What follows belongs to an exercise in optimizing a design on an open flow for small area, a short achievable clock period and few clock cycles per item; a production flow would make more cautious choices. In this exercise RTL edits were held to simulation tests only and were not proved equivalent to the original. The series may have gaps, and a smaller design here may also do less where the tests do not look. No activity file was given, so power comes from the tool's default toggle rates.

<file path="flow/run.sh">
#!/bin/bash
# Standard ORFS layout with these changes:
#  - synthesis maps logic with the ABC script flow/abc_area.script (when present);
#    everything before ABC, so every register and its name, is the standard synthesis;
#  - the cells listed in flow/dont_use.txt (when present) are added to the platform's
#    don't-use list, for synthesis and the resizer (slow many-input OR/NOR gates);
#  - the port buffers are sky130 buf_1 cells instead of buffer_ports' default.
set -euo pipefail
here=$PWD
rm -rf "$here/scripts_abc"
cp -r "$FLOW_HOME/scripts" "$here/scripts_abc"
if [[ -f "$here/flow/abc_area.script" ]]; then
  cp "$here/flow/abc_area.script" "$here/scripts_abc/abc_area.script"
fi
args=()
if [[ -f "$here/flow/dont_use.txt" ]]; then
  base=$(make -s -C "$FLOW_HOME" DESIGN_CONFIG="$here/config.mk" WORK_HOME="$here/orfs" print-DONT_USE_CELLS | sed -n 's/^DONT_USE_CELLS: //p')
  args+=("DONT_USE_CELLS=$base $(tr '\n' ' ' < "$here/flow/dont_use.txt")")
fi
export BUFFER_PORTS_ARGS="-buffer_cell sky130_fd_sc_hd__buf_1"
bash standard.sh SCRIPTS_DIR="$here/scripts_abc" "${args[@]}" synth > synth.log 2>&1
bash standard.sh "${args[@]}" > standard.log 2>&1
</file>
<file path="flow/abc_area.script">
strash
&get -n
&dch -f
&nf
&put
topo
stime -c
</file>
<file path="flow/dont_use.txt">
sky130_fd_sc_hd__nor3_1
sky130_fd_sc_hd__nor3_2
sky130_fd_sc_hd__nor3_4
sky130_fd_sc_hd__nor3b_1
sky130_fd_sc_hd__nor3b_2
sky130_fd_sc_hd__nor3b_4
sky130_fd_sc_hd__nor4_1
sky130_fd_sc_hd__nor4_2
sky130_fd_sc_hd__nor4_4
sky130_fd_sc_hd__nor4b_1
sky130_fd_sc_hd__nor4b_2
sky130_fd_sc_hd__nor4b_4
sky130_fd_sc_hd__nor4bb_1
sky130_fd_sc_hd__nor4bb_2
sky130_fd_sc_hd__nor4bb_4
sky130_fd_sc_hd__or3_1
sky130_fd_sc_hd__or3_2
sky130_fd_sc_hd__or3_4
sky130_fd_sc_hd__or3b_1
sky130_fd_sc_hd__or3b_2
sky130_fd_sc_hd__or3b_4
sky130_fd_sc_hd__or4_1
sky130_fd_sc_hd__or4_2
sky130_fd_sc_hd__or4_4
sky130_fd_sc_hd__or4b_1
sky130_fd_sc_hd__or4b_2
sky130_fd_sc_hd__or4b_4
sky130_fd_sc_hd__or4bb_1
sky130_fd_sc_hd__or4bb_2
sky130_fd_sc_hd__or4bb_4
</file>
<file path="standard.sh">
#!/bin/bash
# synth_recipe.tcl (not shown) runs the flow's synth.tcl, then flattens the netlist and writes it again
# the make line also repeats each setting of config.mk as NAME=value (left out here)
make -C /OpenROAD-flow-scripts/flow DESIGN_CONFIG=/design/flow/config.mk WORK_HOME=/design/flow/orfs CLKGATE_MAP_FILE= SYNTH_SCRIPT=/design/flow/synth_recipe.tcl "${@:-finish}"
</file>
<file path="config.mk">
export PLATFORM = sky130hd
export DESIGN_NAME = axi4l_slv_top
export DESIGN_NICKNAME = axi4l_slv_top
export VERILOG_FILES = /design/flow/design.v
export SDC_FILE = /design/flow/constraint.sdc
export NUM_CORES = 4
export LEC_CHECK = 0
export ABC_AREA = 1
export CAP_MARGIN = 20
export CORE_MARGIN = 2
export CORE_UTILIZATION = 40
export SETUP_SLACK_MARGIN = 1.4
export SLEW_MARGIN = 20
</file>
<file path="constraint.sdc">
create_clock -name core_clock -period 3.0 [get_ports {aclk}]
set_input_delay 0.6000 -clock core_clock [delete_from_list [all_inputs] [get_ports {aclk}]]
set_output_delay 0.6000 -clock core_clock [all_outputs]
set_load 0.01 [all_outputs]
</file>
<file path="design.v">
`timescale 1 ns / 1 ps
`default_nettype none
module axi4l_slv_top #(
    parameter int ADDR_WIDTH = 12,
    parameter int DATA_WIDTH = 32
) (
    input var                     aclk,
    input var                     aresetn,
    input var  [  ADDR_WIDTH-1:0] s_axi_awaddr,
    input var  [             2:0] s_axi_awprot,
    input var                     s_axi_awvalid,
    output var                    s_axi_awready,
    input var  [  DATA_WIDTH-1:0] s_axi_wdata,
    input var  [DATA_WIDTH/8-1:0] s_axi_wstrb,
    input var                     s_axi_wvalid,
    output var                    s_axi_wready,
    output var [             1:0] s_axi_bresp,
    output var                    s_axi_bvalid,
    input var                     s_axi_bready,
    input var  [  ADDR_WIDTH-1:0] s_axi_araddr,
    input var  [             2:0] s_axi_arprot,
    input var                     s_axi_arvalid,
    output var                    s_axi_arready,
    output var [  DATA_WIDTH-1:0] s_axi_rdata,
    output var [             1:0] s_axi_rresp,
    output var                    s_axi_rvalid,
    input var                     s_axi_rready,
    output var                    irq_reg_irq,
    input var                     reg_irq_bit0,
    output var [            31:0] reg_a_b,
    input var  [            31:0] reg_c_d
);
  logic b_free, wr_hs;
  logic bvalid_q, bidle_q, berr_q;
  assign b_free = bidle_q || s_axi_bready;
  assign s_axi_awready = s_axi_wvalid && b_free;
  assign s_axi_wready = s_axi_awvalid && b_free;
  assign wr_hs = s_axi_awvalid && s_axi_wvalid && b_free;
  logic [9:0] wa;
  logic wa_lo;   
  assign wa = s_axi_awaddr[11:2];
  assign wa_lo = (wa[9:4] == 6'd0);
  logic wr_trap, wr_mask, wr_force, wr_trig, wr_a, wr_ok;
  assign wr_trap = wr_hs && wa_lo && (wa[3:0] == 4'd1);
  assign wr_mask = wr_hs && wa_lo && (wa[3:0] == 4'd2);
  assign wr_force = wr_hs && wa_lo && (wa[3:0] == 4'd3);
  assign wr_trig = wr_hs && wa_lo && (wa[3:0] == 4'd5);
  assign wr_a = wr_hs && wa_lo && (wa[3:0] == 4'd8);
  assign wr_ok = wa_lo && (wa[3:0] <= 4'd5 || wa[3:0] == 4'd8);
  always_ff @(posedge aclk) begin
    if (!aresetn) bvalid_q <= 1'b0;
    else if (wr_hs) bvalid_q <= 1'b1;
    else if (s_axi_bready) bvalid_q <= 1'b0;
  end
  always_ff @(posedge aclk) begin
    if (!aresetn) bidle_q <= 1'b1;
    else if (wr_hs) bidle_q <= 1'b0;
    else if (s_axi_bready) bidle_q <= 1'b1;
  end
  always_ff @(posedge aclk) begin
    if (b_free) berr_q <= !wr_ok;
  end
  assign s_axi_bvalid = bvalid_q;
  assign s_axi_bresp = {berr_q, berr_q};
  logic trap_q, mask_q, trig_q, irq_in_q;
  logic [31:0] a_q;
  logic irq_event;
  always_ff @(posedge aclk) irq_in_q <= reg_irq_bit0;
  assign irq_event = reg_irq_bit0 && (!trig_q || !irq_in_q);
  always_ff @(posedge aclk) begin
    if (!aresetn) trap_q <= 1'b0;
    else
      trap_q <= (trap_q && !(wr_trap && !s_axi_wdata[0])) || (wr_force && s_axi_wdata[0]) ||
          irq_event;
  end
  always_ff @(posedge aclk) begin
    if (!aresetn) mask_q <= 1'b0;
    else if (wr_mask) mask_q <= s_axi_wdata[0];
  end
  always_ff @(posedge aclk) begin
    if (!aresetn) trig_q <= 1'b0;
    else if (wr_trig) trig_q <= s_axi_wdata[0];
  end
  logic a_ld, a_keep;
  assign a_ld = wr_a && aresetn;
  assign a_keep = !wr_a && aresetn;
  always_ff @(posedge aclk) a_q <= ({32{a_ld}} & s_axi_wdata) | ({32{a_keep}} & a_q);
  assign reg_a_b = a_q;
  assign irq_reg_irq = trap_q && mask_q;
  logic rvalid_q, ridle_q, rerr_q, r_free;
  logic [31:0] rdata_q;
  assign r_free = ridle_q || s_axi_rready;
  assign s_axi_arready = r_free;
  logic [9:0] ra;
  logic ra_lo;
  assign ra = s_axi_araddr[11:2];
  assign ra_lo = (ra[9:4] == 6'd0);
  logic ra_ok, rd_a, rd_c;
  assign ra_ok = ra_lo && (ra[3:0] <= 4'd5 || ra[3:0] == 4'd8 || ra[3:0] == 4'd9);
  assign rd_a = ra_lo && (ra[3:0] == 4'd8);
  assign rd_c = ra_lo && (ra[3:0] == 4'd9);
  logic rd_bit0;
  always_comb begin
    case (ra[3:0])
      4'd0: rd_bit0 = trap_q && mask_q;
      4'd1: rd_bit0 = trap_q;
      4'd2: rd_bit0 = mask_q;
      4'd4: rd_bit0 = irq_in_q;
      4'd5: rd_bit0 = trig_q;
      4'd8: rd_bit0 = a_q[0];
      4'd9: rd_bit0 = reg_c_d[0];
      default: rd_bit0 = 1'b0;
    endcase
  end
  always_ff @(posedge aclk) begin
    if (!aresetn) rvalid_q <= 1'b0;
    else if (r_free) rvalid_q <= s_axi_arvalid;
  end
  always_ff @(posedge aclk) begin
    if (!aresetn) ridle_q <= 1'b1;
    else if (r_free) ridle_q <= !s_axi_arvalid;
  end
  logic ld_a, ld_c, r_keep;
  assign ld_a = r_free && rd_a;
  assign ld_c = r_free && rd_c;
  assign r_keep = !r_free;
  always_ff @(posedge aclk) begin
    rdata_q[31:1] <= ({31{ld_a}} & a_q[31:1]) | ({31{ld_c}} & reg_c_d[31:1]) |
        ({31{r_keep}} & rdata_q[31:1]);
    rdata_q[0] <= (r_free && ra_lo && rd_bit0) || (r_keep && rdata_q[0]);
  end
  always_ff @(posedge aclk) begin
    if (r_free) rerr_q <= !ra_ok;
  end
  assign s_axi_rvalid = rvalid_q;
  assign s_axi_rdata = rdata_q;
  assign s_axi_rresp = {rerr_q, rerr_q};
endmodule
`default_nettype wire
</file>
### The metal 2 layer, run 1

Scale bar: 20 µm.
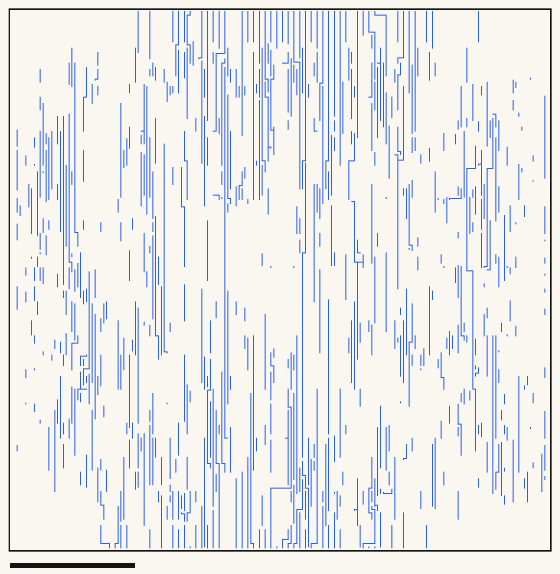
- longest straight run: 59.2 µm
- share of all routed wire: 46%
- main direction: vertical
- wire length on this layer: 3650 µm

### Metal 1, run 1

Scale bar: 20 µm.
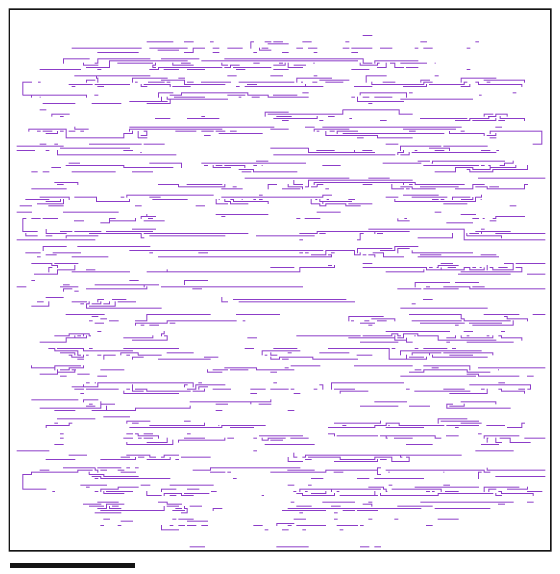
- longest straight run: 30.8 µm
- share of all routed wire: 45%
- main direction: horizontal

==> summary.txt, run 1 <==
* Period utilization at 53.4%
* Synth warnings at 1
* Clock skew at 0.0112 ns
* CTS tree: built
* Least-Margin Pin Slew at 0.445 ns
* Die ar. at 7420 µm²
* Mapped Avg Cell Area at 11.5 µm²
* DRT Pass-1 Iters at 4
* Most frequent cells in the layout: buf_1 (159), dfxtp_1 (68), and2_0 (32), a22o_1 (32), a221o_1 (31)
* WHS at 0.391 ns
* Slew margin rel. at 70.4%
* Most area-consuming cells after synthesis: dfxtp_1 (53%), a221o_1 (11%), a22o_1 (10%)
* Fraction of synthesized cell area in xor and xnor cells at 0%
* Top-count cell post-synth: dfxtp_1
* Minimum clock period at 1.60 ns
* WP data arrival at 1.00 ns
* Syn Nets at 341
* Die X at 86.2 µm
* Vias in the first global route at 2492
* WP depth at 4
* Switching part of the total at 23.2%
* Top layer in use: met4
* Num sequential at 74
* Fraction of area in multi-input gates at 32.7%
* Unrepaired setup endpoints after global routing: true
* # clk buffers at 11
* Antenna Nets Post-Route at 0
* Hold Path Class: input pin to flip-flop
* Crit path launch: s_axi_bready
* WL per Instance at 16.1 µm
* Placeable Area at 6420 µm²
* Post-Synth Simple-Gate Area at 15.0%
* Comb pwr share at 6.0%
* Sequential power share at 55.1%
* Vias per std cell at 5.29
* Area of placed instances at 3450 µm²
* Commonest non-fill, non-tap cell in the layout: buf_1
* Sequential-to-total area share from yosys stat at 55.6%
* Final WL at 8000 µm
* Status: complete, no violations
* Psw at 0.419 mW
* Synth-to-Final Area Change at 38.1%
* Pwr dens at 485 nW/µm²
* #MultiIn Comb at 155
* Mapped Cells at 235
* Non-clock buffer share at 19.2%
* Synth cell count leaders: dfxtp_1 (72), a22o_1 (32), and2_0 (32)
* Setup WS post-layout at 1.40 ns
* Routability cong. at 0.759
* Register area at 1510 µm²
* N_taps at 77
* Largest family of logic cells by synthesized area: compound AO/OA/AOI/OAI gates
* Synth top area share at 53.4%
* Reg-to-reg slack, setup at 1.50 ns
* Fraction of area in registers at 40.4%
* Worst endpoint required time at 2.40 ns
* Deepest clock path buffer count at 2
* Kind of critical path: input pin to output pin
* Final hold violations at 0
* Fin. max-slew vios at 0
* Worst Setup Start Kind: input pin
Testbench counts for the RTL of run 1, summed over its fixed seeds: cycles 1,608, items 3,200.
### Routing congestion, run 1

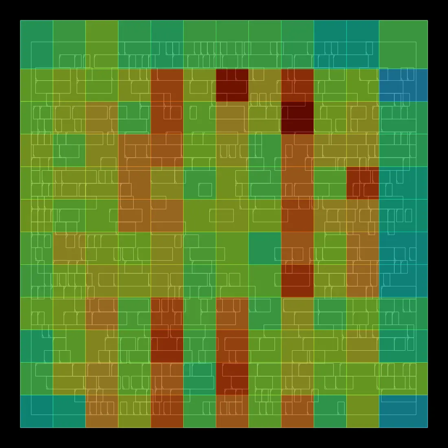
fin util: 58.1%
grt met3 use: 5.77%

### Metal 3, run 1

Scale bar: 20 µm.
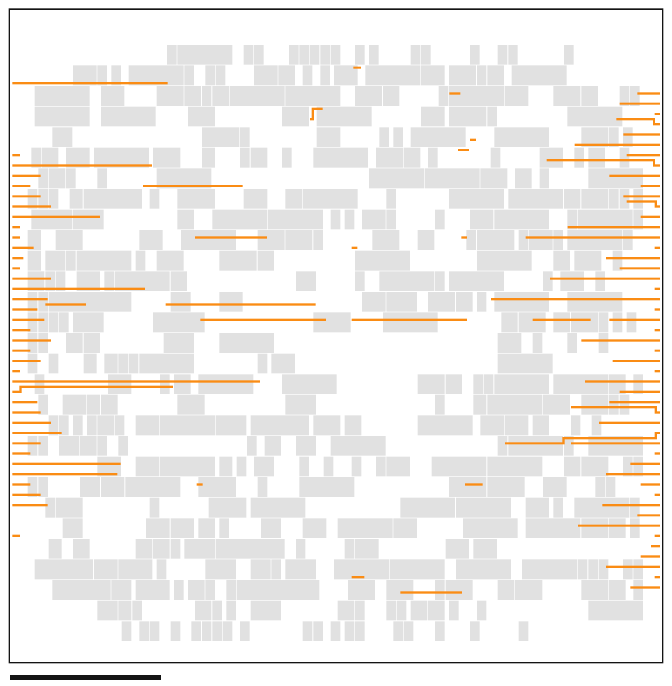

## Run 2: what changed since run 1
==> flow/abc_area.script (replaced) <==
strash
&get -n
&st
&dch -f
&nf
&st
&syn2
&dch -f
&nf
&put
topo
stime -c
### Metal 3, run 2

Scale bar: 20 µm.
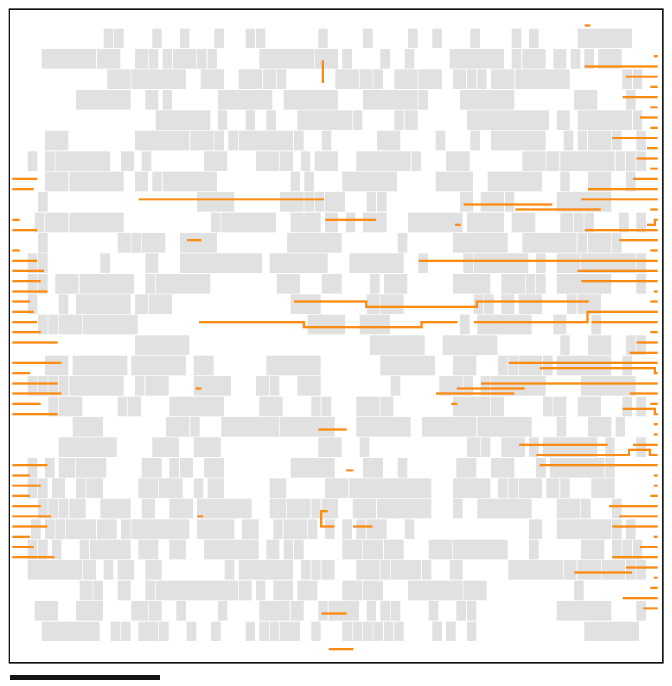
- share of all routed wire: 6.6%
- longest straight run: 31.5 µm

### The metal 2 layer, run 2

Scale bar: 20 µm.
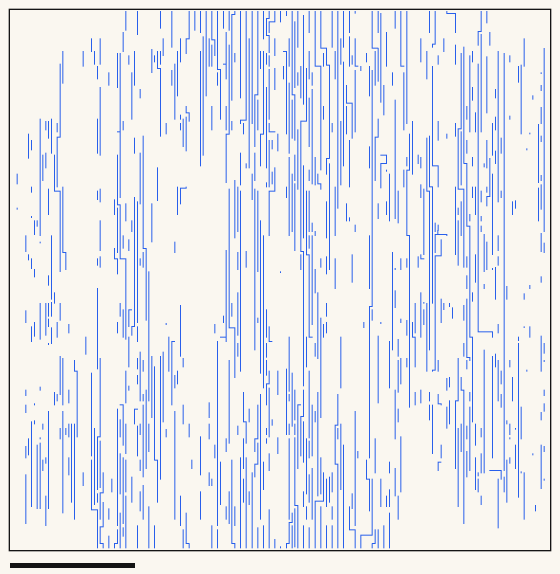
- nets with wire on the layer: 465
- main direction: vertical
- longest straight run: 67.0 µm

==> summary.txt, run 2 <==
* Largest class: sequential cells
* Post-CTS Setup Inserts at 15
* Layout Nets at 568
* CP max stage delay at 0.13 ns
* Starting DRT DRC Count at 180
* Met2 usage at 38.0%
* M1 GR Usage at 30.9%
* Crit-path max FO at 4
* CP delay by family, top: buffers and inverters
* #MultiIn Comb at 188 (+21%)
* Clock Power at 0.846 mW
* FF-to-FF path depth at 9
* Least-Margin Pin Slew at 0.665 ns (+0.220 ns)
* Crit path launch: s_axi_rready
* Critical Path End: rerr_q
* GRT overflow at 0
* Routability cong. at 0.820 (+8.1%)
* CP endpoint kind: flip-flop
* Clock skew at 0.00974 ns (-0.00150 ns)
* Post-synthesis mux area share at 0%
* Vias per std cell at 5.41 (+2.2%)
* Power Internal at 1.54 mW
* Switching part of the total at 22.1% (-1.1 points)
* Die Y at 86.7 µm
* Kind of critical path: input pin to flip-flop
* Vias at 2958
* Global-route wire length before repair at 13500 µm
* Placeable Area at 6720 µm² (+4.6%)
* Clock Latency Late Sink at 0.33 ns
* Post-detail-place hpwl at 5380 µm
* WP data arrival at 1.73 ns (+0.73 ns)
* Top-count cell post-synth: dfxtp_1
* Inverter count at 6
* Period utilization at 54.0% (+0.53 points)
* Hold Path Class: input pin to flip-flop
* WHS at 0.414 ns (+0.0226 ns)
* Initial antenna violation count at 0
* Synth warnings at 1 (unchanged)
* R2R Path Start: ridle_q
* Worst path slowest cell: buf_4
* Leading power group: registers
* Vias in the first global route at 2606 (+4.6%)
* Reg-to-reg slack, setup at 1.40 ns (-0.10 ns)
* Hold Path End: irq_in_q
* DRT Pass-1 Iters at 4 (unchanged)
* Clk sink count at 74
* Synth cell types at 28
* Most frequent cells in the layout: buf_1 (160), dfxtp_1 (69), nand2_1 (34)
* Sequential power share at 50.2% (-4.9 points)
* Slew margin rel. at 55.7% (-15 points)
* P_comb at 0.141 mW
* Largest net degree at the start of global routing at 63
* Final setup vio count at 0
* Status: complete, no violations
* Inst Count DP at 511
* Die ar. at 7520 µm² (+1.3%)
* Worst Setup Start Kind: input pin
* Top Usage Layer GRT: met2
* CTS tree: built
* Synthesized flop and latch total at 74
* Area of the multi-input gates at 1290 µm²
* Mapped Cells at 268 (+14%)
* Worst slack, placed at 0.770 ns
* Total negative setup slack at 0 ns
* Final hold violations at 0 (unchanged)
* Post-Synth Simple-Gate Area at 18.1% (+3.1 points)
* Post-CTS Resized at 15
* Root Buffer: clkbuf_8
* Biggest regs: a_q (32), rdata_q (32)
* P_seq at 0.995 mW
* Pwr Total at 1.98 mW
* Met3 routed WL at 600 µm
* Fin. max-slew vios at 0 (unchanged)
* Worst r2r dst: rerr_q
* Fraction of area in multi-input gates at 32.8% (+0.15 points)
* Hold_buf cts at 0
* # clk buffers at 12 (+1)
* Number of synthesized flops with an enable pin at 2
* Layout cell share with drive strength beyond 1 at 11.6%
* H-tree depth at 3
* Deepest clock path buffer count at 2 (unchanged)
* Die X at 86.7 µm (+0.66%)
* Number of diodes at 0
* Worst endpoint required time at 3.11 ns (+0.71 ns)
* PortBufs at 165
* Post-synthesis compound-gate area fraction at 25.1%
* CP Cell Sequence: buf_1 > nor2_4 > clkinv_2 > buf_4 > buf_4 > buf_4 > buf_4 > buf_4 > buf_4 > buf_4
* Commonest non-fill, non-tap cell in the layout: buf_1
* Sequential-to-total area share from yosys stat at 54.8% (-0.76 points)
* Register area at 1510 µm² (about the same)
* Area leader, netlist: dfxtp_1
* Fraction of synthesized cell area in xor and xnor cells at 0% (unchanged)
* Comb pwr share at 7.1% (+1.1 points)
* Pwr dens at 505 nW/µm² (+4.2%)
* Cell area after synthesis at 2740 µm²
* Clk tree area frac at 5.58%
* Unrepaired setup endpoints after global routing: true
* DR WL met2 at 4220 µm
* I/O pin cnt at 180
* Minimum clock period at 1.62 ns (+0.0159 ns)
* Row cnt at 30
* LEAKAGE at 1.52 nW
* Non-clock buffers at 183
* Initial core utilization at 40.7%
* Maximum clock rate at 618 MHz
* Hold_sp: reg_irq_bit0
* Synth-to-Final Area Change at 43.4%
* Fin area at 3930 µm²
* Synth cell count leaders: dfxtp_1 (72), nand2_1 (34), a22o_1 (33)
* Synth top area share at 52.7% (-0.73 points)
* Most frequent CP cell: buf_4
* Psw at 0.438 mW (+4.5%)
* Largest family of logic cells by synthesized area: compound AO/OA/AOI/OAI gates
* Top layer in use: met4
* Mapped Avg Cell Area at 10.2 µm² (-11%)
* Clock Pin Slew Worst Setup and Hold Paths at 0.08 ns
* Area of placed instances at 3470 µm² (+0.54%)
* Synth Area in Adders at 0%
* Setup WS post-layout at 1.38 ns (-0.0159 ns)
* Most area-consuming cells after synthesis: dfxtp_1 (53%), a22o_1 (11%), a32oi_1 (10%)
* Cells on Worst Hold Path at 1
* Final WL at 9160 µm (+14%)
* WP depth at 10 (+6)
* Syn Nets at 374 (+9.7%)
* Clk pwr share at 42.7%
* Ys flop type: dfxtp_1
* Antenna Nets Post-Route at 0 (unchanged)
* Non-clock buffer share at 20.1% (+0.89 points)
* M1 wire length at 4190 µm
* Worst vdd ir at 0.229 mV
### Routing congestion, run 2

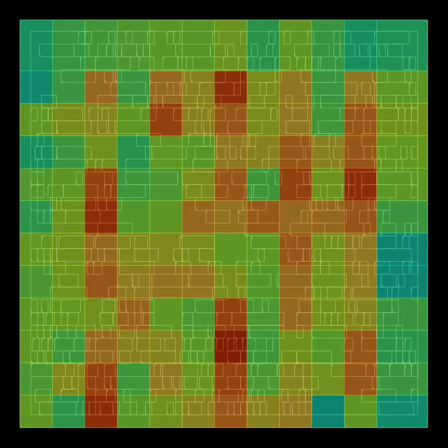
grt met3 use: 3.81%
WL per Instance: 16.7 µm
fin util: 58.4%

### Placed standard cells, run 2

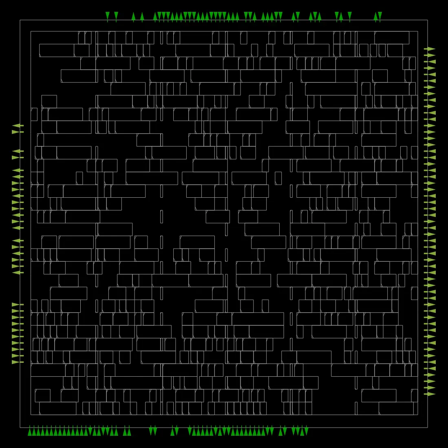
fraction of area in registers: 38.3%
Post-Layout Cell Count: 547
n_taps: 80
FILL cells: 670
num sequential: 74

### Metal 1, run 2

Scale bar: 20 µm.
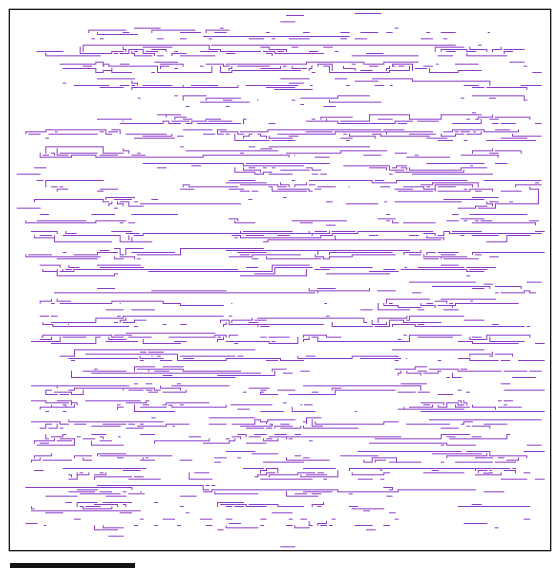

## Run 3: what changed since run 2
==> flow/abc_area.script (replaced) <==
strash
&get -n
&st
&syn2
&dch -f
&nf
&put
topo
stime -c
### Metal 1, run 3

Scale bar: 20 µm.
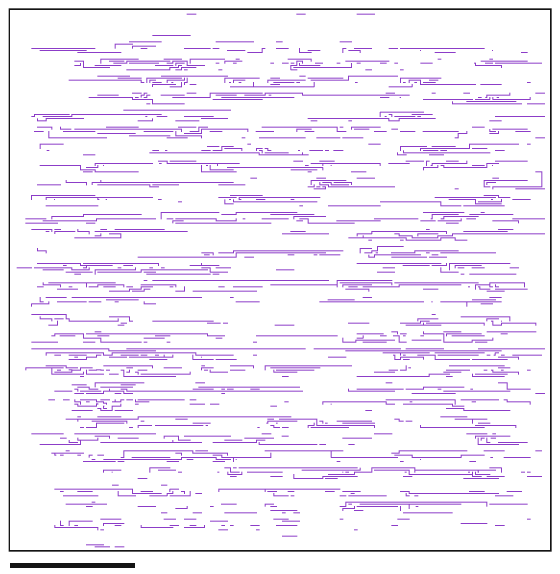
- longest straight run: 28.5 µm
- share of all routed wire: 44%

### Metal 3, run 3

Scale bar: 20 µm.
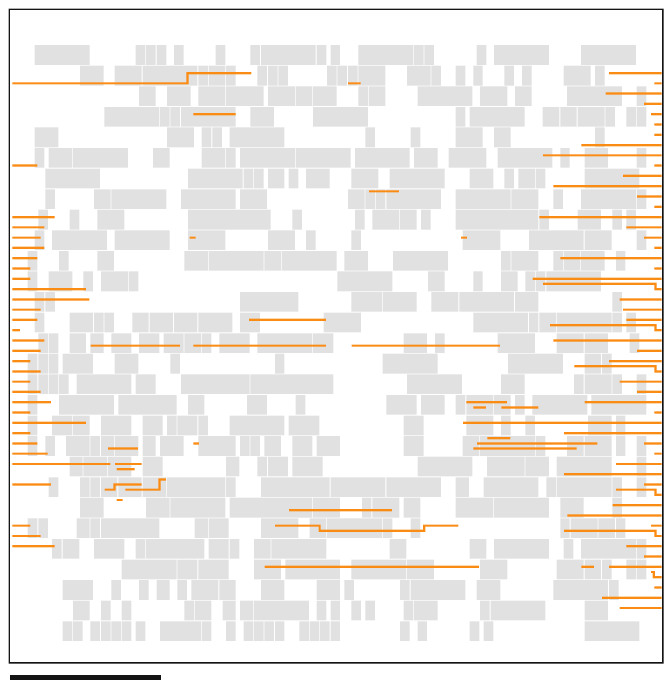
- longest straight run: 28.1 µm
- wire length on this layer: 711 µm

### The metal 2 layer, run 3

Scale bar: 20 µm.
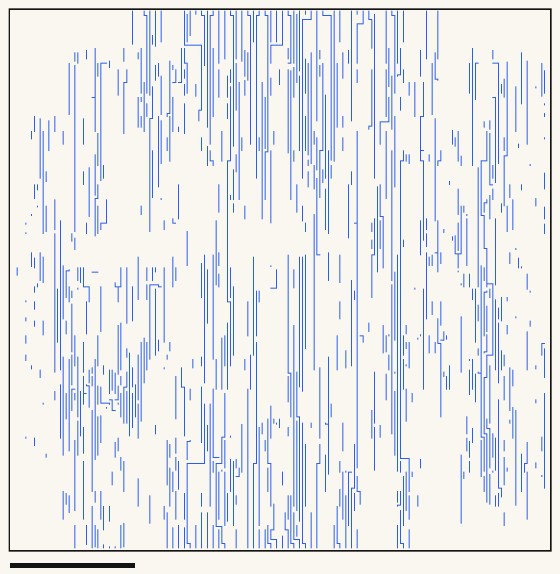
- longest straight run: 53.7 µm
- nets with wire on the layer: 459
- share of all routed wire: 46%

### Routing congestion, run 3

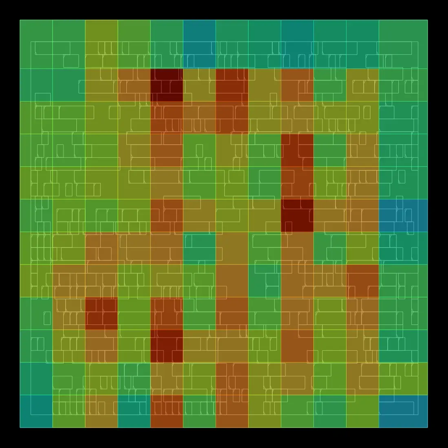
M1 GR Usage: 29.4%
Top Usage Layer GRT: met2

==> summary.txt, run 3 <==
* Critical Path End: s_axi_awready
* Die ar. at 7430 µm² (-1.2%)
* WP depth at 4 (-6)
* Fin. max-slew vios at 0 (unchanged)
* Fraction of area in registers at 39.0% (+0.62 points)
* Max cap viols at 0
* Largest net degree at the start of global routing at 35 (-44%)
* Worst r2r dst: a_q[15]
* Clock skew at 0.00780 ns (-0.00194 ns)
* Status: complete, no violations
* Num sequential at 74 (unchanged)
* Non-clock buffer share at 19.4% (-0.70 points)
* Synth Area in Adders at 0% (unchanged)
* Deepest clock path buffer count at 2 (unchanged)
* Die Y at 86.2 µm (-0.62%)
* H-tree depth at 3 (unchanged)
* Most frequent cells in the layout: buf_1 (159), dfxtp_1 (68), a22o_1 (33)
* Worst vdd ir at 0.200 mV (-13%)
* Pwr Total at 2.07 mW (+4.3%)
* PortBufs at 165 (unchanged)
* Placeable Area at 6460 µm² (-3.9%)
* Gr usage total at 22.4%
* CTS tree: built
* FILL cells at 604 (-9.9%)
* Layout cell share with drive strength beyond 1 at 11.8% (+0.27 points)
* Fin area at 3870 µm² (-1.5%)
* # clk buffers at 13 (+1)
* Starting DRT DRC Count at 122 (-32%)
* M1 wire length at 3820 µm (-9.0%)
* Met3 routed WL at 710 µm (+18%)
* Inst Count DP at 480 (-6.1%)
* Synth cell types at 29 (+3.6%)
* Leading power group: registers
* Synth top area share at 53.3% (+0.68 points)
* Post-Synth Simple-Gate Area at 14.7% (-3.5 points)
* Worst slack, placed at 0.793 ns (+0.0228 ns)
* Non-clock buffers at 178 (-2.7%)
* Maximum clock rate at 629 MHz (+1.8%)
* Worst path slowest cell: buf_2
* Cells on Worst Hold Path at 1 (unchanged)
* Register area at 1510 µm² (about the same)
* WHS at 0.379 ns (-0.0349 ns)
* Mapped Cells at 239 (-11%)
* Synthesized flop and latch total at 74 (unchanged)
* Sequential power share at 48.1% (-2.1 points)
* FFs w/ async S/R, synth at 0%
* Post-detail-place hpwl at 5470 µm (+1.5%)
* Setup WS post-layout at 1.41 ns (+0.0281 ns)
* Post-CTS Resized at 20 (+5)
* CP Cell Sequence: buf_8 > nor2_4 > nor2b_1 > buf_2
* Worst path bufs/invs at 2
* CTS buffer count at 9
* Crit path launch: s_axi_bready
* Psw at 0.433 mW (-1.0%)
* Mapped Avg Cell Area at 11.3 µm² (+11%)
* Clock Latency Late Sink at 0.35 ns (+0.02 ns)
* Clock Pin Slew Worst Setup and Hold Paths at 0.07 ns (about the same)
* Hold Path Class: input pin to flip-flop
* Comb pwr share at 5.6% (-1.5 points)
* Syn Nets at 345 (-7.8%)
* LEAKAGE at 1.43 nW (-6.0%)
* Global-route wire length before repair at 12800 µm (-5.0%)
* Hold_buf cts at 0 (unchanged)
* Synth cell count leaders: dfxtp_1 (72), a22o_1 (33), and2_0 (32)
* Layout Nets at 532 (-6.3%)
* Clock Power at 0.957 mW (+13%)
* Least-Margin Pin Slew at 0.396 ns (-0.269 ns)
* Pwr dens at 535 nW/µm² (+5.9%)
* Routability cong. at 0.745 (-9.2%)
* Largest class: sequential cells
* Initial core utilization at 41.8% (+1.1 points)
* Synth warnings at 1 (unchanged)
* I/O pin cnt at 180 (unchanged)
* Vias per std cell at 5.47 (+1.1%)
* Worst Setup Start Kind: input pin
* Switching part of the total at 21.0% (-1.1 points)
* FF-to-FF path depth at 5 (-4)
* Row cnt at 29 (-3.3%)
* Hold_sp: reg_irq_bit0
* DR WL met2 at 4010 µm (-4.9%)
* Largest family of logic cells by synthesized area: compound AO/OA/AOI/OAI gates
* N_taps at 77 (-3.8%)
* Post-CTS Setup Inserts at 4 (-11)
* Commonest non-fill, non-tap cell in the layout: buf_1
* Period utilization at 53.0% (-0.94 points)
* Vias in the first global route at 2521 (-3.3%)
* Final hold violations at 0 (unchanged)
* Clk sink count at 74 (unchanged)
* Post-synthesis mux area share at 0% (unchanged)
* Sequential-to-total area share from yosys stat at 55.6% (+0.71 points)
* Total negative setup slack at 0 ns (unchanged)
* Root Buffer: clkbuf_8
* Area of the multi-input gates at 1230 µm² (-4.7%)
* Post-synthesis compound-gate area fraction at 27.7% (+2.6 points)
* Kind of critical path: input pin to output pin
* Hold Path End: irq_in_q
* GRT overflow at 0 (unchanged)
* Minimum clock period at 1.59 ns (-0.0281 ns)
* Number of diodes at 0 (unchanged)
* CP max stage delay at 0.13 ns (about the same)
* Antenna Nets Post-Route at 0 (unchanged)
* WL per Instance at 17.0 µm (+1.5%)
* P_comb at 0.116 mW (-18%)
* Cell area after synthesis at 2700 µm² (-1.3%)
* Clk tree area frac at 6.63% (+1.1 points)
* Slew margin rel. at 73.6% (+18 points)
* Crit-path max FO at 3 (-1)
* Final WL at 8630 µm (-5.7%)
* Initial antenna violation count at 0 (unchanged)
* P_seq at 0.995 mW (about the same)
* Area of placed instances at 3450 µm² (-0.79%)
* Vias at 2777 (-6.1%)
* Ys flop type: dfxtp_1
* Top-count cell post-synth: dfxtp_1
* Biggest regs: a_q (32), rdata_q (32)
* Fraction of synthesized cell area in xor and xnor cells at 0% (unchanged)
* DRT Pass-1 Iters at 4 (unchanged)
* Die X at 86.2 µm (-0.62%)
* Top layer in use: met4
* Worst endpoint required time at 2.40 ns (-0.71 ns)
* Inverter count at 7 (+1)
* Fin util at 59.9% (+1.4 points)
* Power Internal at 1.64 mW (+5.9%)
* CP endpoint kind: output pin
* WP data arrival at 0.99 ns (-0.74 ns)
* # DRC at 0
* Grt met3 use at 6.38% (+2.6 points)
* Post-Layout Cell Count at 508 (-7.1%)
* #MultiIn Comb at 156 (-17%)
* Final setup vio count at 0 (unchanged)
* Synth-to-Final Area Change at 43.1%
* Met2 usage at 36.2% (-1.9 points)
* Clk pwr share at 46.3% (+3.6 points)
* Fraction of area in multi-input gates at 31.7% (-1.1 points)
* Unrepaired setup endpoints after global routing: true
* Reg-to-reg slack, setup at 1.45 ns (+0.05 ns)
* Number of synthesized flops with an enable pin at 2 (unchanged)
* Area leader, netlist: dfxtp_1
* Most area-consuming cells after synthesis: dfxtp_1 (53%), a221o_1 (11%), a22o_1 (11%)
* R2R Path Start: bidle_q
* CP delay by family, top: buffers and inverters
### Nets reached from selected ports, run 3

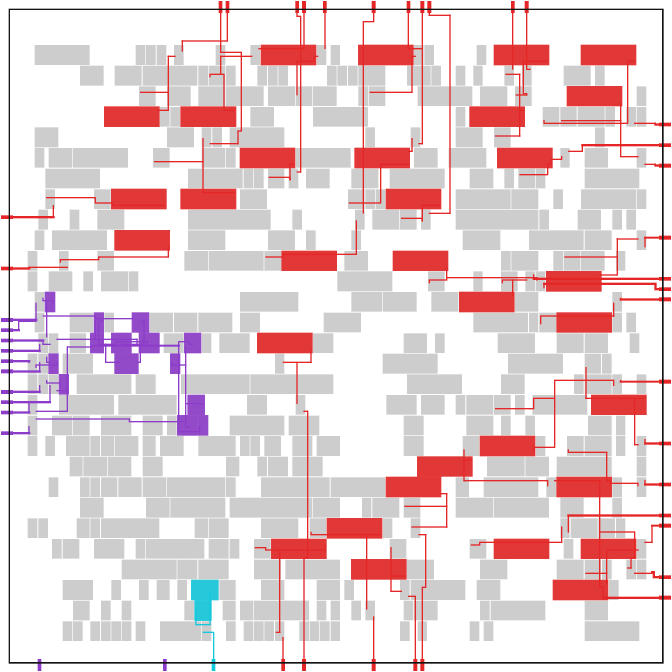

## Run 4: what changed since run 3
==> flow/abc_area.script (replaced) <==
strash
&get -n
&dch
&nf
&put
topo
stime -c
### Nets reached from selected ports, run 4

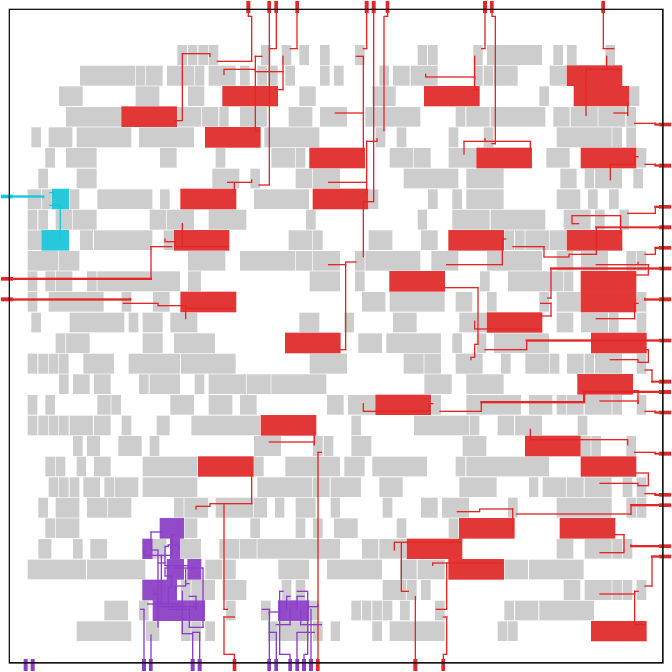
- red: s_axi_rdata (bits 32; direction output; edge 16 right, 10 top, 4 bottom, 2 left; end cells 32; buffers 32; wire 770 µm)
- cyan: s_axi_wvalid (bits 1; direction input; edge left; end cells 2; buffers 1; wire 10.7 µm)
- purple: s_axi_araddr (bits 12; direction input; edge bottom; end cells 12; buffers 10; wire 171 µm)

### Metal 1, run 4

Scale bar: 20 µm.
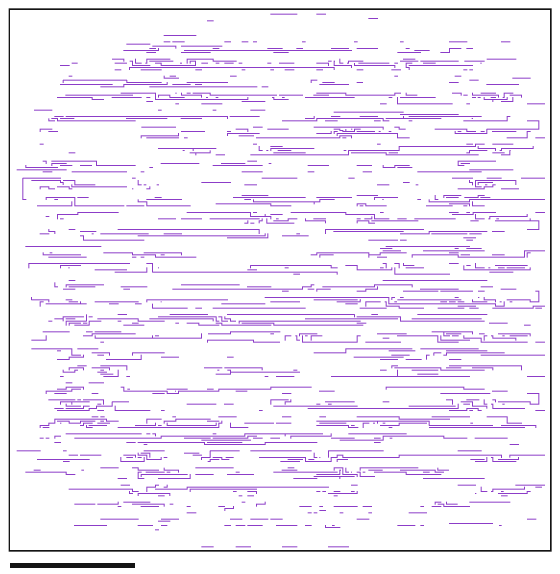
- wire length on this layer: 3710 µm
- nets with wire on the layer: 444
- share of all routed wire: 44%
- main direction: horizontal

### Routing congestion, run 4

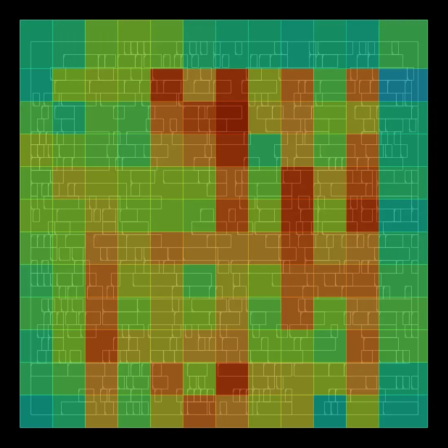
grt met3 use: 4.19%
fin util: 58.5%
gr usage total: 20.9%
WL per Instance: 16.9 µm

### Metal 3, run 4

Scale bar: 20 µm.
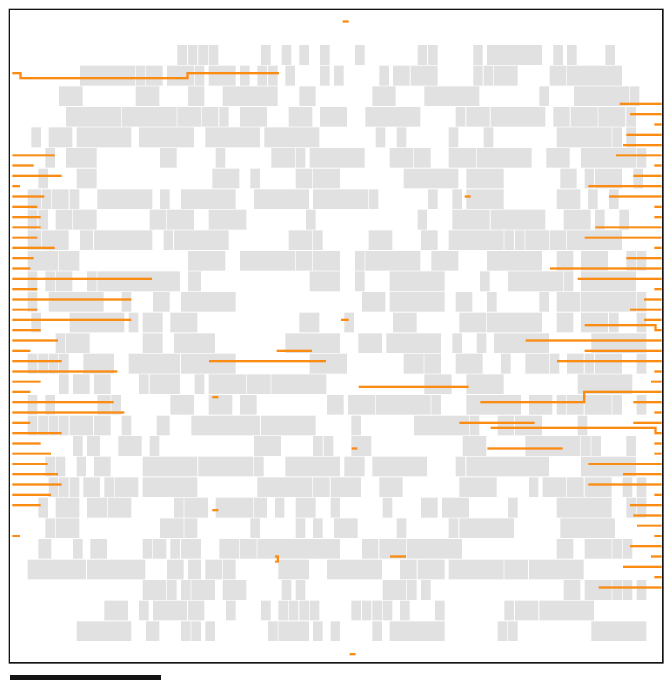
- longest straight run: 22.1 µm
- main direction: horizontal
- wire length on this layer: 566 µm
- nets with wire on the layer: 92

==> summary.txt, run 4 <==
* Status: complete, no violations
* Vias at 2729 (-1.7%)
* Largest net degree at the start of global routing at 35 (unchanged)
* Clock skew at 0.00992 ns (+0.00213 ns)
* Clk tree area frac at 5.66% (-0.97 points)
* M1 GR Usage at 24.7% (-4.7 points)
* Fin. max-slew vios at 0 (unchanged)
* Num sequential at 74 (unchanged)
* Reg-to-reg slack, setup at 1.52 ns (+0.07 ns)
* Mapped Avg Cell Area at 11.4 µm² (+0.42%)
* Least-Margin Pin Slew at 0.442 ns (+0.0466 ns)
* P_seq at 0.995 mW (about the same)
* Area leader, netlist: dfxtp_1
* CTS buffer count at 9 (unchanged)
* H-tree depth at 3 (unchanged)
* Antenna Nets Post-Route at 0 (unchanged)
* Hold_sp: reg_irq_bit0
* Synthesized flop and latch total at 74 (unchanged)
* Placeable Area at 6460 µm² (unchanged)
* Post-synthesis compound-gate area fraction at 27.4% (-0.28 points)
* Total negative setup slack at 0 ns (unchanged)
* P_comb at 0.117 mW (about the same)
* Deepest clock path buffer count at 2 (unchanged)
* I/O pin cnt at 180 (unchanged)
* Starting DRT DRC Count at 79 (-35%)
* Clk sink count at 74 (unchanged)
* Synth cell types at 28 (-3.4%)
* CP max stage delay at 0.13 ns (about the same)
* Worst path bufs/invs at 2 (unchanged)
* Sequential power share at 51.5% (+3.4 points)
* Hold Path Class: input pin to flip-flop
* # clk buffers at 13 (unchanged)
* N_taps at 77 (unchanged)
* Register area at 1510 µm² (about the same)
* Critical Path End: s_axi_wready
* Pwr dens at 511 nW/µm² (-4.5%)
* Clock Pin Slew Worst Setup and Hold Paths at 0.08 ns (about the same)
* Fraction of area in multi-input gates at 32.4% (+0.66 points)
* Met2 usage at 37.1% (+0.99 points)
* Clk pwr share at 42.4% (-3.9 points)
* Worst Setup Start Kind: input pin
* Unrepaired setup endpoints after global routing: true
* Initial antenna violation count at 0 (unchanged)
* Non-clock buffers at 175 (-1.7%)
* Clock Power at 0.819 mW (-14%)
* Cells on Worst Hold Path at 1 (unchanged)
* Top-count cell post-synth: dfxtp_1
* Post-Synth Simple-Gate Area at 15.4% (+0.69 points)
* CP Cell Sequence: buf_6 > nor2_4 > nor2b_1 > buf_2
* Pwr Total at 1.93 mW (-6.6%)
* Fraction of synthesized cell area in xor and xnor cells at 0% (unchanged)
* Vias in the first global route at 2457 (-2.5%)
* Worst path slowest cell: buf_2
* Global-route wire length before repair at 12100 µm (-5.5%)
* Leading power group: registers
* Fraction of area in registers at 39.8% (+0.86 points)
* Cell area after synthesis at 2700 µm² (unchanged)
* FF-to-FF path depth at 5 (unchanged)
* Post-detail-place hpwl at 5290 µm (-3.2%)
* WHS at 0.399 ns (+0.0200 ns)
* Most area-consuming cells after synthesis: dfxtp_1 (53%), a221o_1 (11%), a22o_1 (11%)
* Worst vdd ir at 0.229 mV (+14%)
* Inverter count at 4 (-3)
* Die ar. at 7430 µm² (unchanged)
* Worst slack, placed at 0.861 ns (+0.0681 ns)
* Synth top area share at 53.3% (unchanged)
* Layout Nets at 529 (-0.56%)
* Final setup vio count at 0 (unchanged)
* LEAKAGE at 1.54 nW (+7.7%)
* R2R Path Start: ridle_q
* Final hold violations at 0 (unchanged)
* CP delay by family, top: buffers and inverters
### The metal 2 layer, run 4

Scale bar: 20 µm.
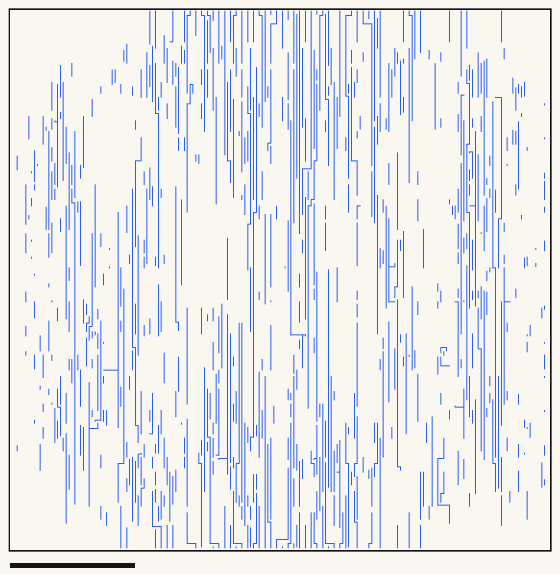

## Run 5: what changed since run 4
==> flow/abc_area.script (replaced) <==
strash
&get -n
&dch
&nf -R 1000
&put
topo
stime -c
### The metal 2 layer, run 5

Scale bar: 20 µm.
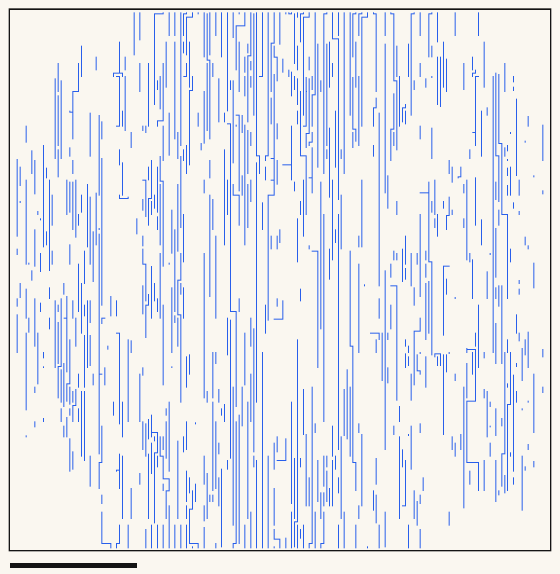
- longest straight run: 43.5 µm
- main direction: vertical
- nets with wire on the layer: 461

### Nets reached from selected ports, run 5

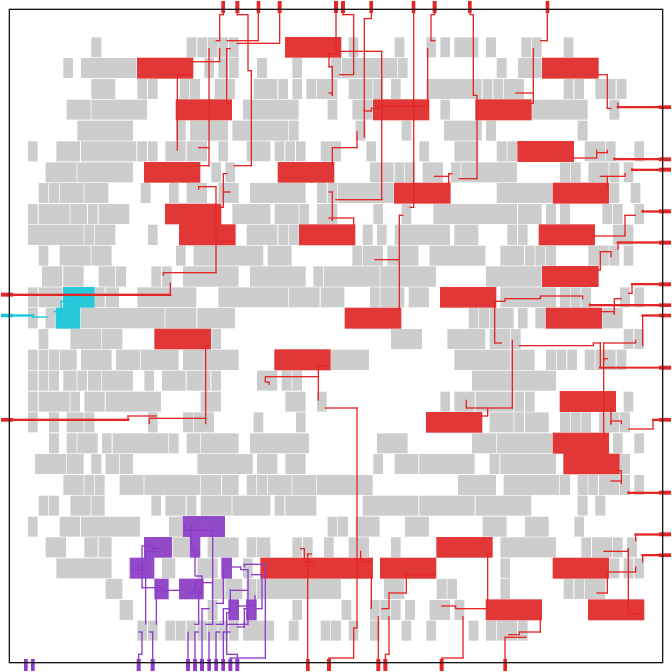
- cyan: s_axi_wvalid (bits 1; direction input; edge left; end cells 2; buffers 1; wire 8.90 µm)
- red: s_axi_rdata (bits 32; direction output; edge 13 right, 11 top, 6 bottom, 2 left; end cells 32; buffers 32; wire 716 µm)
- purple: s_axi_araddr (bits 12; direction input; edge bottom; end cells 13; buffers 10; wire 177 µm)

==> summary.txt, run 5 <==
* WP depth at 4
* # clk buffers at 10 (-3)
* Worst Setup Start Kind: flip-flop
* Most area-consuming cells after synthesis: dfxtp_1 (55%), a22o_1 (11%), nand2_1 (9.8%)
* Hold Path End: irq_in_q
* Leading power group: registers
* Commonest non-fill, non-tap cell in the layout: buf_1
* Hold_sp: reg_irq_bit0
* Worst endpoint required time at 2.40 ns
* Biggest regs: a_q (32), rdata_q (32)
* Final WL at 8190 µm
* Inverter count at 4 (unchanged)
* Clock Latency Late Sink at 0.34 ns
* CP delay by family, top: flip-flops
* Synth Area in Adders at 0%
* Clk tree area frac at 5.71% (+0.047 points)
* Syn Nets at 378
* Initial core utilization at 41.4%
* Most frequent cells in the layout: buf_1 (158), dfxtp_1 (69), nand2_1 (68)
* Area leader, netlist: dfxtp_1
* Pwr dens at 509 nW/µm² (-0.35%)
* Maximum clock rate at 591 MHz
* Final hold violations at 0 (unchanged)
* Fraction of synthesized cell area in xor and xnor cells at 0% (unchanged)
* Post-detail-place hpwl at 5310 µm (+0.45%)
* Setup WS post-layout at 1.31 ns
* Sequential power share at 50.1% (-1.4 points)
* P_comb at 0.130 mW (+11%)
* Reg-to-reg slack, setup at 1.40 ns (-0.12 ns)
* Post-Synth Simple-Gate Area at 17.2% (+1.8 points)
* CP Cell Sequence: nor2_4 > inv_4 > and2_4 > buf_6
* DR WL met2 at 3980 µm
* Die X at 85.1 µm
* FILL cells at 578
* Deepest clock path buffer count at 2 (unchanged)
* Layout cell share with drive strength beyond 1 at 12.8%
* N_taps at 77 (unchanged)
* Clock Pin Slew Worst Setup and Hold Paths at 0.07 ns (about the same)
* Initial antenna violation count at 0 (unchanged)
* Final setup vio count at 0 (unchanged)
* Status: complete, no violations
* H-tree depth at 3 (unchanged)
* Clk sink count at 74 (unchanged)
* Placeable Area at 6350 µm² (-1.7%)
* Row cnt at 29
* Fin area at 3900 µm²
* M1 wire length at 3460 µm
* Number of diodes at 0
* PortBufs at 165
* Minimum clock period at 1.69 ns
* Area of the multi-input gates at 1180 µm²
* Max cap viols at 0
* DRT Pass-1 Iters at 4
* CTS tree: built
* Fraction of area in registers at 38.6% (-1.3 points)
* P_seq at 0.995 mW (about the same)
* Post-synthesis mux area share at 0%
* Post-CTS Setup Inserts at 6
* Synthesized flop and latch total at 74 (unchanged)
* Worst slack, placed at 0.889 ns (+0.0274 ns)
* CP endpoint kind: output pin
* Power Internal at 1.57 mW
* Fin. max-slew vios at 0 (unchanged)
* Sequential-to-total area share from yosys stat at 57.1%
* Hold Path Class: input pin to flip-flop
* I/O pin cnt at 180 (unchanged)
* Layout Nets at 573 (+8.3%)
* # DRC at 0
* Top-count cell post-synth: dfxtp_1
* Synth-to-Final Area Change at 48.3%
* Number of synthesized flops with an enable pin at 2
* Worst path bufs/invs at 2 (unchanged)
* Inst Count DP at 514
* Clk pwr share at 43.4% (+1.0 points)
* Vias in the first global route at 2412 (-1.8%)
* Post-synthesis compound-gate area fraction at 24.1% (-3.3 points)
* Global-route wire length before repair at 11900 µm (-1.6%)
* Top Usage Layer GRT: met2
* FFs w/ async S/R, synth at 0%
* Kind of critical path: flip-flop to output pin
* Met3 routed WL at 604 µm
* Least-Margin Pin Slew at 0.377 ns (-0.0653 ns)
* #MultiIn Comb at 193
* Crit-path max FO at 4
* FF-to-FF path depth at 10 (+5)
* Top layer in use: met4
* Mapped Cells at 272
* Unrepaired setup endpoints after global routing: true
* Register area at 1510 µm² (unchanged)
* Antenna Nets Post-Route at 0 (unchanged)
* Largest net degree at the start of global routing at 34 (-2.9%)
* Die Y at 85.1 µm
* Period utilization at 56.4%
* Die ar. at 7240 µm² (-2.5%)
* Fraction of area in multi-input gates at 30.2% (-2.2 points)
* Starting DRT DRC Count at 107 (+35%)
* Critical Path End: s_axi_wready
* Synth cell types at 24 (-14%)
* Synth cell count leaders: dfxtp_1 (72), nand2_1 (69), a22o_1 (32), a22oi_1 (32), nor2_1 (19)
* Post-Layout Cell Count at 547
* Cells on Worst Hold Path at 1 (unchanged)
* Worst vdd ir at 0.326 mV (+42%)
* Worst r2r dst: a_q[0]
* Total negative setup slack at 0 ns (unchanged)
* Mapped Avg Cell Area at 9.67 µm² (-15%)
* Largest family of logic cells by synthesized area: compound AO/OA/AOI/OAI gates
* WP data arrival at 1.09 ns
* Post-CTS Resized at 14
* Pwr Total at 1.99 mW (+2.9%)
* Largest class: sequential cells
* Ys flop type: dfxtp_1
* Crit path launch: bidle_q
* Hold_buf cts at 0
* Area of placed instances at 3410 µm²
* Vias at 2756 (+0.99%)
* Met2 usage at 35.5% (-1.6 points)
* Comb pwr share at 6.5%
* WHS at 0.422 ns (+0.0233 ns)
* CTS buffer count at 9 (unchanged)
* Clock Power at 0.861 mW (+5.1%)
* Psw at 0.418 mW
* GRT overflow at 0
* R2R Path Start: bidle_q
* Switching part of the total at 21.0%
* Clock skew at 0.00856 ns (-0.00136 ns)
* Worst path slowest cell: dfxtp_2
* LEAKAGE at 1.56 nW (+1.4%)
* Cell area after synthesis at 2630 µm² (-2.6%)
* Slew margin rel. at 74.9%
* Routability cong. at 0.750
* Vias per std cell at 5.04
* CP max stage delay at 0.34 ns (+0.21 ns)
* Root Buffer: clkbuf_8
* Synth top area share at 54.8% (+1.4 points)
* Num sequential at 74 (unchanged)
* Synth warnings at 1
* Non-clock buffer share at 22.5%
* Non-clock buffers at 185 (+5.7%)
### Routing congestion, run 5

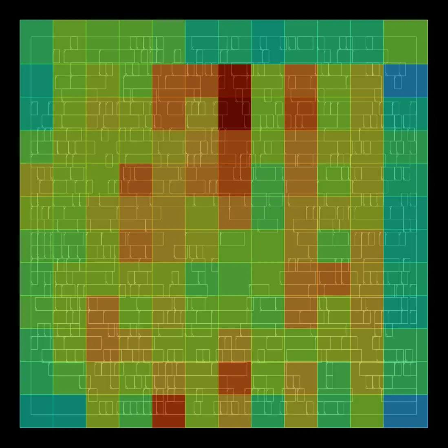
WL per Instance: 15.0 µm
grt met3 use: 6.03%
M1 GR Usage: 25.4%
gr usage total: 21.3%
fin util: 61.5%

### Metal 1, run 5

Scale bar: 20 µm.
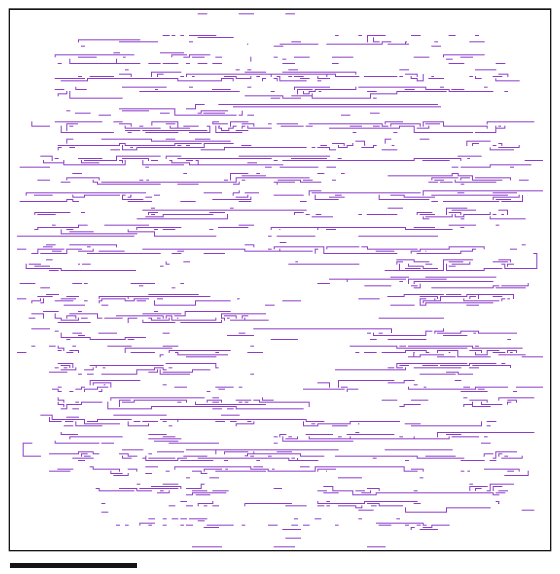
- share of all routed wire: 42%
- wire length on this layer: 3460 µm
- nets with wire on the layer: 480
- longest straight run: 34.5 µm

### Placed standard cells, run 5

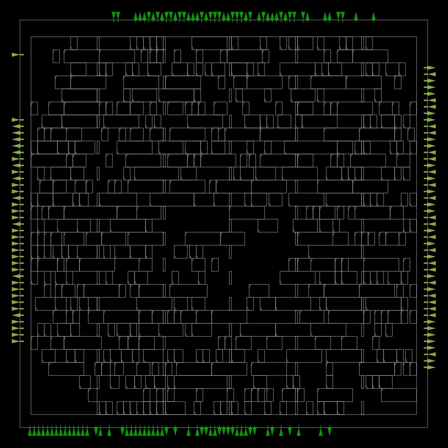

## Run 6: what changed since run 5
==> flow/abc_area.script (replaced) <==
strash
&get -n
&dch -f
&nf -R 1000
&put
topo
stime -c
--- a/config.mk
+++ b/config.mk
@@ -9,5 +9,4 @@
 export CAP_MARGIN = 20
 export CORE_MARGIN = 2
 export CORE_UTILIZATION = 40
-export SETUP_SLACK_MARGIN = 1.4
 export SLEW_MARGIN = 20
### Placed standard cells, run 6

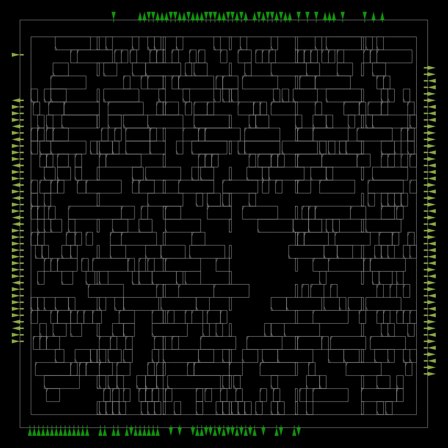
fraction of area in registers: 41.9%
row cnt: 29
Post-Layout Cell Count: 534
Placeable Area: 6350 µm²

### Metal 1, run 6

Scale bar: 20 µm.
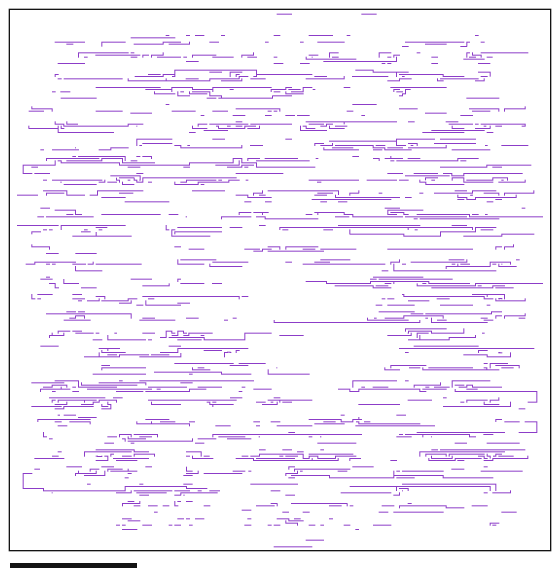
- share of all routed wire: 42%
- longest straight run: 30.4 µm

==> summary.txt, run 6 <==
* Deepest clock path buffer count at 2 (unchanged)
* Root Buffer: clkbuf_8
* I/O pin cnt at 180 (unchanged)
* Fin util at 56.4% (-5.1 points)
* Critical Path End: a_q[14]
* Clk tree area frac at 5.24% (-0.47 points)
* Ys flop type: dfxtp_1
* Antenna Nets Post-Route at 0 (unchanged)
* Vias per std cell at 5.09 (+0.95%)
* DRT Pass-1 Iters at 4 (unchanged)
* Non-clock buffer share at 19.1% (-3.4 points)
* Synthesized flop and latch total at 74 (unchanged)
* Starting DRT DRC Count at 110 (+2.8%)
* Num sequential at 74 (unchanged)
* Most frequent cells in the layout: buf_1 (165), dfxtp_1 (72), nand2_1 (71)
* Setup WS post-layout at 0.994 ns (-0.313 ns)
* Die ar. at 7250 µm² (about the same)
* Die X at 85.1 µm (about the same)
* Syn Nets at 379 (+0.26%)
* Register area at 1500 µm² (-0.25%)
* CTS buffer count at 9 (unchanged)
* GRT overflow at 0 (unchanged)
* Post-synthesis mux area share at 0% (unchanged)
* Synth-to-Final Area Change at 36.0%
* Unrepaired setup endpoints after global routing: false
* Fin. max-slew vios at 0 (unchanged)
* Hold Path Class: input pin to flip-flop
* Global-route wire length before repair at 12000 µm (+0.40%)
* Most frequent CP cell: nor2_1
* Synth cell types at 25 (+4.2%)
* Mapped Avg Cell Area at 9.64 µm² (-0.32%)
* WP data arrival at 2.29 ns (+1.20 ns)
* Final setup vio count at 0 (unchanged)
* Mapped Cells at 273 (+0.37%)
* Most area-consuming cells after synthesis: dfxtp_1 (55%), a22o_1 (11%), nand2_1 (10%)
* Number of diodes at 0 (unchanged)
* M1 wire length at 3160 µm (-8.6%)
* Worst path slowest cell: and2_1
* Gr usage total at 20.8% (-0.51 points)
* Clock Latency Late Sink at 0.34 ns (about the same)
* FFs w/ async S/R, synth at 0% (unchanged)
* Area of placed instances at 3390 µm² (-0.44%)
* Status: complete, no violations
* Post-synthesis compound-gate area fraction at 23.6% (-0.49 points)
* WHS at 0.384 ns (-0.0388 ns)
* Initial antenna violation count at 0 (unchanged)
* Vias at 2716 (-1.5%)
* H-tree depth at 3 (unchanged)
* Power Internal at 1.38 mW (-12%)
* P_seq at 0.994 mW (about the same)
* Top-count cell post-synth: dfxtp_1
* Max cap viols at 0 (unchanged)
* FF-to-FF path depth at 8 (-2)
* CP max stage delay at 0.42 ns (+0.08 ns)
* Largest class: sequential cells
* CP Cell Sequence: buf_1 > nor2_1 > clkinv_1 > and3_1 > nand2_1 > nor2_1 > and2_1 > buf_4 > a22o_1
* Final hold violations at 0 (unchanged)
* Hold_sp: reg_irq_bit0
* Leading power group: registers
* Worst endpoint required time at 3.28 ns (+0.88 ns)
* Initial core utilization at 41.5% (about the same)
* Worst slack, placed at 0.602 ns (-0.286 ns)
* Synth top area share at 54.8% (about the same)
* Pwr dens at 505 nW/µm² (-0.82%)
* Inverter count at 5 (+1)
* DR WL met2 at 3570 µm (-10%)
* Reg-to-reg slack, setup at 1.03 ns (-0.37 ns)
* # clk buffers at 11 (+1)
* Post-Synth Simple-Gate Area at 17.5% (+0.37 points)
* Layout cell share with drive strength beyond 1 at 5.91% (-6.9 points)
* #MultiIn Comb at 190 (-1.6%)
* Top layer in use: met4
* Top Usage Layer GRT: met2
* Clock Pin Slew Worst Setup and Hold Paths at 0.08 ns (about the same)
* FILL cells at 645 (+12%)
* Fraction of synthesized cell area in xor and xnor cells at 0% (unchanged)
* Cell area after synthesis at 2630 µm² (about the same)
* # DRC at 0 (unchanged)
* PortBufs at 165 (unchanged)
* Slew margin rel. at 66.5% (-8.4 points)
* Sequential-to-total area share from yosys stat at 57.0% (about the same)
* Vias in the first global route at 2532 (+5.0%)
* Hold Path End: irq_in_q
* Die Y at 85.1 µm (about the same)
* Final WL at 7570 µm (-7.6%)
* Pwr Total at 1.81 mW (-9.0%)
* Crit-path max FO at 22 (+18)
* WP depth at 9 (+5)
* Fin area at 3580 µm² (-8.2%)
* Routability cong. at 0.754 (+0.53%)
* Sequential power share at 54.9% (+4.8 points)
* Clk sink count at 74 (unchanged)
* Hold_buf cts at 0 (unchanged)
* Least-Margin Pin Slew at 0.503 ns (+0.126 ns)
* Biggest regs: a_q (32), rdata_q (32)
* Kind of critical path: input pin to flip-flop
* Worst vdd ir at 0.304 mV (-6.6%)
* Maximum clock rate at 499 MHz (-16%)
* CP endpoint kind: flip-flop
* Worst r2r dst: a_q[14]
* Largest family of logic cells by synthesized area: compound AO/OA/AOI/OAI gates
* Commonest non-fill, non-tap cell in the layout: buf_1
* Number of synthesized flops with an enable pin at 2 (unchanged)
* Worst path bufs/invs at 3 (+1)
* Largest net degree at the start of global routing at 34 (unchanged)
* Synth warnings at 1 (unchanged)
* Crit path launch: s_axi_bready
* Minimum clock period at 2.01 ns (+0.313 ns)
* Total negative setup slack at 0 ns (unchanged)
* Worst Setup Start Kind: input pin
* Met3 routed WL at 676 µm (+12%)
* Post-CTS Setup Inserts at 0 (-6)
* Inst Count DP at 518 (+0.78%)
* CTS tree: built
* Post-CTS Resized at 0 (-14)
* N_taps at 77 (unchanged)
* Area of the multi-input gates at 1090 µm² (-7.3%)
* Synth cell count leaders: dfxtp_1 (72), nand2_1 (71), a22o_1 (32)
* Post-detail-place hpwl at 5580 µm (+5.1%)
* Layout Nets at 558 (-2.6%)
* Psw at 0.427 mW (+2.1%)
* Fraction of area in multi-input gates at 30.5% (+0.30 points)
* Switching part of the total at 23.6% (+2.6 points)
* Clock skew at 0.00892 ns (+0.000357 ns)
* Period utilization at 66.9% (+10 points)
* R2R Path Start: bidle_q
* Synth Area in Adders at 0% (unchanged)
* Clock Power at 0.718 mW (-17%)
* Area leader, netlist: dfxtp_1
* Non-clock buffers at 172 (-7.0%)
* LEAKAGE at 1.39 nW (-11%)
* CP delay by family, top: simple AND/OR/NAND/NOR gates
* Clk pwr share at 39.7% (-3.7 points)
* Comb pwr share at 5.4% (-1.1 points)
* P_comb at 0.0969 mW (-25%)
* Cells on Worst Hold Path at 1 (unchanged)
### Routing congestion, run 6

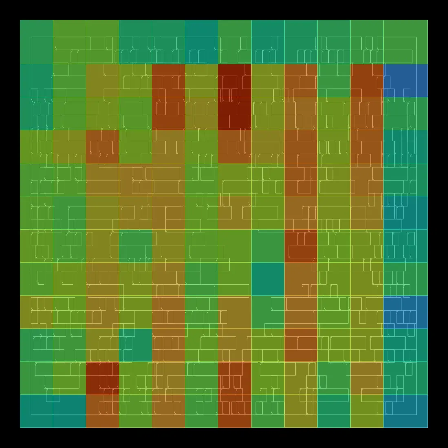
WL per Instance: 14.2 µm
met2 usage: 34.1%
grt met3 use: 5.45%
M1 GR Usage: 25.8%

### Met4 routing, run 6

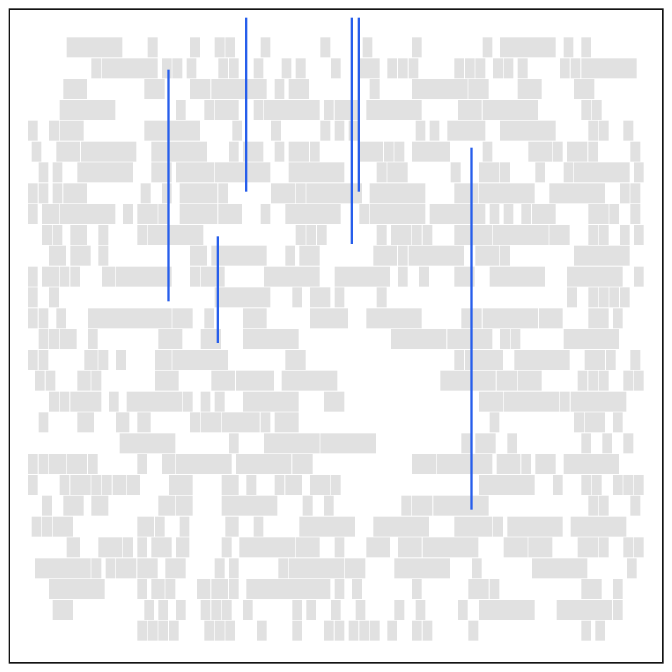
- share of all routed wire: 2.2%
- nets with wire on the layer: 5

### Metal 3, run 6

Scale bar: 20 µm.
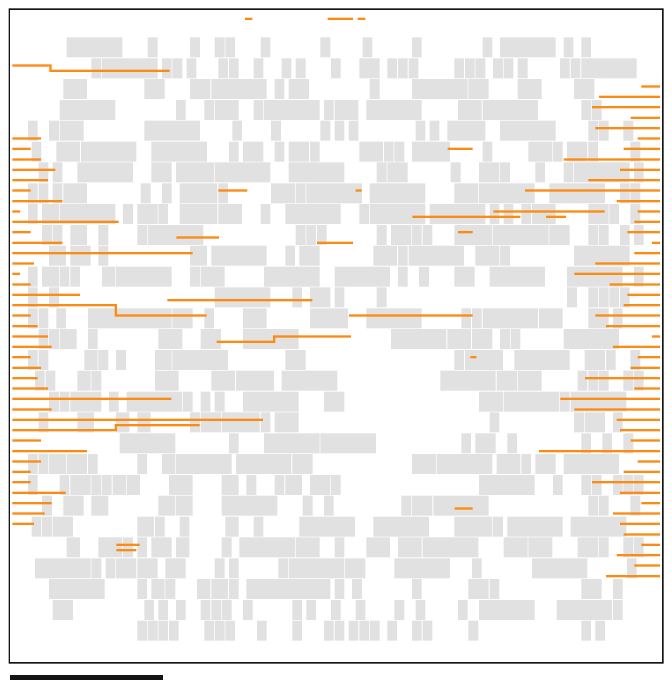

## Run 7: what changed since run 6
--- a/config.mk
+++ b/config.mk
@@ -9,4 +9,5 @@
 export CAP_MARGIN = 20
 export CORE_MARGIN = 2
 export CORE_UTILIZATION = 40
+export SETUP_SLACK_MARGIN = 1.0
 export SLEW_MARGIN = 20
### Metal 3, run 7

Scale bar: 20 µm.
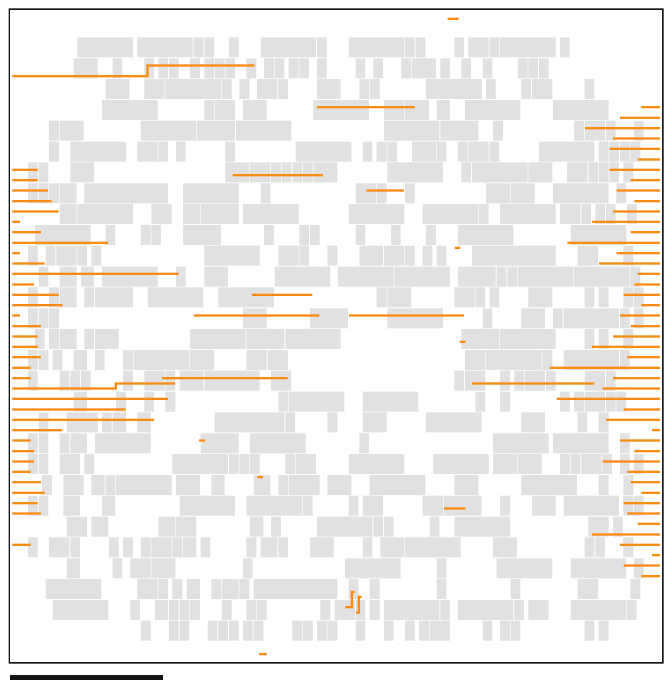
- share of all routed wire: 7.8%
- main direction: horizontal
- wire length on this layer: 584 µm

### Nets reached from selected ports, run 7

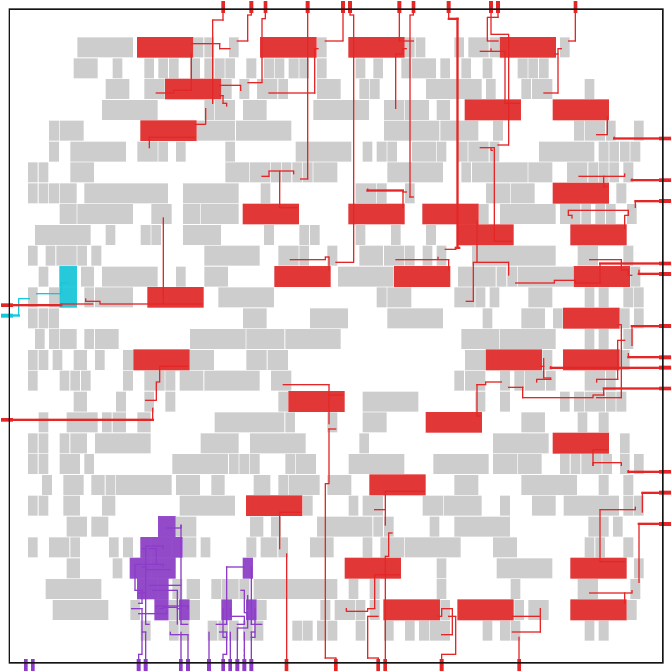
- red: s_axi_rdata (bits 32; direction output; edge 12 top, 12 right, 6 bottom, 2 left; end cells 32; buffers 32; wire 749 µm)
- purple: s_axi_araddr (bits 12; direction input; edge bottom; end cells 13; buffers 10; wire 160 µm)
- cyan: s_axi_wvalid (bits 1; direction input; edge left; end cells 2; buffers 1; wire 9.80 µm)

### Metal 1, run 7

Scale bar: 20 µm.
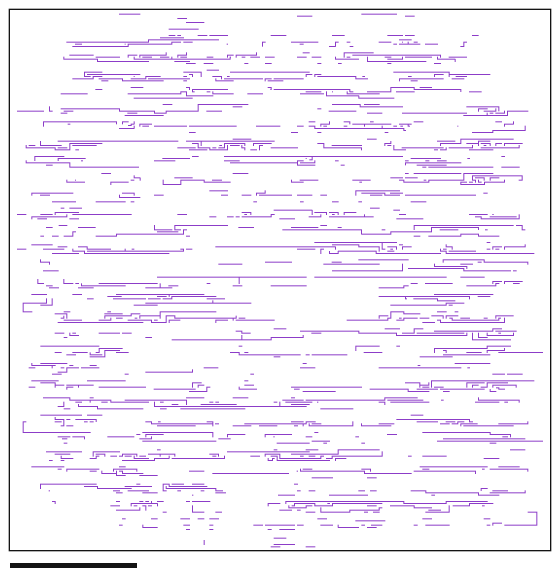
- main direction: horizontal
- wire length on this layer: 3120 µm
- longest straight run: 28.1 µm

### The metal 2 layer, run 7

Scale bar: 20 µm.
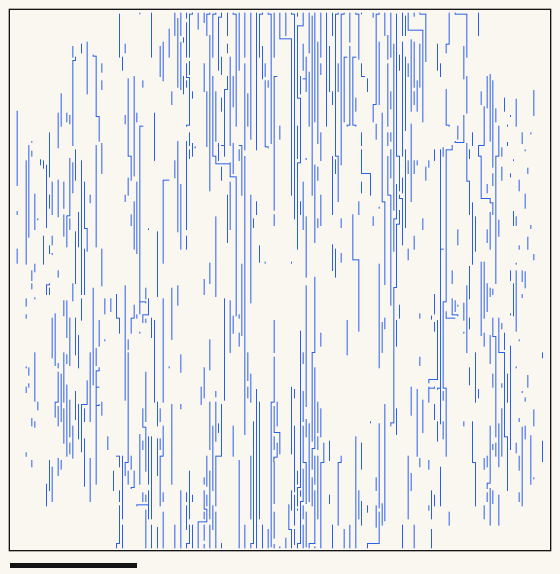
- nets with wire on the layer: 458
- main direction: vertical
- share of all routed wire: 49%

==> summary.txt, run 7 <==
* Hold_sp: reg_irq_bit0
* FF-to-FF path depth at 8 (unchanged)
* Area leader, netlist: dfxtp_1
* Ys flop type: dfxtp_1
* Unrepaired setup endpoints after global routing: false
* Top Usage Layer GRT: met2
* Vias in the first global route at 2546 (+0.55%)
* FILL cells at 653 (+1.2%)
* Met2 usage at 35.2% (+1.1 points)
* Leading power group: registers
* Clock Pin Slew Worst Setup and Hold Paths at 0.08 ns (about the same)
* FFs w/ async S/R, synth at 0% (unchanged)
* Post-synthesis compound-gate area fraction at 23.6% (unchanged)
* Row cnt at 29 (unchanged)
* Antenna Nets Post-Route at 0 (unchanged)
* Most area-consuming cells after synthesis: dfxtp_1 (55%), a22o_1 (11%), nand2_1 (10%)
* Fraction of area in registers at 41.4% (-0.58 points)
* Global-route wire length before repair at 12000 µm (+0.23%)
* Root Buffer: clkbuf_8
* CP max stage delay at 0.36 ns (-0.06 ns)
* Synth cell count leaders: dfxtp_1 (72), nand2_1 (71), a22o_1 (32)
* Vias per std cell at 5.04 (-0.85%)
* Clk sink count at 74 (unchanged)
* Routability cong. at 0.749 (-0.74%)
* Worst path bufs/invs at 3 (unchanged)
* DRT Pass-1 Iters at 4 (unchanged)
* Clock Latency Late Sink at 0.33 ns (about the same)
* Clk pwr share at 43.3% (+3.6 points)
* Mapped Cells at 273 (unchanged)
* Layout cell share with drive strength beyond 1 at 5.92% (+0.013 points)
* Non-clock buffer share at 19.0% (-0.13 points)
* Synth cell types at 25 (unchanged)
* Switching part of the total at 22.4% (-1.3 points)
* Top layer in use: met4
* Fraction of synthesized cell area in xor and xnor cells at 0% (unchanged)
* PortBufs at 165 (unchanged)
* Crit path launch: s_axi_bready
* P_comb at 0.0979 mW (+1%)
* Largest class: sequential cells
* Most frequent cells in the layout: buf_1 (165), dfxtp_1 (72), nand2_1 (71)
* Largest net degree at the start of global routing at 34 (unchanged)
* Worst Setup Start Kind: input pin
* # DRC at 0 (unchanged)
* Synth warnings at 1 (unchanged)
* GRT overflow at 0 (unchanged)
* Setup WS post-layout at 1.13 ns (+0.136 ns)
* Grt met3 use at 4.47% (-0.97 points)
* WP data arrival at 2.14 ns (-0.15 ns)
* Die ar. at 7250 µm² (unchanged)
* LEAKAGE at 1.42 nW (+1.9%)
* Biggest regs: a_q (32), rdata_q (32)
* Fraction of area in multi-input gates at 30.4% (-0.076 points)
* Slew margin rel. at 73.9% (+7.4 points)
* Status: complete, no violations
* Fin. max-slew vios at 0 (unchanged)
* Inverter count at 5 (unchanged)
* Least-Margin Pin Slew at 0.391 ns (-0.111 ns)
* Final WL at 7530 µm (-0.57%)
* Initial antenna violation count at 0 (unchanged)
* WP depth at 9 (unchanged)
* M1 GR Usage at 26.5% (+0.68 points)
* Register area at 1500 µm² (unchanged)
* Deepest clock path buffer count at 2 (unchanged)
* Clk tree area frac at 6.06% (+0.82 points)
* R2R Path Start: bidle_q
* Hold_buf cts at 0 (unchanged)
* Non-clock buffers at 171 (-0.58%)
* Crit-path max FO at 19 (-14%)
* P_seq at 0.994 mW (about the same)
* Synthesized flop and latch total at 74 (unchanged)
* Post-Layout Cell Count at 533 (-0.19%)
* Largest family of logic cells by synthesized area: compound AO/OA/AOI/OAI gates
* H-tree depth at 3 (unchanged)
* Pwr dens at 530 nW/µm² (+4.9%)
* Syn Nets at 379 (unchanged)
* Initial core utilization at 41.5% (unchanged)
* Psw at 0.430 mW (+0.76%)
* Worst endpoint required time at 3.27 ns (about the same)
* CTS buffer count at 9 (unchanged)
* WL per Instance at 14.1 µm (-0.38%)
* CP endpoint kind: flip-flop
* Layout Nets at 557 (-0.18%)
* Post-CTS Setup Inserts at 0 (unchanged)
* I/O pin cnt at 180 (unchanged)
* Post-CTS Resized at 0 (unchanged)
* Number of synthesized flops with an enable pin at 2 (unchanged)
* Vias at 2688 (-1.0%)
* # clk buffers at 11 (unchanged)
* Worst path slowest cell: nor2b_4
* Hold Path Class: input pin to flip-flop
* WHS at 0.395 ns (+0.0118 ns)
* Post-synthesis mux area share at 0% (unchanged)
* Cells on Worst Hold Path at 1 (unchanged)
* Mapped Avg Cell Area at 9.64 µm² (unchanged)
* Area of the multi-input gates at 1100 µm² (+1.1%)
* CP delay by family, top: simple AND/OR/NAND/NOR gates
* Critical Path End: a_q[2]
* Total negative setup slack at 0 ns (unchanged)
* Pwr Total at 1.92 mW (+6.4%)
* Clock Power at 0.832 mW (+16%)
* Period utilization at 62.3% (-4.5 points)
* Gr usage total at 21.0% (+0.20 points)
* Synth-to-Final Area Change at 37.9%
* #MultiIn Comb at 190 (unchanged)
* Reg-to-reg slack, setup at 1.17 ns (+0.14 ns)
* Num sequential at 74 (unchanged)
* Fin area at 3630 µm² (+1.4%)
* Worst slack, placed at 0.723 ns (+0.121 ns)
* Comb pwr share at 5.1% (-0.3 points)
* Hold Path End: irq_in_q
* Kind of critical path: input pin to flip-flop
* Maximum clock rate at 535 MHz (+7.3%)
* Worst vdd ir at 0.287 mV (-5.4%)
* Number of diodes at 0 (unchanged)
* Commonest non-fill, non-tap cell in the layout: buf_1
* Power Internal at 1.49 mW (+8.2%)
* Met3 routed WL at 583 µm (-14%)
* Synth top area share at 54.8% (unchanged)
* Fin util at 57.2% (+0.79 points)
* Post-Synth Simple-Gate Area at 17.5% (unchanged)
* Most frequent CP cell: nor2_1
* Final hold violations at 0 (unchanged)
* Area of placed instances at 3410 µm² (+0.48%)
* CP Cell Sequence: buf_1 > nor2_1 > clkinv_1 > and3_1 > nand2_1 > nor2_1 > nor2b_4 > buf_12 > a22o_1
* CTS tree: built
* Starting DRT DRC Count at 114 (+3.6%)
* Inst Count DP at 517 (-0.19%)
* Cell area after synthesis at 2630 µm² (unchanged)
* Die X at 85.1 µm (unchanged)
* N_taps at 77 (unchanged)
* Sequential power share at 51.6% (-3.3 points)
* Post-detail-place hpwl at 5520 µm (-1.2%)
* Clock skew at 0.00789 ns (-0.00103 ns)
* Final setup vio count at 0 (unchanged)
* DR WL met2 at 3710 µm (+3.9%)
* M1 wire length at 3120 µm (-1.4%)
* Minimum clock period at 1.87 ns (-0.136 ns)
* Synth Area in Adders at 0% (unchanged)
* Max cap viols at 0 (unchanged)
* Worst r2r dst: a_q[2]
* Sequential-to-total area share from yosys stat at 57.0% (unchanged)
* Top-count cell post-synth: dfxtp_1
* Placeable Area at 6350 µm² (unchanged)
* Die Y at 85.1 µm (unchanged)
### Placed standard cells, run 7

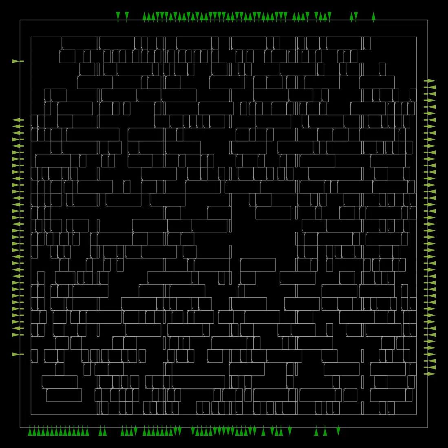

## Run 8: what changed since run 7
--- a/config.mk
+++ b/config.mk
@@ -9,5 +9,5 @@
 export CAP_MARGIN = 20
 export CORE_MARGIN = 2
 export CORE_UTILIZATION = 40
-export SETUP_SLACK_MARGIN = 1.0
+export SETUP_SLACK_MARGIN = 1.2
 export SLEW_MARGIN = 20
### Placed standard cells, run 8

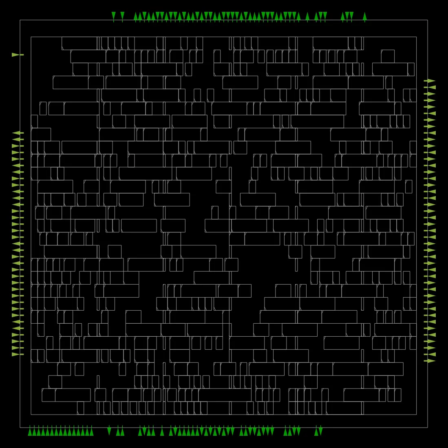
n_taps: 77
fin util: 58.0%

### Met4 routing, run 8

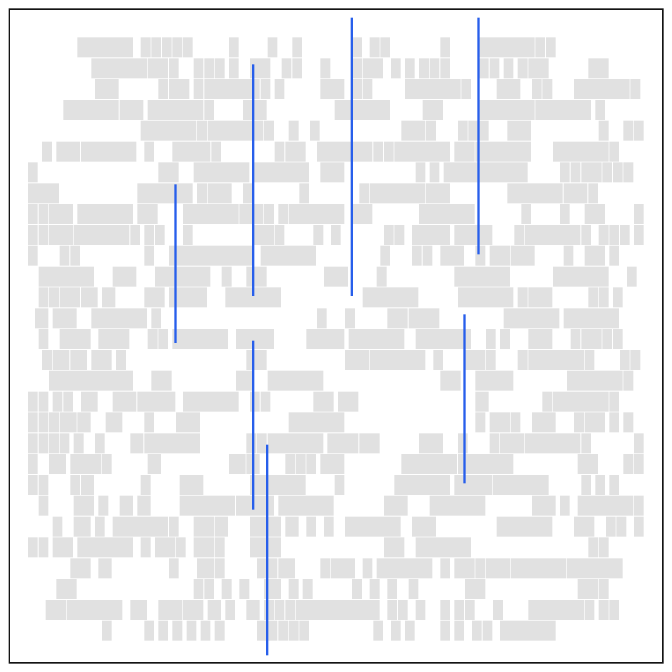
- wire length on this layer: 188 µm
- longest straight run: 36.0 µm
- share of all routed wire: 2.4%
- main direction: vertical

==> summary.txt, run 8 <==
* Clock skew at 0.00718 ns (-0.000710 ns)
* Least-Margin Pin Slew at 0.463 ns (+0.0718 ns)
* Fin area at 3690 µm² (+1.5%)
* DRT Pass-1 Iters at 4 (unchanged)
* Synth cell types at 25 (unchanged)
* Hold Path End: irq_in_q
* Worst r2r dst: a_q[17]
* FF-to-FF path depth at 7 (-1)
* Slew margin rel. at 69.1% (-4.8 points)
* CP delay by family, top: buffers and inverters
* Max cap viols at 0 (unchanged)
* DR WL met2 at 3750 µm (+1.1%)
* Worst vdd ir at 0.304 mV (+5.9%)
* Status: complete, no violations
* I/O pin cnt at 180 (unchanged)
* Root Buffer: clkbuf_8
* Deepest clock path buffer count at 2 (unchanged)
* Comb pwr share at 5.6% (+0.5 points)
* P_comb at 0.107 mW (+9%)
* # DRC at 0 (unchanged)
* Area of the multi-input gates at 1150 µm² (+4.0%)
* Cells on Worst Hold Path at 1 (unchanged)
* Starting DRT DRC Count at 92 (-19%)
* Final hold violations at 0 (unchanged)
* Vias per std cell at 5.06 (+0.40%)
* Psw at 0.416 mW (-3.3%)
* Clock Pin Slew Worst Setup and Hold Paths at 0.07 ns (about the same)
* Worst endpoint required time at 2.40 ns (-0.87 ns)
* Total negative setup slack at 0 ns (unchanged)
* LEAKAGE at 1.44 nW (+1.4%)
* Initial core utilization at 41.5% (unchanged)
* CP Cell Sequence: clkbuf_2 > nor2_4 > inv_4 > and2_0 > buf_1
* Crit-path max FO at 4 (-15)
* Number of diodes at 0 (unchanged)
* WP data arrival at 1.15 ns (-0.99 ns)
* Worst Setup Start Kind: input pin
* Biggest regs: a_q (32), rdata_q (32)
* Maximum clock rate at 572 MHz (+6.9%)
* R2R Path Start: bidle_q
* Fraction of synthesized cell area in xor and xnor cells at 0% (unchanged)
* Synth Area in Adders at 0% (unchanged)
* Non-clock buffer share at 19.2% (+0.23 points)
* Kind of critical path: input pin to output pin
* Post-synthesis mux area share at 0% (unchanged)
* Clk tree area frac at 5.57% (-0.50 points)
* Reg-to-reg slack, setup at 1.39 ns (+0.22 ns)
* Vias at 2714 (+0.97%)
* Clock Latency Late Sink at 0.34 ns (about the same)
* Register area at 1500 µm² (unchanged)
* CP endpoint kind: output pin
* Unrepaired setup endpoints after global routing: false
* Sequential power share at 51.8% (+0.2 points)
* Layout Nets at 561 (+0.72%)
* Worst slack, placed at 0.803 ns (+0.0795 ns)
* FFs w/ async S/R, synth at 0% (unchanged)
* Synthesized flop and latch total at 74 (unchanged)
* Post-CTS Setup Inserts at 2 (+2)
* Post-Layout Cell Count at 536 (+0.56%)
* Initial antenna violation count at 0 (unchanged)
* Mapped Avg Cell Area at 9.64 µm² (unchanged)
* Row cnt at 29 (unchanged)
* Most frequent cells in the layout: buf_1 (163), dfxtp_1 (72), nand2_1 (69)
* Pwr dens at 521 nW/µm² (-1.7%)
* CP max stage delay at 0.14 ns (-0.22 ns)
* P_seq at 0.994 mW (about the same)
* Post-synthesis compound-gate area fraction at 23.6% (unchanged)
* Placeable Area at 6350 µm² (unchanged)
* PortBufs at 165 (unchanged)
* Period utilization at 58.3% (-4.0 points)
* Antenna Nets Post-Route at 0 (unchanged)
* Die ar. at 7250 µm² (unchanged)
* Final WL at 7870 µm (+4.6%)
* Pwr Total at 1.92 mW (-0.20%)
* FILL cells at 637 (-2.5%)
* CTS tree: built
* Hold Path Class: input pin to flip-flop
### Routing congestion, run 8

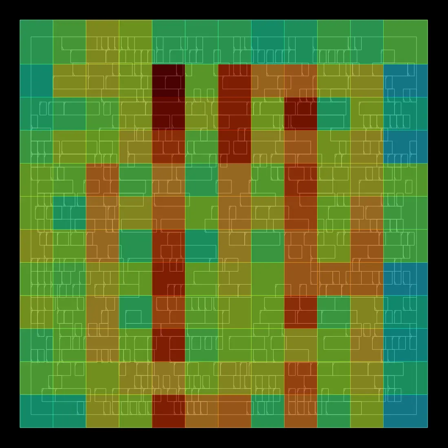
WL per Instance: 14.7 µm
grt met3 use: 4.86%
M1 GR Usage: 26.3%
met2 usage: 35.8%
gr usage total: 21.4%

### Metal 1, run 8

Scale bar: 20 µm.
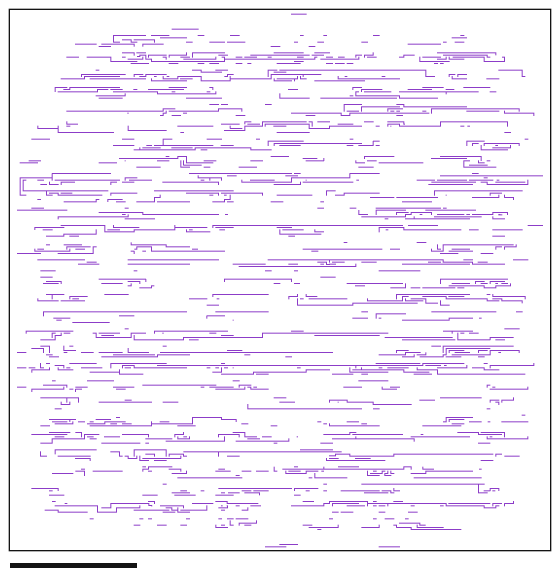
- nets with wire on the layer: 447
- wire length on this layer: 3350 µm

### Metal 3, run 8

Scale bar: 20 µm.
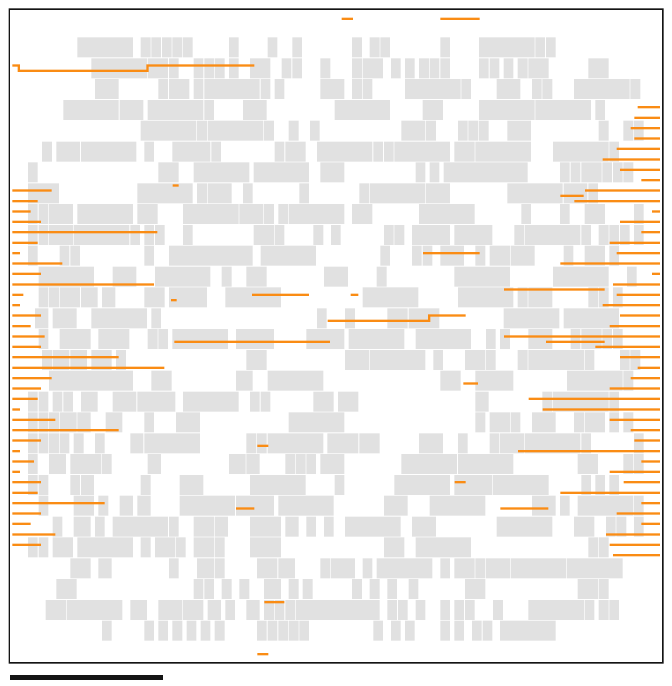

## Run 9: what changed since run 8
==> flow/abc_area.script (replaced) <==
strash
dch -f
amap
topo
stime -c
### Metal 3, run 9

Scale bar: 20 µm.
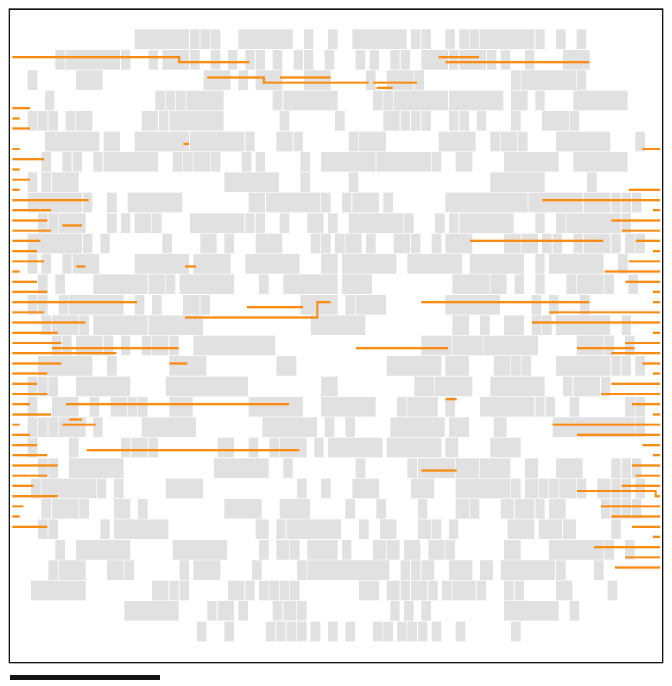
- share of all routed wire: 8.3%
- nets with wire on the layer: 92
- main direction: horizontal
- wire length on this layer: 643 µm
- longest straight run: 29.4 µm

### Placed standard cells, run 9

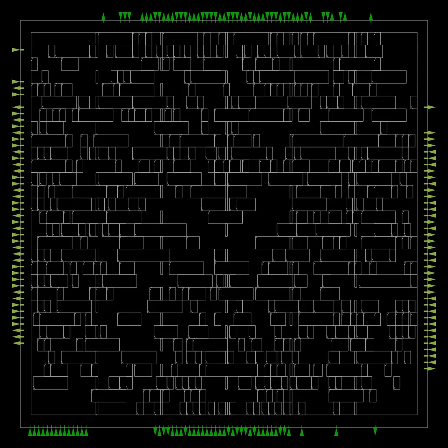
row cnt: 30
fraction of area in registers: 39.3%
Post-Layout Cell Count: 573

==> summary.txt, run 9 <==
* Status: complete, no violations
* Initial core utilization at 40.9% (-0.58 points)
* Non-clock buffer share at 18.1% (-1.1 points)
* Sequential power share at 48.9% (-2.9 points)
* CP endpoint kind: output pin
* Post-synthesis mux area share at 0% (unchanged)
* Number of synthesized flops with an enable pin at 2
* Deepest clock path buffer count at 2 (unchanged)
* Switching part of the total at 21.8%
* Crit-path max FO at 4 (unchanged)
* Post-CTS Setup Inserts at 2 (unchanged)
* Ys flop type: dfxtp_1
* Hold_sp: reg_irq_bit0
* Gr usage total at 18.9% (-2.5 points)
* Worst endpoint required time at 2.40 ns (about the same)
* Unrepaired setup endpoints after global routing: false
* N_taps at 80 (+3.9%)
* Hold_buf cts at 0
* CP max stage delay at 0.17 ns (+0.03 ns)
* CTS tree: built
* FILL cells at 662 (+3.9%)
* Worst r2r dst: a_q[6]
* I/O pin cnt at 180 (unchanged)
* Minimum clock period at 1.71 ns
* P_comb at 0.114 mW (+7%)
* Worst vdd ir at 0.342 mV (+12%)
* Met3 routed WL at 643 µm
* Clk sink count at 74
* Crit path launch: s_axi_bready
* Antenna Nets Post-Route at 0 (unchanged)
* Clock Power at 0.927 mW
* Met2 usage at 31.9% (-3.9 points)
* Psw at 0.443 mW (+6.6%)
* Hold Path End: irq_in_q
* Kind of critical path: input pin to output pin
* Root Buffer: clkbuf_8
* Starting DRT DRC Count at 163 (+77%)
* DRT Pass-1 Iters at 6 (+2)
* Synth Area in Adders at 0% (unchanged)
* Fin area at 3820 µm² (+3.8%)
* Die ar. at 7540 µm² (+4.1%)
* PortBufs at 165 (unchanged)
* Area leader, netlist: dfxtp_1
* P_seq at 0.994 mW (about the same)
* Clock skew at 0.0113 ns (+0.00408 ns)
* Fin util at 56.9% (-1.1 points)
* Worst Setup Start Kind: input pin
* Most frequent cells in the layout: buf_1 (165), clkinv_1 (105), dfxtp_1 (72)
* Pwr dens at 532 nW/µm² (+2.2%)
* Vias in the first global route at 2402
* Register area at 1500 µm² (unchanged)
* CP delay by family, top: buffers and inverters
* Grt met3 use at 4.17% (-0.69 points)
* Clk pwr share at 45.5%
* FF-to-FF path depth at 7 (unchanged)
* Maximum clock rate at 583 MHz (+2.0%)
* Area of the multi-input gates at 892 µm² (-22%)
* FFs w/ async S/R, synth at 0% (unchanged)
* Max cap viols at 0 (unchanged)
* Period utilization at 57.1% (-1.1 points)
* Synth-to-Final Area Change at 39.3%
* CP Cell Sequence: buf_1 > nor2_4 > nor2b_4 > buf_1
* DR WL met2 at 3750 µm (+0.19%)
* Layout Nets at 595 (+6.1%)
* Non-clock buffers at 172
* Final hold violations at 0 (unchanged)
* Clock Pin Slew Worst Setup and Hold Paths at 0.08 ns (about the same)
* Total negative setup slack at 0 ns (unchanged)
* WP data arrival at 1.11 ns (-0.04 ns)
* Comb pwr share at 5.6% (about the same)
* Clock Latency Late Sink at 0.34 ns (about the same)
* Fraction of synthesized cell area in xor and xnor cells at 0% (unchanged)
* Placeable Area at 6720 µm² (+5.8%)
* Synthesized flop and latch total at 74 (unchanged)
* LEAKAGE at 1.30 nW (-9.5%)
* Reg-to-reg slack, setup at 1.43 ns (+0.04 ns)
* Mapped Cells at 308
* Worst path slowest cell: buf_1
* M1 GR Usage at 23.3% (-3.0 points)
* Biggest regs: a_q (32), rdata_q (32)
* Cells on Worst Hold Path at 1 (unchanged)
* Mapped Avg Cell Area at 8.92 µm² (-7.5%)
* Synth cell types at 21 (-16%)
* Area of placed instances at 3510 µm²
* Synth cell count leaders: clkinv_1 (106), dfxtp_1 (72), o22ai_1 (32)
* Number of diodes at 0 (unchanged)
* Final WL at 7760 µm (-1.5%)
* # DRC at 0 (unchanged)
* Vias per std cell at 4.91 (-3.0%)
* Worst slack, placed at 0.820 ns (+0.0176 ns)
* Largest class: sequential cells
* Slew margin rel. at 67.5% (-1.6 points)
* Vias at 2815 (+3.7%)
* Least-Margin Pin Slew at 0.487 ns (+0.0238 ns)
* Initial antenna violation count at 0 (unchanged)
* Post-synthesis compound-gate area fraction at 22.6% (-0.93 points)
* WL per Instance at 13.5 µm (-7.8%)
* Pwr Total at 2.04 mW (+6.0%)
* Hold Path Class: input pin to flip-flop
* R2R Path Start: bidle_q
* Clk tree area frac at 6.28% (+0.71 points)
### Metal 1, run 9

Scale bar: 20 µm.
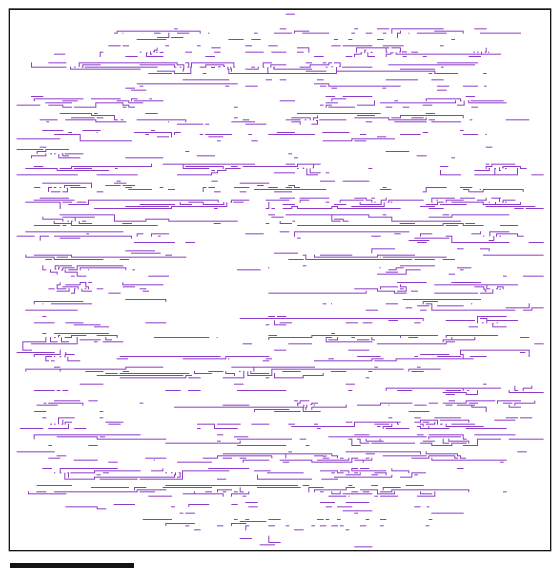
- wire length on this layer: 3290 µm
- longest straight run: 29.4 µm
- nets with wire on the layer: 498

### Nets reached from selected ports, run 9

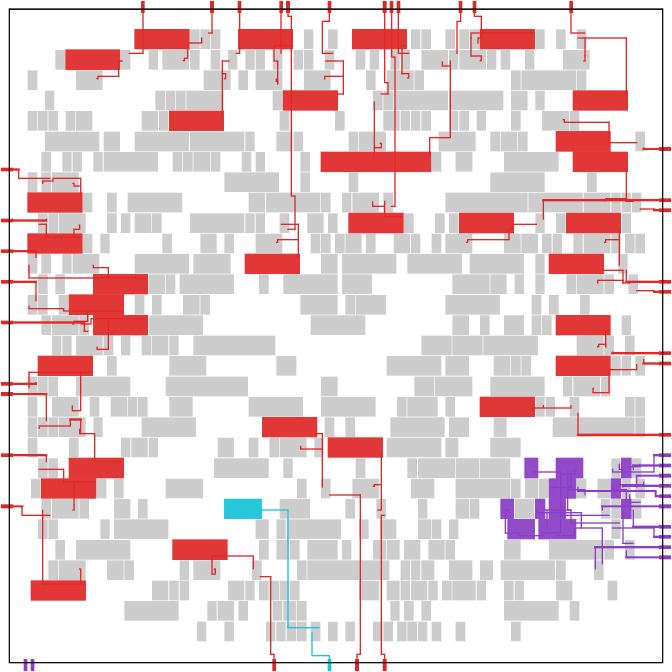
- cyan: s_axi_wvalid (bits 1; direction input; edge bottom; end cells 1; buffers 1; wire 29.3 µm)
- red: s_axi_rdata (bits 32; direction output; edge 12 top, 9 left, 8 right, 3 bottom; end cells 32; buffers 32; wire 651 µm)
- purple: s_axi_araddr (bits 12; direction input; edge 10 right, 2 bottom; end cells 13; buffers 10; wire 173 µm)

### Routing congestion, run 9

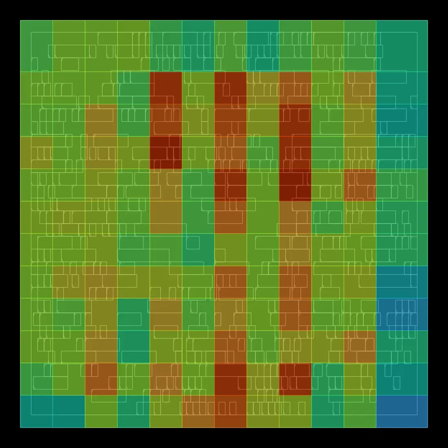

## Run 10: what changed since run 9
--- a/config.mk
+++ b/config.mk
@@ -9,5 +9,4 @@
 export CAP_MARGIN = 20
 export CORE_MARGIN = 2
 export CORE_UTILIZATION = 40
-export SETUP_SLACK_MARGIN = 1.2
 export SLEW_MARGIN = 20
### Routing congestion, run 10

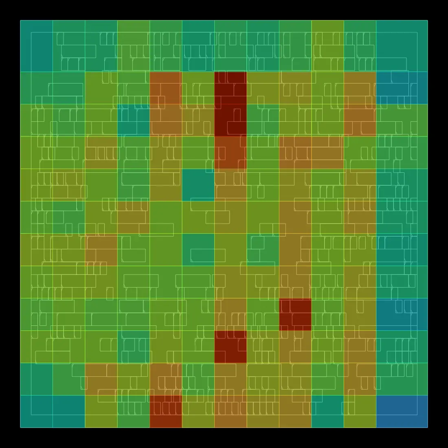
fin util: 55.4%
grt met3 use: 4.64%

### Metal 3, run 10

Scale bar: 20 µm.
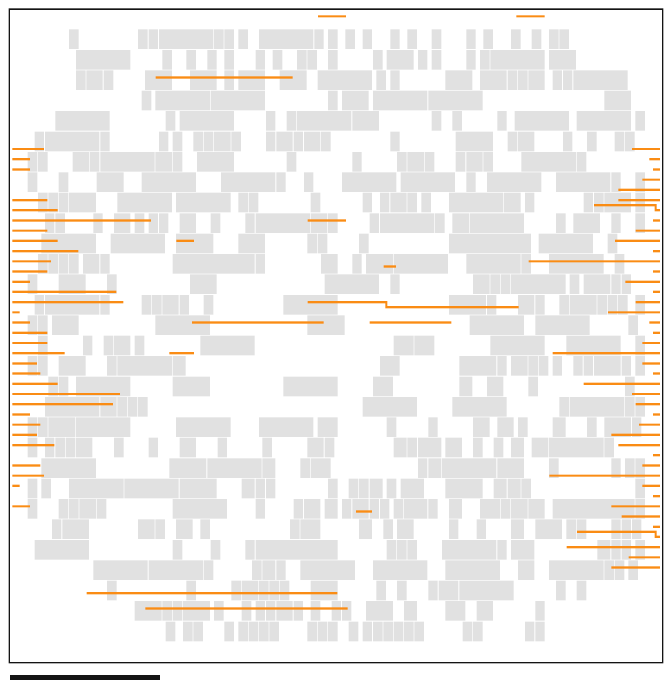
- share of all routed wire: 7.1%
- main direction: horizontal

### Nets reached from selected ports, run 10

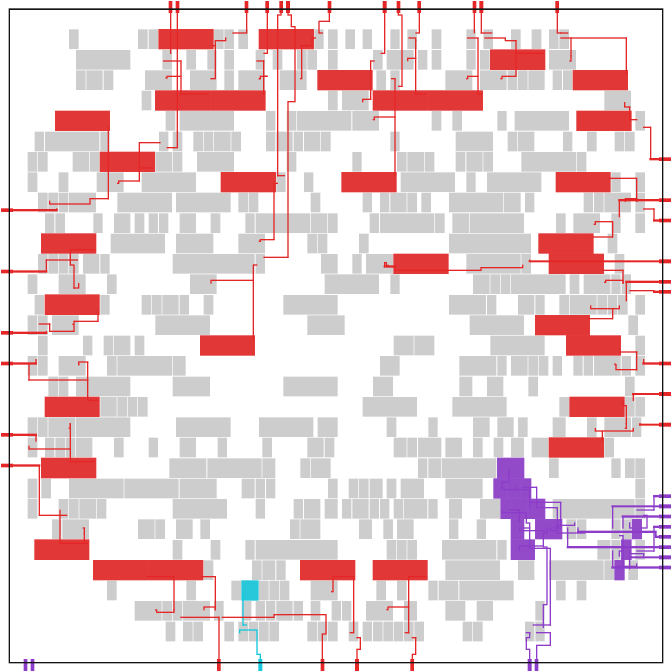
- purple: s_axi_araddr (bits 12; direction input; edge 8 right, 4 bottom; end cells 13; buffers 10; wire 183 µm)
- cyan: s_axi_wvalid (bits 1; direction input; edge bottom; end cells 1; buffers 1; wire 11.6 µm)
- red: s_axi_rdata (bits 32; direction output; edge 13 top, 9 right, 6 left, 4 bottom; end cells 32; buffers 32; wire 629 µm)

### Metal 1, run 10

Scale bar: 20 µm.
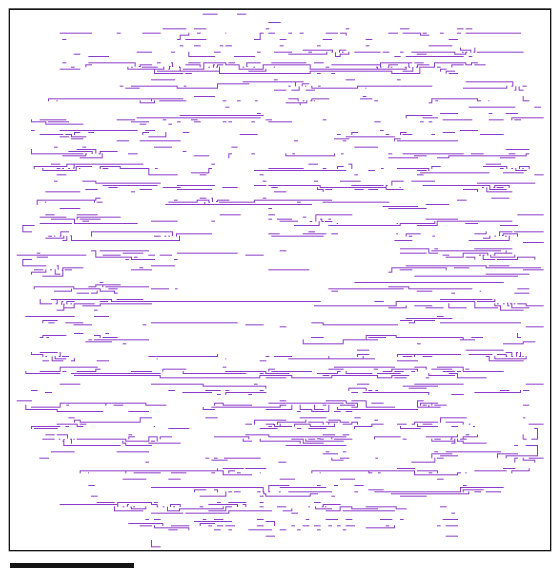
- share of all routed wire: 43%
- longest straight run: 33.6 µm
- nets with wire on the layer: 489

==> summary.txt, run 10 <==
* Final hold violations at 0 (unchanged)
* Root Buffer: clkbuf_8
* P_comb at 0.107 mW (-6%)
* FILL cells at 668 (+0.91%)
* Hold_buf cts at 0 (unchanged)
* Worst endpoint required time at 2.40 ns (about the same)
* WL per Instance at 12.7 µm (-6.6%)
* Register area at 1500 µm² (unchanged)
* Post-Layout Cell Count at 572 (-0.17%)
* DR WL met2 at 3510 µm (-6.5%)
* Cells on Worst Hold Path at 1 (unchanged)
* Antenna Nets Post-Route at 0 (unchanged)
* Crit path launch: s_axi_rready
* Fin area at 3720 µm² (-2.7%)
* Area leader, netlist: dfxtp_1
* Met3 routed WL at 516 µm (-20%)
* Maximum clock rate at 506 MHz (-13%)
* Vias per std cell at 4.83 (-1.7%)
* Max cap viols at 0 (unchanged)
* Crit-path max FO at 22 (+18)
* Sequential power share at 51.6% (+2.7 points)
* M1 GR Usage at 23.3% (-0.042 points)
* Area of placed instances at 3500 µm² (-0.18%)
* Non-clock buffers at 173 (+0.58%)
* Post-CTS Setup Inserts at 0 (-2)
* Clk pwr share at 42.8% (-2.7 points)
* Synth cell types at 21 (unchanged)
* Minimum clock period at 1.97 ns (+0.260 ns)
* Period utilization at 65.8% (+8.7 points)
* Vias at 2763 (-1.8%)
* WP data arrival at 1.37 ns (+0.26 ns)
* Initial core utilization at 40.9% (unchanged)
* Switching part of the total at 21.0% (-0.82 points)
* Status: complete, no violations
* Most frequent cells in the layout: buf_1 (165), clkinv_1 (106), dfxtp_1 (72)
* Die ar. at 7540 µm² (unchanged)
* Hold Path End: irq_in_q
* Gr usage total at 18.7% (-0.19 points)
* Clock Power at 0.825 mW (-11%)
* LEAKAGE at 1.28 nW (-1.9%)
* Pwr Total at 1.93 mW (-5.4%)
* Mapped Cells at 308 (unchanged)
* Worst Setup Start Kind: input pin
* Final WL at 7240 µm (-6.7%)
* Inverter count at 106
* # DRC at 0 (unchanged)
* Synth-to-Final Area Change at 35.4%
* Layout Nets at 594 (-0.17%)
* I/O pin cnt at 180 (unchanged)
* Most area-consuming cells after synthesis: dfxtp_1 (52%), clkinv_1 (14%), a222oi_1 (11%)
* Fraction of synthesized cell area in xor and xnor cells at 0% (unchanged)
* Clk tree area frac at 5.82% (-0.46 points)
* Fraction of area in registers at 40.4% (+1.1 points)
* Least-Margin Pin Slew at 0.376 ns (-0.111 ns)
* Mapped Avg Cell Area at 8.92 µm² (unchanged)
* CP delay by family, top: buffers and inverters
* Synth Area in Adders at 0% (unchanged)
* Number of diodes at 0 (unchanged)
* Clock Pin Slew Worst Setup and Hold Paths at 0.07 ns (about the same)
* Hold Path Class: input pin to flip-flop
* Sequential-to-total area share from yosys stat at 54.7%
* Comb pwr share at 5.6% (about the same)
* Worst path slowest cell: buf_4
* CP max stage delay at 0.27 ns (+0.10 ns)
* Largest class: sequential cells
* Biggest regs: a_q (32), rdata_q (32)
* Total negative setup slack at 0 ns (unchanged)
* Vias in the first global route at 2362 (-1.7%)
* R2R Path Start: ridle_q
* Kind of critical path: input pin to output pin
* Area of the multi-input gates at 825 µm² (-7.6%)
* Ys flop type: dfxtp_1
* Psw at 0.404 mW (-8.9%)
* Reg-to-reg slack, setup at 1.18 ns (-0.25 ns)
* Number of synthesized flops with an enable pin at 2 (unchanged)
* Worst path bufs/invs at 4
* Clock Latency Late Sink at 0.33 ns (about the same)
* Worst r2r dst: rdata_q[4]
* Synthesized flop and latch total at 74 (unchanged)
* Synth cell count leaders: clkinv_1 (106), dfxtp_1 (72), o22ai_1 (32)
* Clk sink count at 74 (unchanged)
* Row cnt at 30 (unchanged)
* Worst slack, placed at 0.786 ns (-0.0342 ns)
* CP Cell Sequence: buf_1 > nor2_2 > buf_4 > clkinv_1 > buf_1
* Starting DRT DRC Count at 175 (+7.4%)
* Pwr dens at 518 nW/µm² (-2.7%)
* Met2 usage at 30.5% (-1.3 points)
* Slew margin rel. at 74.8% (+7.4 points)
* FF-to-FF path depth at 7 (unchanged)
* Non-clock buffer share at 18.3% (+0.17 points)
* Deepest clock path buffer count at 2 (unchanged)
* PortBufs at 165 (unchanged)
* N_taps at 80 (unchanged)
* Hold_sp: reg_irq_bit0
* CTS tree: built
* DRT Pass-1 Iters at 5 (-1)
* Initial antenna violation count at 0 (unchanged)
### The metal 2 layer, run 10

Scale bar: 20 µm.
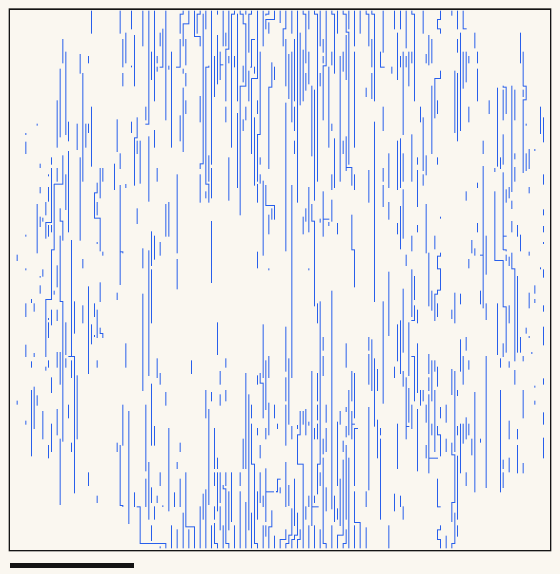

## Run 11: what changed since run 10
==> flow/abc_area.script (replaced) <==
strash
&get -n
&dch -f
&nf
&put
topo
stime -c
--- a/config.mk
+++ b/config.mk
@@ -9,4 +9,5 @@
 export CAP_MARGIN = 20
 export CORE_MARGIN = 2
 export CORE_UTILIZATION = 40
+export SETUP_SLACK_MARGIN = 1.3
 export SLEW_MARGIN = 20
### The metal 2 layer, run 11

Scale bar: 20 µm.
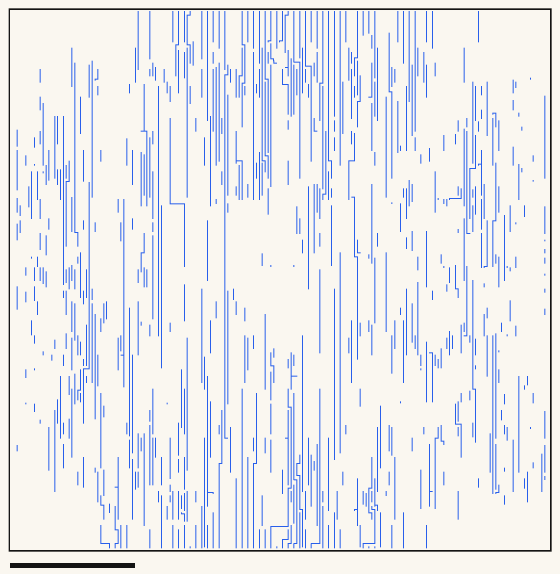
- main direction: vertical
- wire length on this layer: 3550 µm

### Nets reached from selected ports, run 11

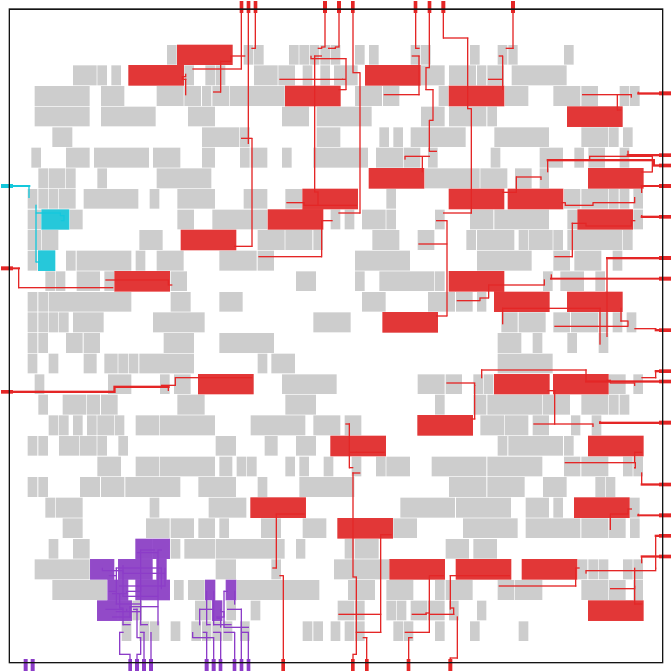
- purple: s_axi_araddr (bits 12; direction input; edge bottom; end cells 12; buffers 10; wire 177 µm)
- red: s_axi_rdata (bits 32; direction output; edge 15 right, 10 top, 5 bottom, 2 left; end cells 32; buffers 32; wire 766 µm)
- cyan: s_axi_wvalid (bits 1; direction input; edge left; end cells 2; buffers 1; wire 16.6 µm)

==> summary.txt, run 11 <==
* Cells on Worst Hold Path at 1 (unchanged)
* Sequential power share at 55.4% (+3.8 points)
* Worst path slowest cell: buf_1
* Most frequent cells in the layout: buf_1 (163), dfxtp_1 (72), and2_0 (32), a22o_1 (32), a221o_1 (31)
* Most area-consuming cells after synthesis: dfxtp_1 (53%), a221o_1 (11%), a22o_1 (10%)
* Worst endpoint required time at 2.40 ns (about the same)
* Met2 usage at 33.4% (+2.9 points)
* Max cap viols at 0 (unchanged)
* Switching part of the total at 23.1% (+2.1 points)
* Status: complete, no violations
* Final WL at 7680 µm (+6.2%)
* Synth cell count leaders: dfxtp_1 (72), a22o_1 (32), and2_0 (32)
* CP delay by family, top: buffers and inverters
* Layout Nets at 518 (-13%)
* R2R Path Start: bidle_q
* #MultiIn Comb at 154
* Die ar. at 7420 µm² (-1.6%)
* Period utilization at 54.8% (-11 points)
* Hold Path End: irq_in_q
* Vias at 2570 (-7.0%)
* Non-clock buffers at 170 (-1.7%)
* Starting DRT DRC Count at 82 (-53%)
* Number of diodes at 0 (unchanged)
* Mapped Cells at 235 (-24%)
* Clock Latency Late Sink at 0.34 ns (about the same)
* Initial antenna violation count at 0 (unchanged)
* Crit-path max FO at 4 (-82%)
* Register area at 1500 µm² (unchanged)
* Pwr Total at 1.80 mW (-6.8%)
* Final hold violations at 0 (unchanged)
* Synth Area in Adders at 0% (unchanged)
* Fraction of synthesized cell area in xor and xnor cells at 0% (unchanged)
* P_comb at 0.101 mW (-6%)
* Kind of critical path: input pin to output pin
* I/O pin cnt at 180 (unchanged)
* Mapped Avg Cell Area at 11.5 µm² (+29%)
* FF-to-FF path depth at 4 (-3)
* Reg-to-reg slack, setup at 1.46 ns (+0.28 ns)
* Worst slack, placed at 0.866 ns (+0.0802 ns)
* CTS buffer count at 9
* PortBufs at 165 (unchanged)
* Largest net degree at the start of global routing at 34
* Synth-to-Final Area Change at 35.1%
* Initial core utilization at 42.0% (+1.2 points)
* Psw at 0.414 mW (+2.5%)
* Area leader, netlist: dfxtp_1
* Vias per std cell at 5.21 (+7.9%)
* Clock Power at 0.700 mW (-15%)
* Antenna Nets Post-Route at 0 (unchanged)
* Root Buffer: clkbuf_8
* Worst path bufs/invs at 3 (-1)
* Pwr dens at 492 nW/µm² (-5.0%)
* CP max stage delay at 0.13 ns (-0.14 ns)
* Fin. max-slew vios at 0
* Deepest clock path buffer count at 2 (unchanged)
* Clk sink count at 74 (unchanged)
* Inst Count DP at 477
* CP Cell Sequence: buf_1 > nor2_4 > clkinv_2 > buf_1
* Top Usage Layer GRT: met2
* Placeable Area at 6420 µm²
* Leading power group: registers
* Non-clock buffer share at 18.1% (-0.19 points)
* Clk pwr share at 39.0% (-3.8 points)
* Synth warnings at 1
* DR WL met2 at 3550 µm (+1.2%)
* Sequential-to-total area share from yosys stat at 55.6% (+0.94 points)
* Largest class: sequential cells
* Vias in the first global route at 2466 (+4.4%)
* CTS tree: built
* Gr usage total at 20.4% (+1.7 points)
* Clk tree area frac at 4.87% (-0.95 points)
* WP data arrival at 1.04 ns (-0.33 ns)
* Met3 routed WL at 605 µm (+17%)
* Number of synthesized flops with an enable pin at 2 (unchanged)
* Least-Margin Pin Slew at 0.388 ns (+0.0117 ns)
* Worst r2r dst: a_q[5]
* Post-CTS Setup Inserts at 1 (+1)
* Hold_sp: reg_irq_bit0
* Num sequential at 74
* Grt met3 use at 5.68% (+1.0 points)
* Crit path launch: s_axi_rready
* Minimum clock period at 1.64 ns (-0.331 ns)
* Ys flop type: dfxtp_1
* Post-Synth Simple-Gate Area at 15.0%
* Fin area at 3650 µm² (-1.9%)
* N_taps at 77 (-3.8%)
* Hold Path Class: input pin to flip-flop
* Synthesized flop and latch total at 74 (unchanged)
* Comb pwr share at 5.6% (about the same)
* Slew margin rel. at 74.2% (-0.68 points)
* Clock Pin Slew Worst Setup and Hold Paths at 0.08 ns (about the same)
* Maximum clock rate at 609 MHz (+20%)
* Synth cell types at 31 (+48%)
* Total negative setup slack at 0 ns (unchanged)
* Worst Setup Start Kind: input pin
* Area of the multi-input gates at 1200 µm² (+46%)
* Hold_buf cts at 0 (unchanged)
* Row cnt at 29 (-3.3%)
* Area of placed instances at 3450 µm² (-1.4%)
* M1 GR Usage at 24.7% (+1.5 points)
* WL per Instance at 15.6 µm (+23%)
* LEAKAGE at 1.33 nW (+4.0%)
* Inverter count at 3 (-97%)
* DRT Pass-1 Iters at 4 (-1)
* # DRC at 0 (unchanged)
* Biggest regs: a_q (32), rdata_q (32)
* WP depth at 4
* Fraction of area in registers at 41.2% (+0.79 points)
### Placed standard cells, run 11

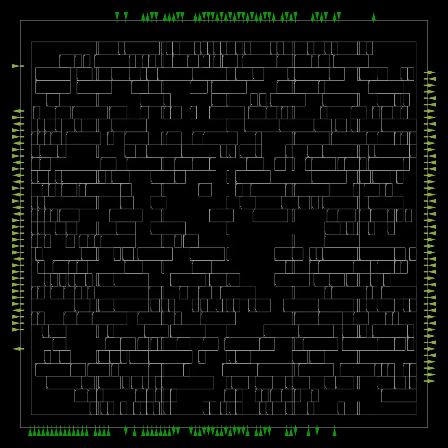
fin util: 56.8%
FILL cells: 606
Post-Layout Cell Count: 493

### Metal 3, run 11

Scale bar: 20 µm.
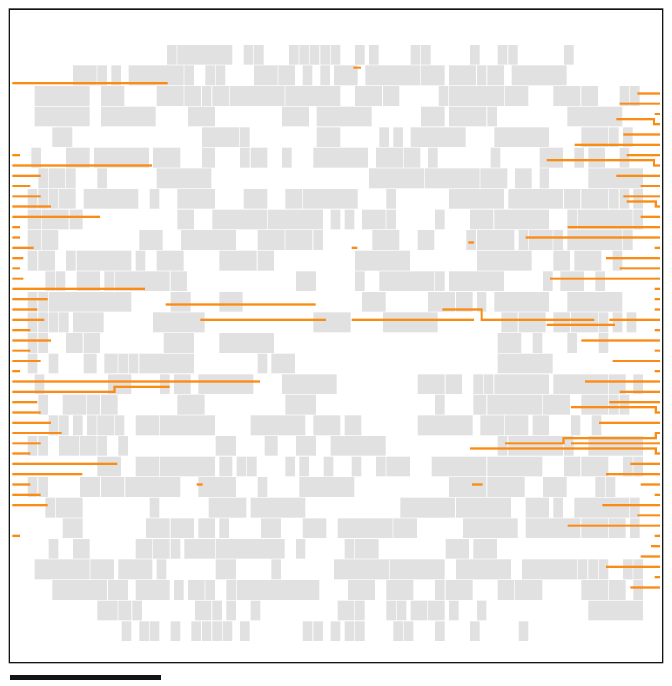
- longest straight run: 32.4 µm
- nets with wire on the layer: 90
- share of all routed wire: 7.9%
- wire length on this layer: 606 µm

### Metal 1, run 11

Scale bar: 20 µm.
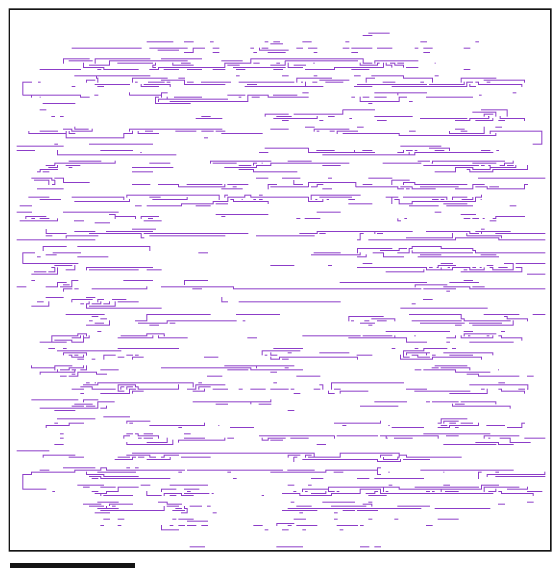

## Run 12: what changed since run 11
==> flow/abc_area.script (replaced) <==
strash
&get -n
&dch -f
&nf -R 1000
&put
topo
stime -c
### Metal 1, run 12

Scale bar: 20 µm.
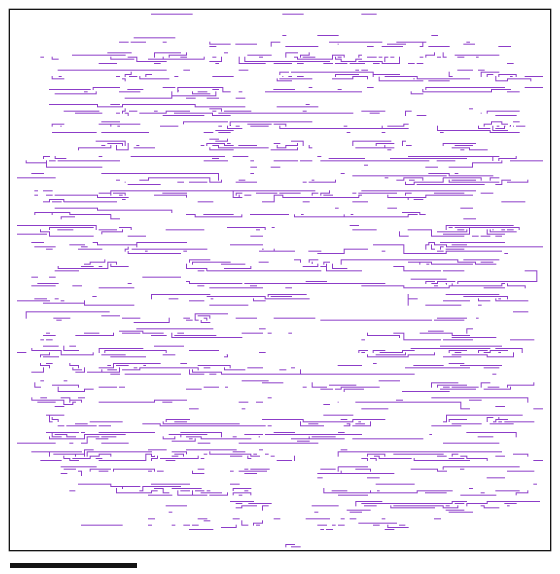
- share of all routed wire: 43%
- longest straight run: 32.2 µm
- main direction: horizontal
- wire length on this layer: 3390 µm

### Placed standard cells, run 12

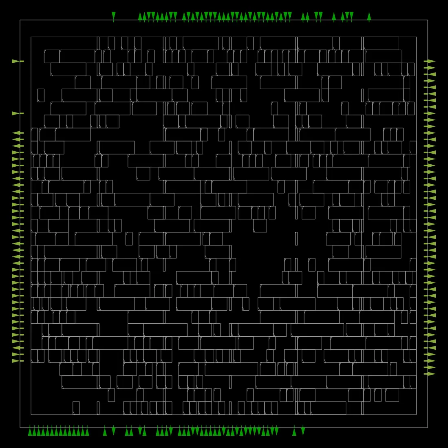
fin util: 58.8%
fraction of area in registers: 40.2%

==> summary.txt, run 12 <==
* Vias per std cell at 5.03 (-3.6%)
* Synth-to-Final Area Change at 41.8%
* Kind of critical path: input pin to output pin
* M1 GR Usage at 26.4% (+1.6 points)
* Clock Pin Slew Worst Setup and Hold Paths at 0.07 ns (about the same)
* Sequential-to-total area share from yosys stat at 57.0% (+1.4 points)
* Max cap viols at 0 (unchanged)
* LEAKAGE at 1.48 nW (+11%)
* Met2 usage at 33.9% (+0.55 points)
* Period utilization at 56.2% (+1.4 points)
* Mapped Cells at 273 (+16%)
* Crit-path max FO at 4 (unchanged)
* Reg-to-reg slack, setup at 1.56 ns (+0.10 ns)
* Deepest clock path buffer count at 2 (unchanged)
* I/O pin cnt at 180 (unchanged)
* Minimum clock period at 1.68 ns (+0.0417 ns)
* Vias at 2699 (+5.0%)
* Worst path slowest cell: and2_4
* Area leader, netlist: dfxtp_1
* Synthesized flop and latch total at 74 (unchanged)
* Psw at 0.414 mW (about the same)
* Area of the multi-input gates at 1160 µm² (-3.5%)
* Maximum clock rate at 594 MHz (-2.5%)
* Fin area at 3730 µm² (+2.3%)
* Pwr Total at 1.94 mW (+7.8%)
* Hold_buf cts at 0 (unchanged)
* Slew margin rel. at 72.3% (-1.8 points)
* Cells on Worst Hold Path at 1 (unchanged)
* Status: complete, no violations
* #MultiIn Comb at 191 (+24%)
* Post-synthesis compound-gate area fraction at 23.6%
* Pwr dens at 518 nW/µm² (+5.3%)
* Met3 routed WL at 566 µm (-6.4%)
* Post-Layout Cell Count at 537 (+8.9%)
* Hold Path End: irq_in_q
* Hold Path Class: input pin to flip-flop
* Root Buffer: clkbuf_8
* PortBufs at 165 (unchanged)
* Non-clock buffers at 175 (+2.9%)
* Area of placed instances at 3440 µm² (-0.51%)
* Worst endpoint required time at 2.40 ns (about the same)
* DR WL met2 at 3730 µm (+5.1%)
* Clock Power at 0.831 mW (+19%)
* Antenna Nets Post-Route at 0 (unchanged)
* Top Usage Layer GRT: met2
* Worst path bufs/invs at 3 (unchanged)
* Inst Count DP at 516 (+8.2%)
* Initial antenna violation count at 0 (unchanged)
* Post-CTS Setup Inserts at 1 (unchanged)
* Biggest regs: a_q (32), rdata_q (32)
* Crit path launch: s_axi_bready
* CTS tree: built
* Num sequential at 74 (unchanged)
* CP max stage delay at 0.13 ns (about the same)
* WP depth at 5 (+1)
* Largest net degree at the start of global routing at 34 (unchanged)
* Unrepaired setup endpoints after global routing: true
* Total negative setup slack at 0 ns (unchanged)
* Layout Nets at 562 (+8.5%)
* Initial core utilization at 41.5% (-0.58 points)
* Final hold violations at 0 (unchanged)
* Mapped Avg Cell Area at 9.64 µm² (-16%)
* CTS buffer count at 9 (unchanged)
* # DRC at 0 (unchanged)
* Fraction of synthesized cell area in xor and xnor cells at 0% (unchanged)
* R2R Path Start: bidle_q
* Final WL at 7820 µm (+1.8%)
* Most area-consuming cells after synthesis: dfxtp_1 (55%), a22o_1 (11%), nand2_1 (10%)
* Ys flop type: dfxtp_1
* Grt met3 use at 5.06% (-0.62 points)
* Largest class: sequential cells
* Comb pwr share at 5.7% (about the same)
* FF-to-FF path depth at 8 (+4)
* N_taps at 77 (unchanged)
* Inverter count at 5 (+2)
* Placeable Area at 6350 µm² (-1.1%)
* Post-Synth Simple-Gate Area at 17.5% (+2.5 points)
* P_comb at 0.110 mW (+9%)
* Starting DRT DRC Count at 78 (-4.9%)
* Gr usage total at 20.8% (+0.48 points)
* Clk pwr share at 42.9% (+3.9 points)
* Hold_sp: reg_irq_bit0
* Synth warnings at 1 (unchanged)
* Top layer in use: met4
* M1 wire length at 3390 µm
* Worst Setup Start Kind: input pin
* Fin. max-slew vios at 0 (unchanged)
* Register area at 1500 µm² (about the same)
* Die ar. at 7250 µm² (-2.4%)
* DRT Pass-1 Iters at 4 (unchanged)
* WL per Instance at 14.6 µm (-6.6%)
* Clk sink count at 74 (unchanged)
* Number of diodes at 0 (unchanged)
* Number of synthesized flops with an enable pin at 2 (unchanged)
* Leading power group: registers
* Worst r2r dst: a_q[20]
* Sequential power share at 51.4% (-4.0 points)
* Least-Margin Pin Slew at 0.415 ns (+0.0276 ns)
* Most frequent cells in the layout: buf_1 (162), dfxtp_1 (71), nand2_1 (69)
* Synth cell types at 25 (-19%)
* CP delay by family, top: buffers and inverters
* Non-clock buffer share at 19.5% (+1.5 points)
### The metal 2 layer, run 12

Scale bar: 20 µm.
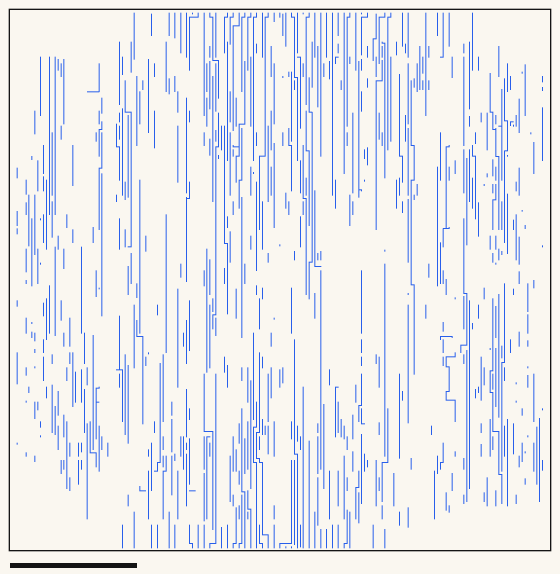
- wire length on this layer: 3730 µm
- longest straight run: 31.3 µm

### Nets reached from selected ports, run 12

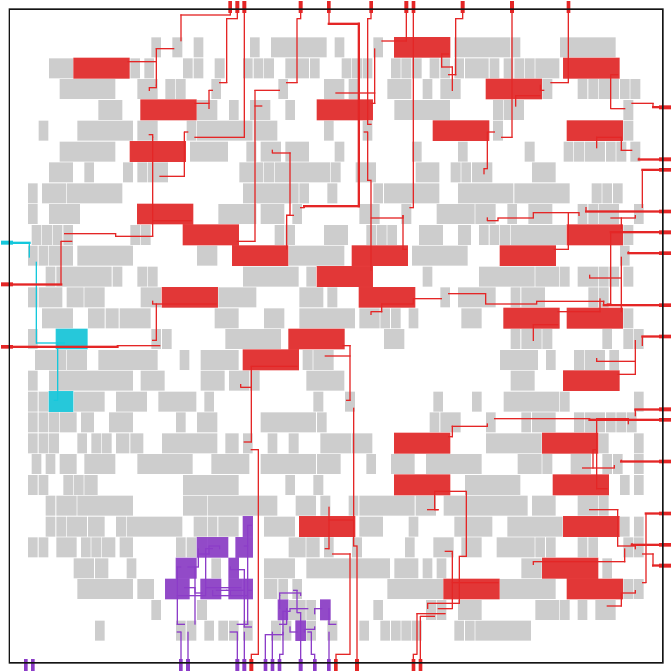
- purple: s_axi_araddr (bits 12; direction input; edge bottom; end cells 13; buffers 10; wire 148 µm)
- red: s_axi_rdata (bits 32; direction output; edge 14 right, 11 top, 5 bottom, 2 left; end cells 32; buffers 32; wire 841 µm)
- cyan: s_axi_wvalid (bits 1; direction input; edge left; end cells 2; buffers 1; wire 26.1 µm)

==> static timing again, ports no longer ideal <==
How much do the figures lean on ideal ports? The routed layouts below were timed once more, with nothing changed but the port constraints. Step 1 sets driving cells, clkbuf_16 on the clock port and buf_2 on the other inputs (assumed; they add their load-dependent delay and slew). Step 2 times the ports against the registers' clock, not the clock port: input delays grow and output delays shrink by t, the midpoint of the rising clock arrivals with the driver on. a / b / c = ideal ports / drivers / drivers and shift; a / b = the first two.
run	t (ns)	slack for setup (ns)	worst setup path after step 2
run 1	0.362	1.397 / 1.358 / 1.134	input to register
run 2	0.362	1.381 / 1.353 / 1.030	input to register
run 3	0.374	1.409 / 1.369 / 1.071	input to register
run 4	0.357	1.402 / 1.372 / 1.149	input to register
run 5	0.363	1.307 / 1.275 / 1.030	input to register
run 6	0.362	0.994 / 0.999 / 0.637	input to register
run 7	0.358	1.130 / 1.141 / 0.783	input to register
run 8	0.363	1.251 / 1.231 / 0.988	input to register
run 9	0.362	1.286 / 1.262 / 0.995	input to register
run 10	0.351	1.025 / 1.004 / 0.782	input to register
run 11	0.359	1.357 / 1.327 / 1.065	input to register
run 12	0.358	1.315 / 1.284 / 1.048	input to register
After both steps every run listed still meets setup and hold. The setup slack of run 6, which loses most, moves by +0.005 ns with the drivers and by -0.357 ns with both steps.
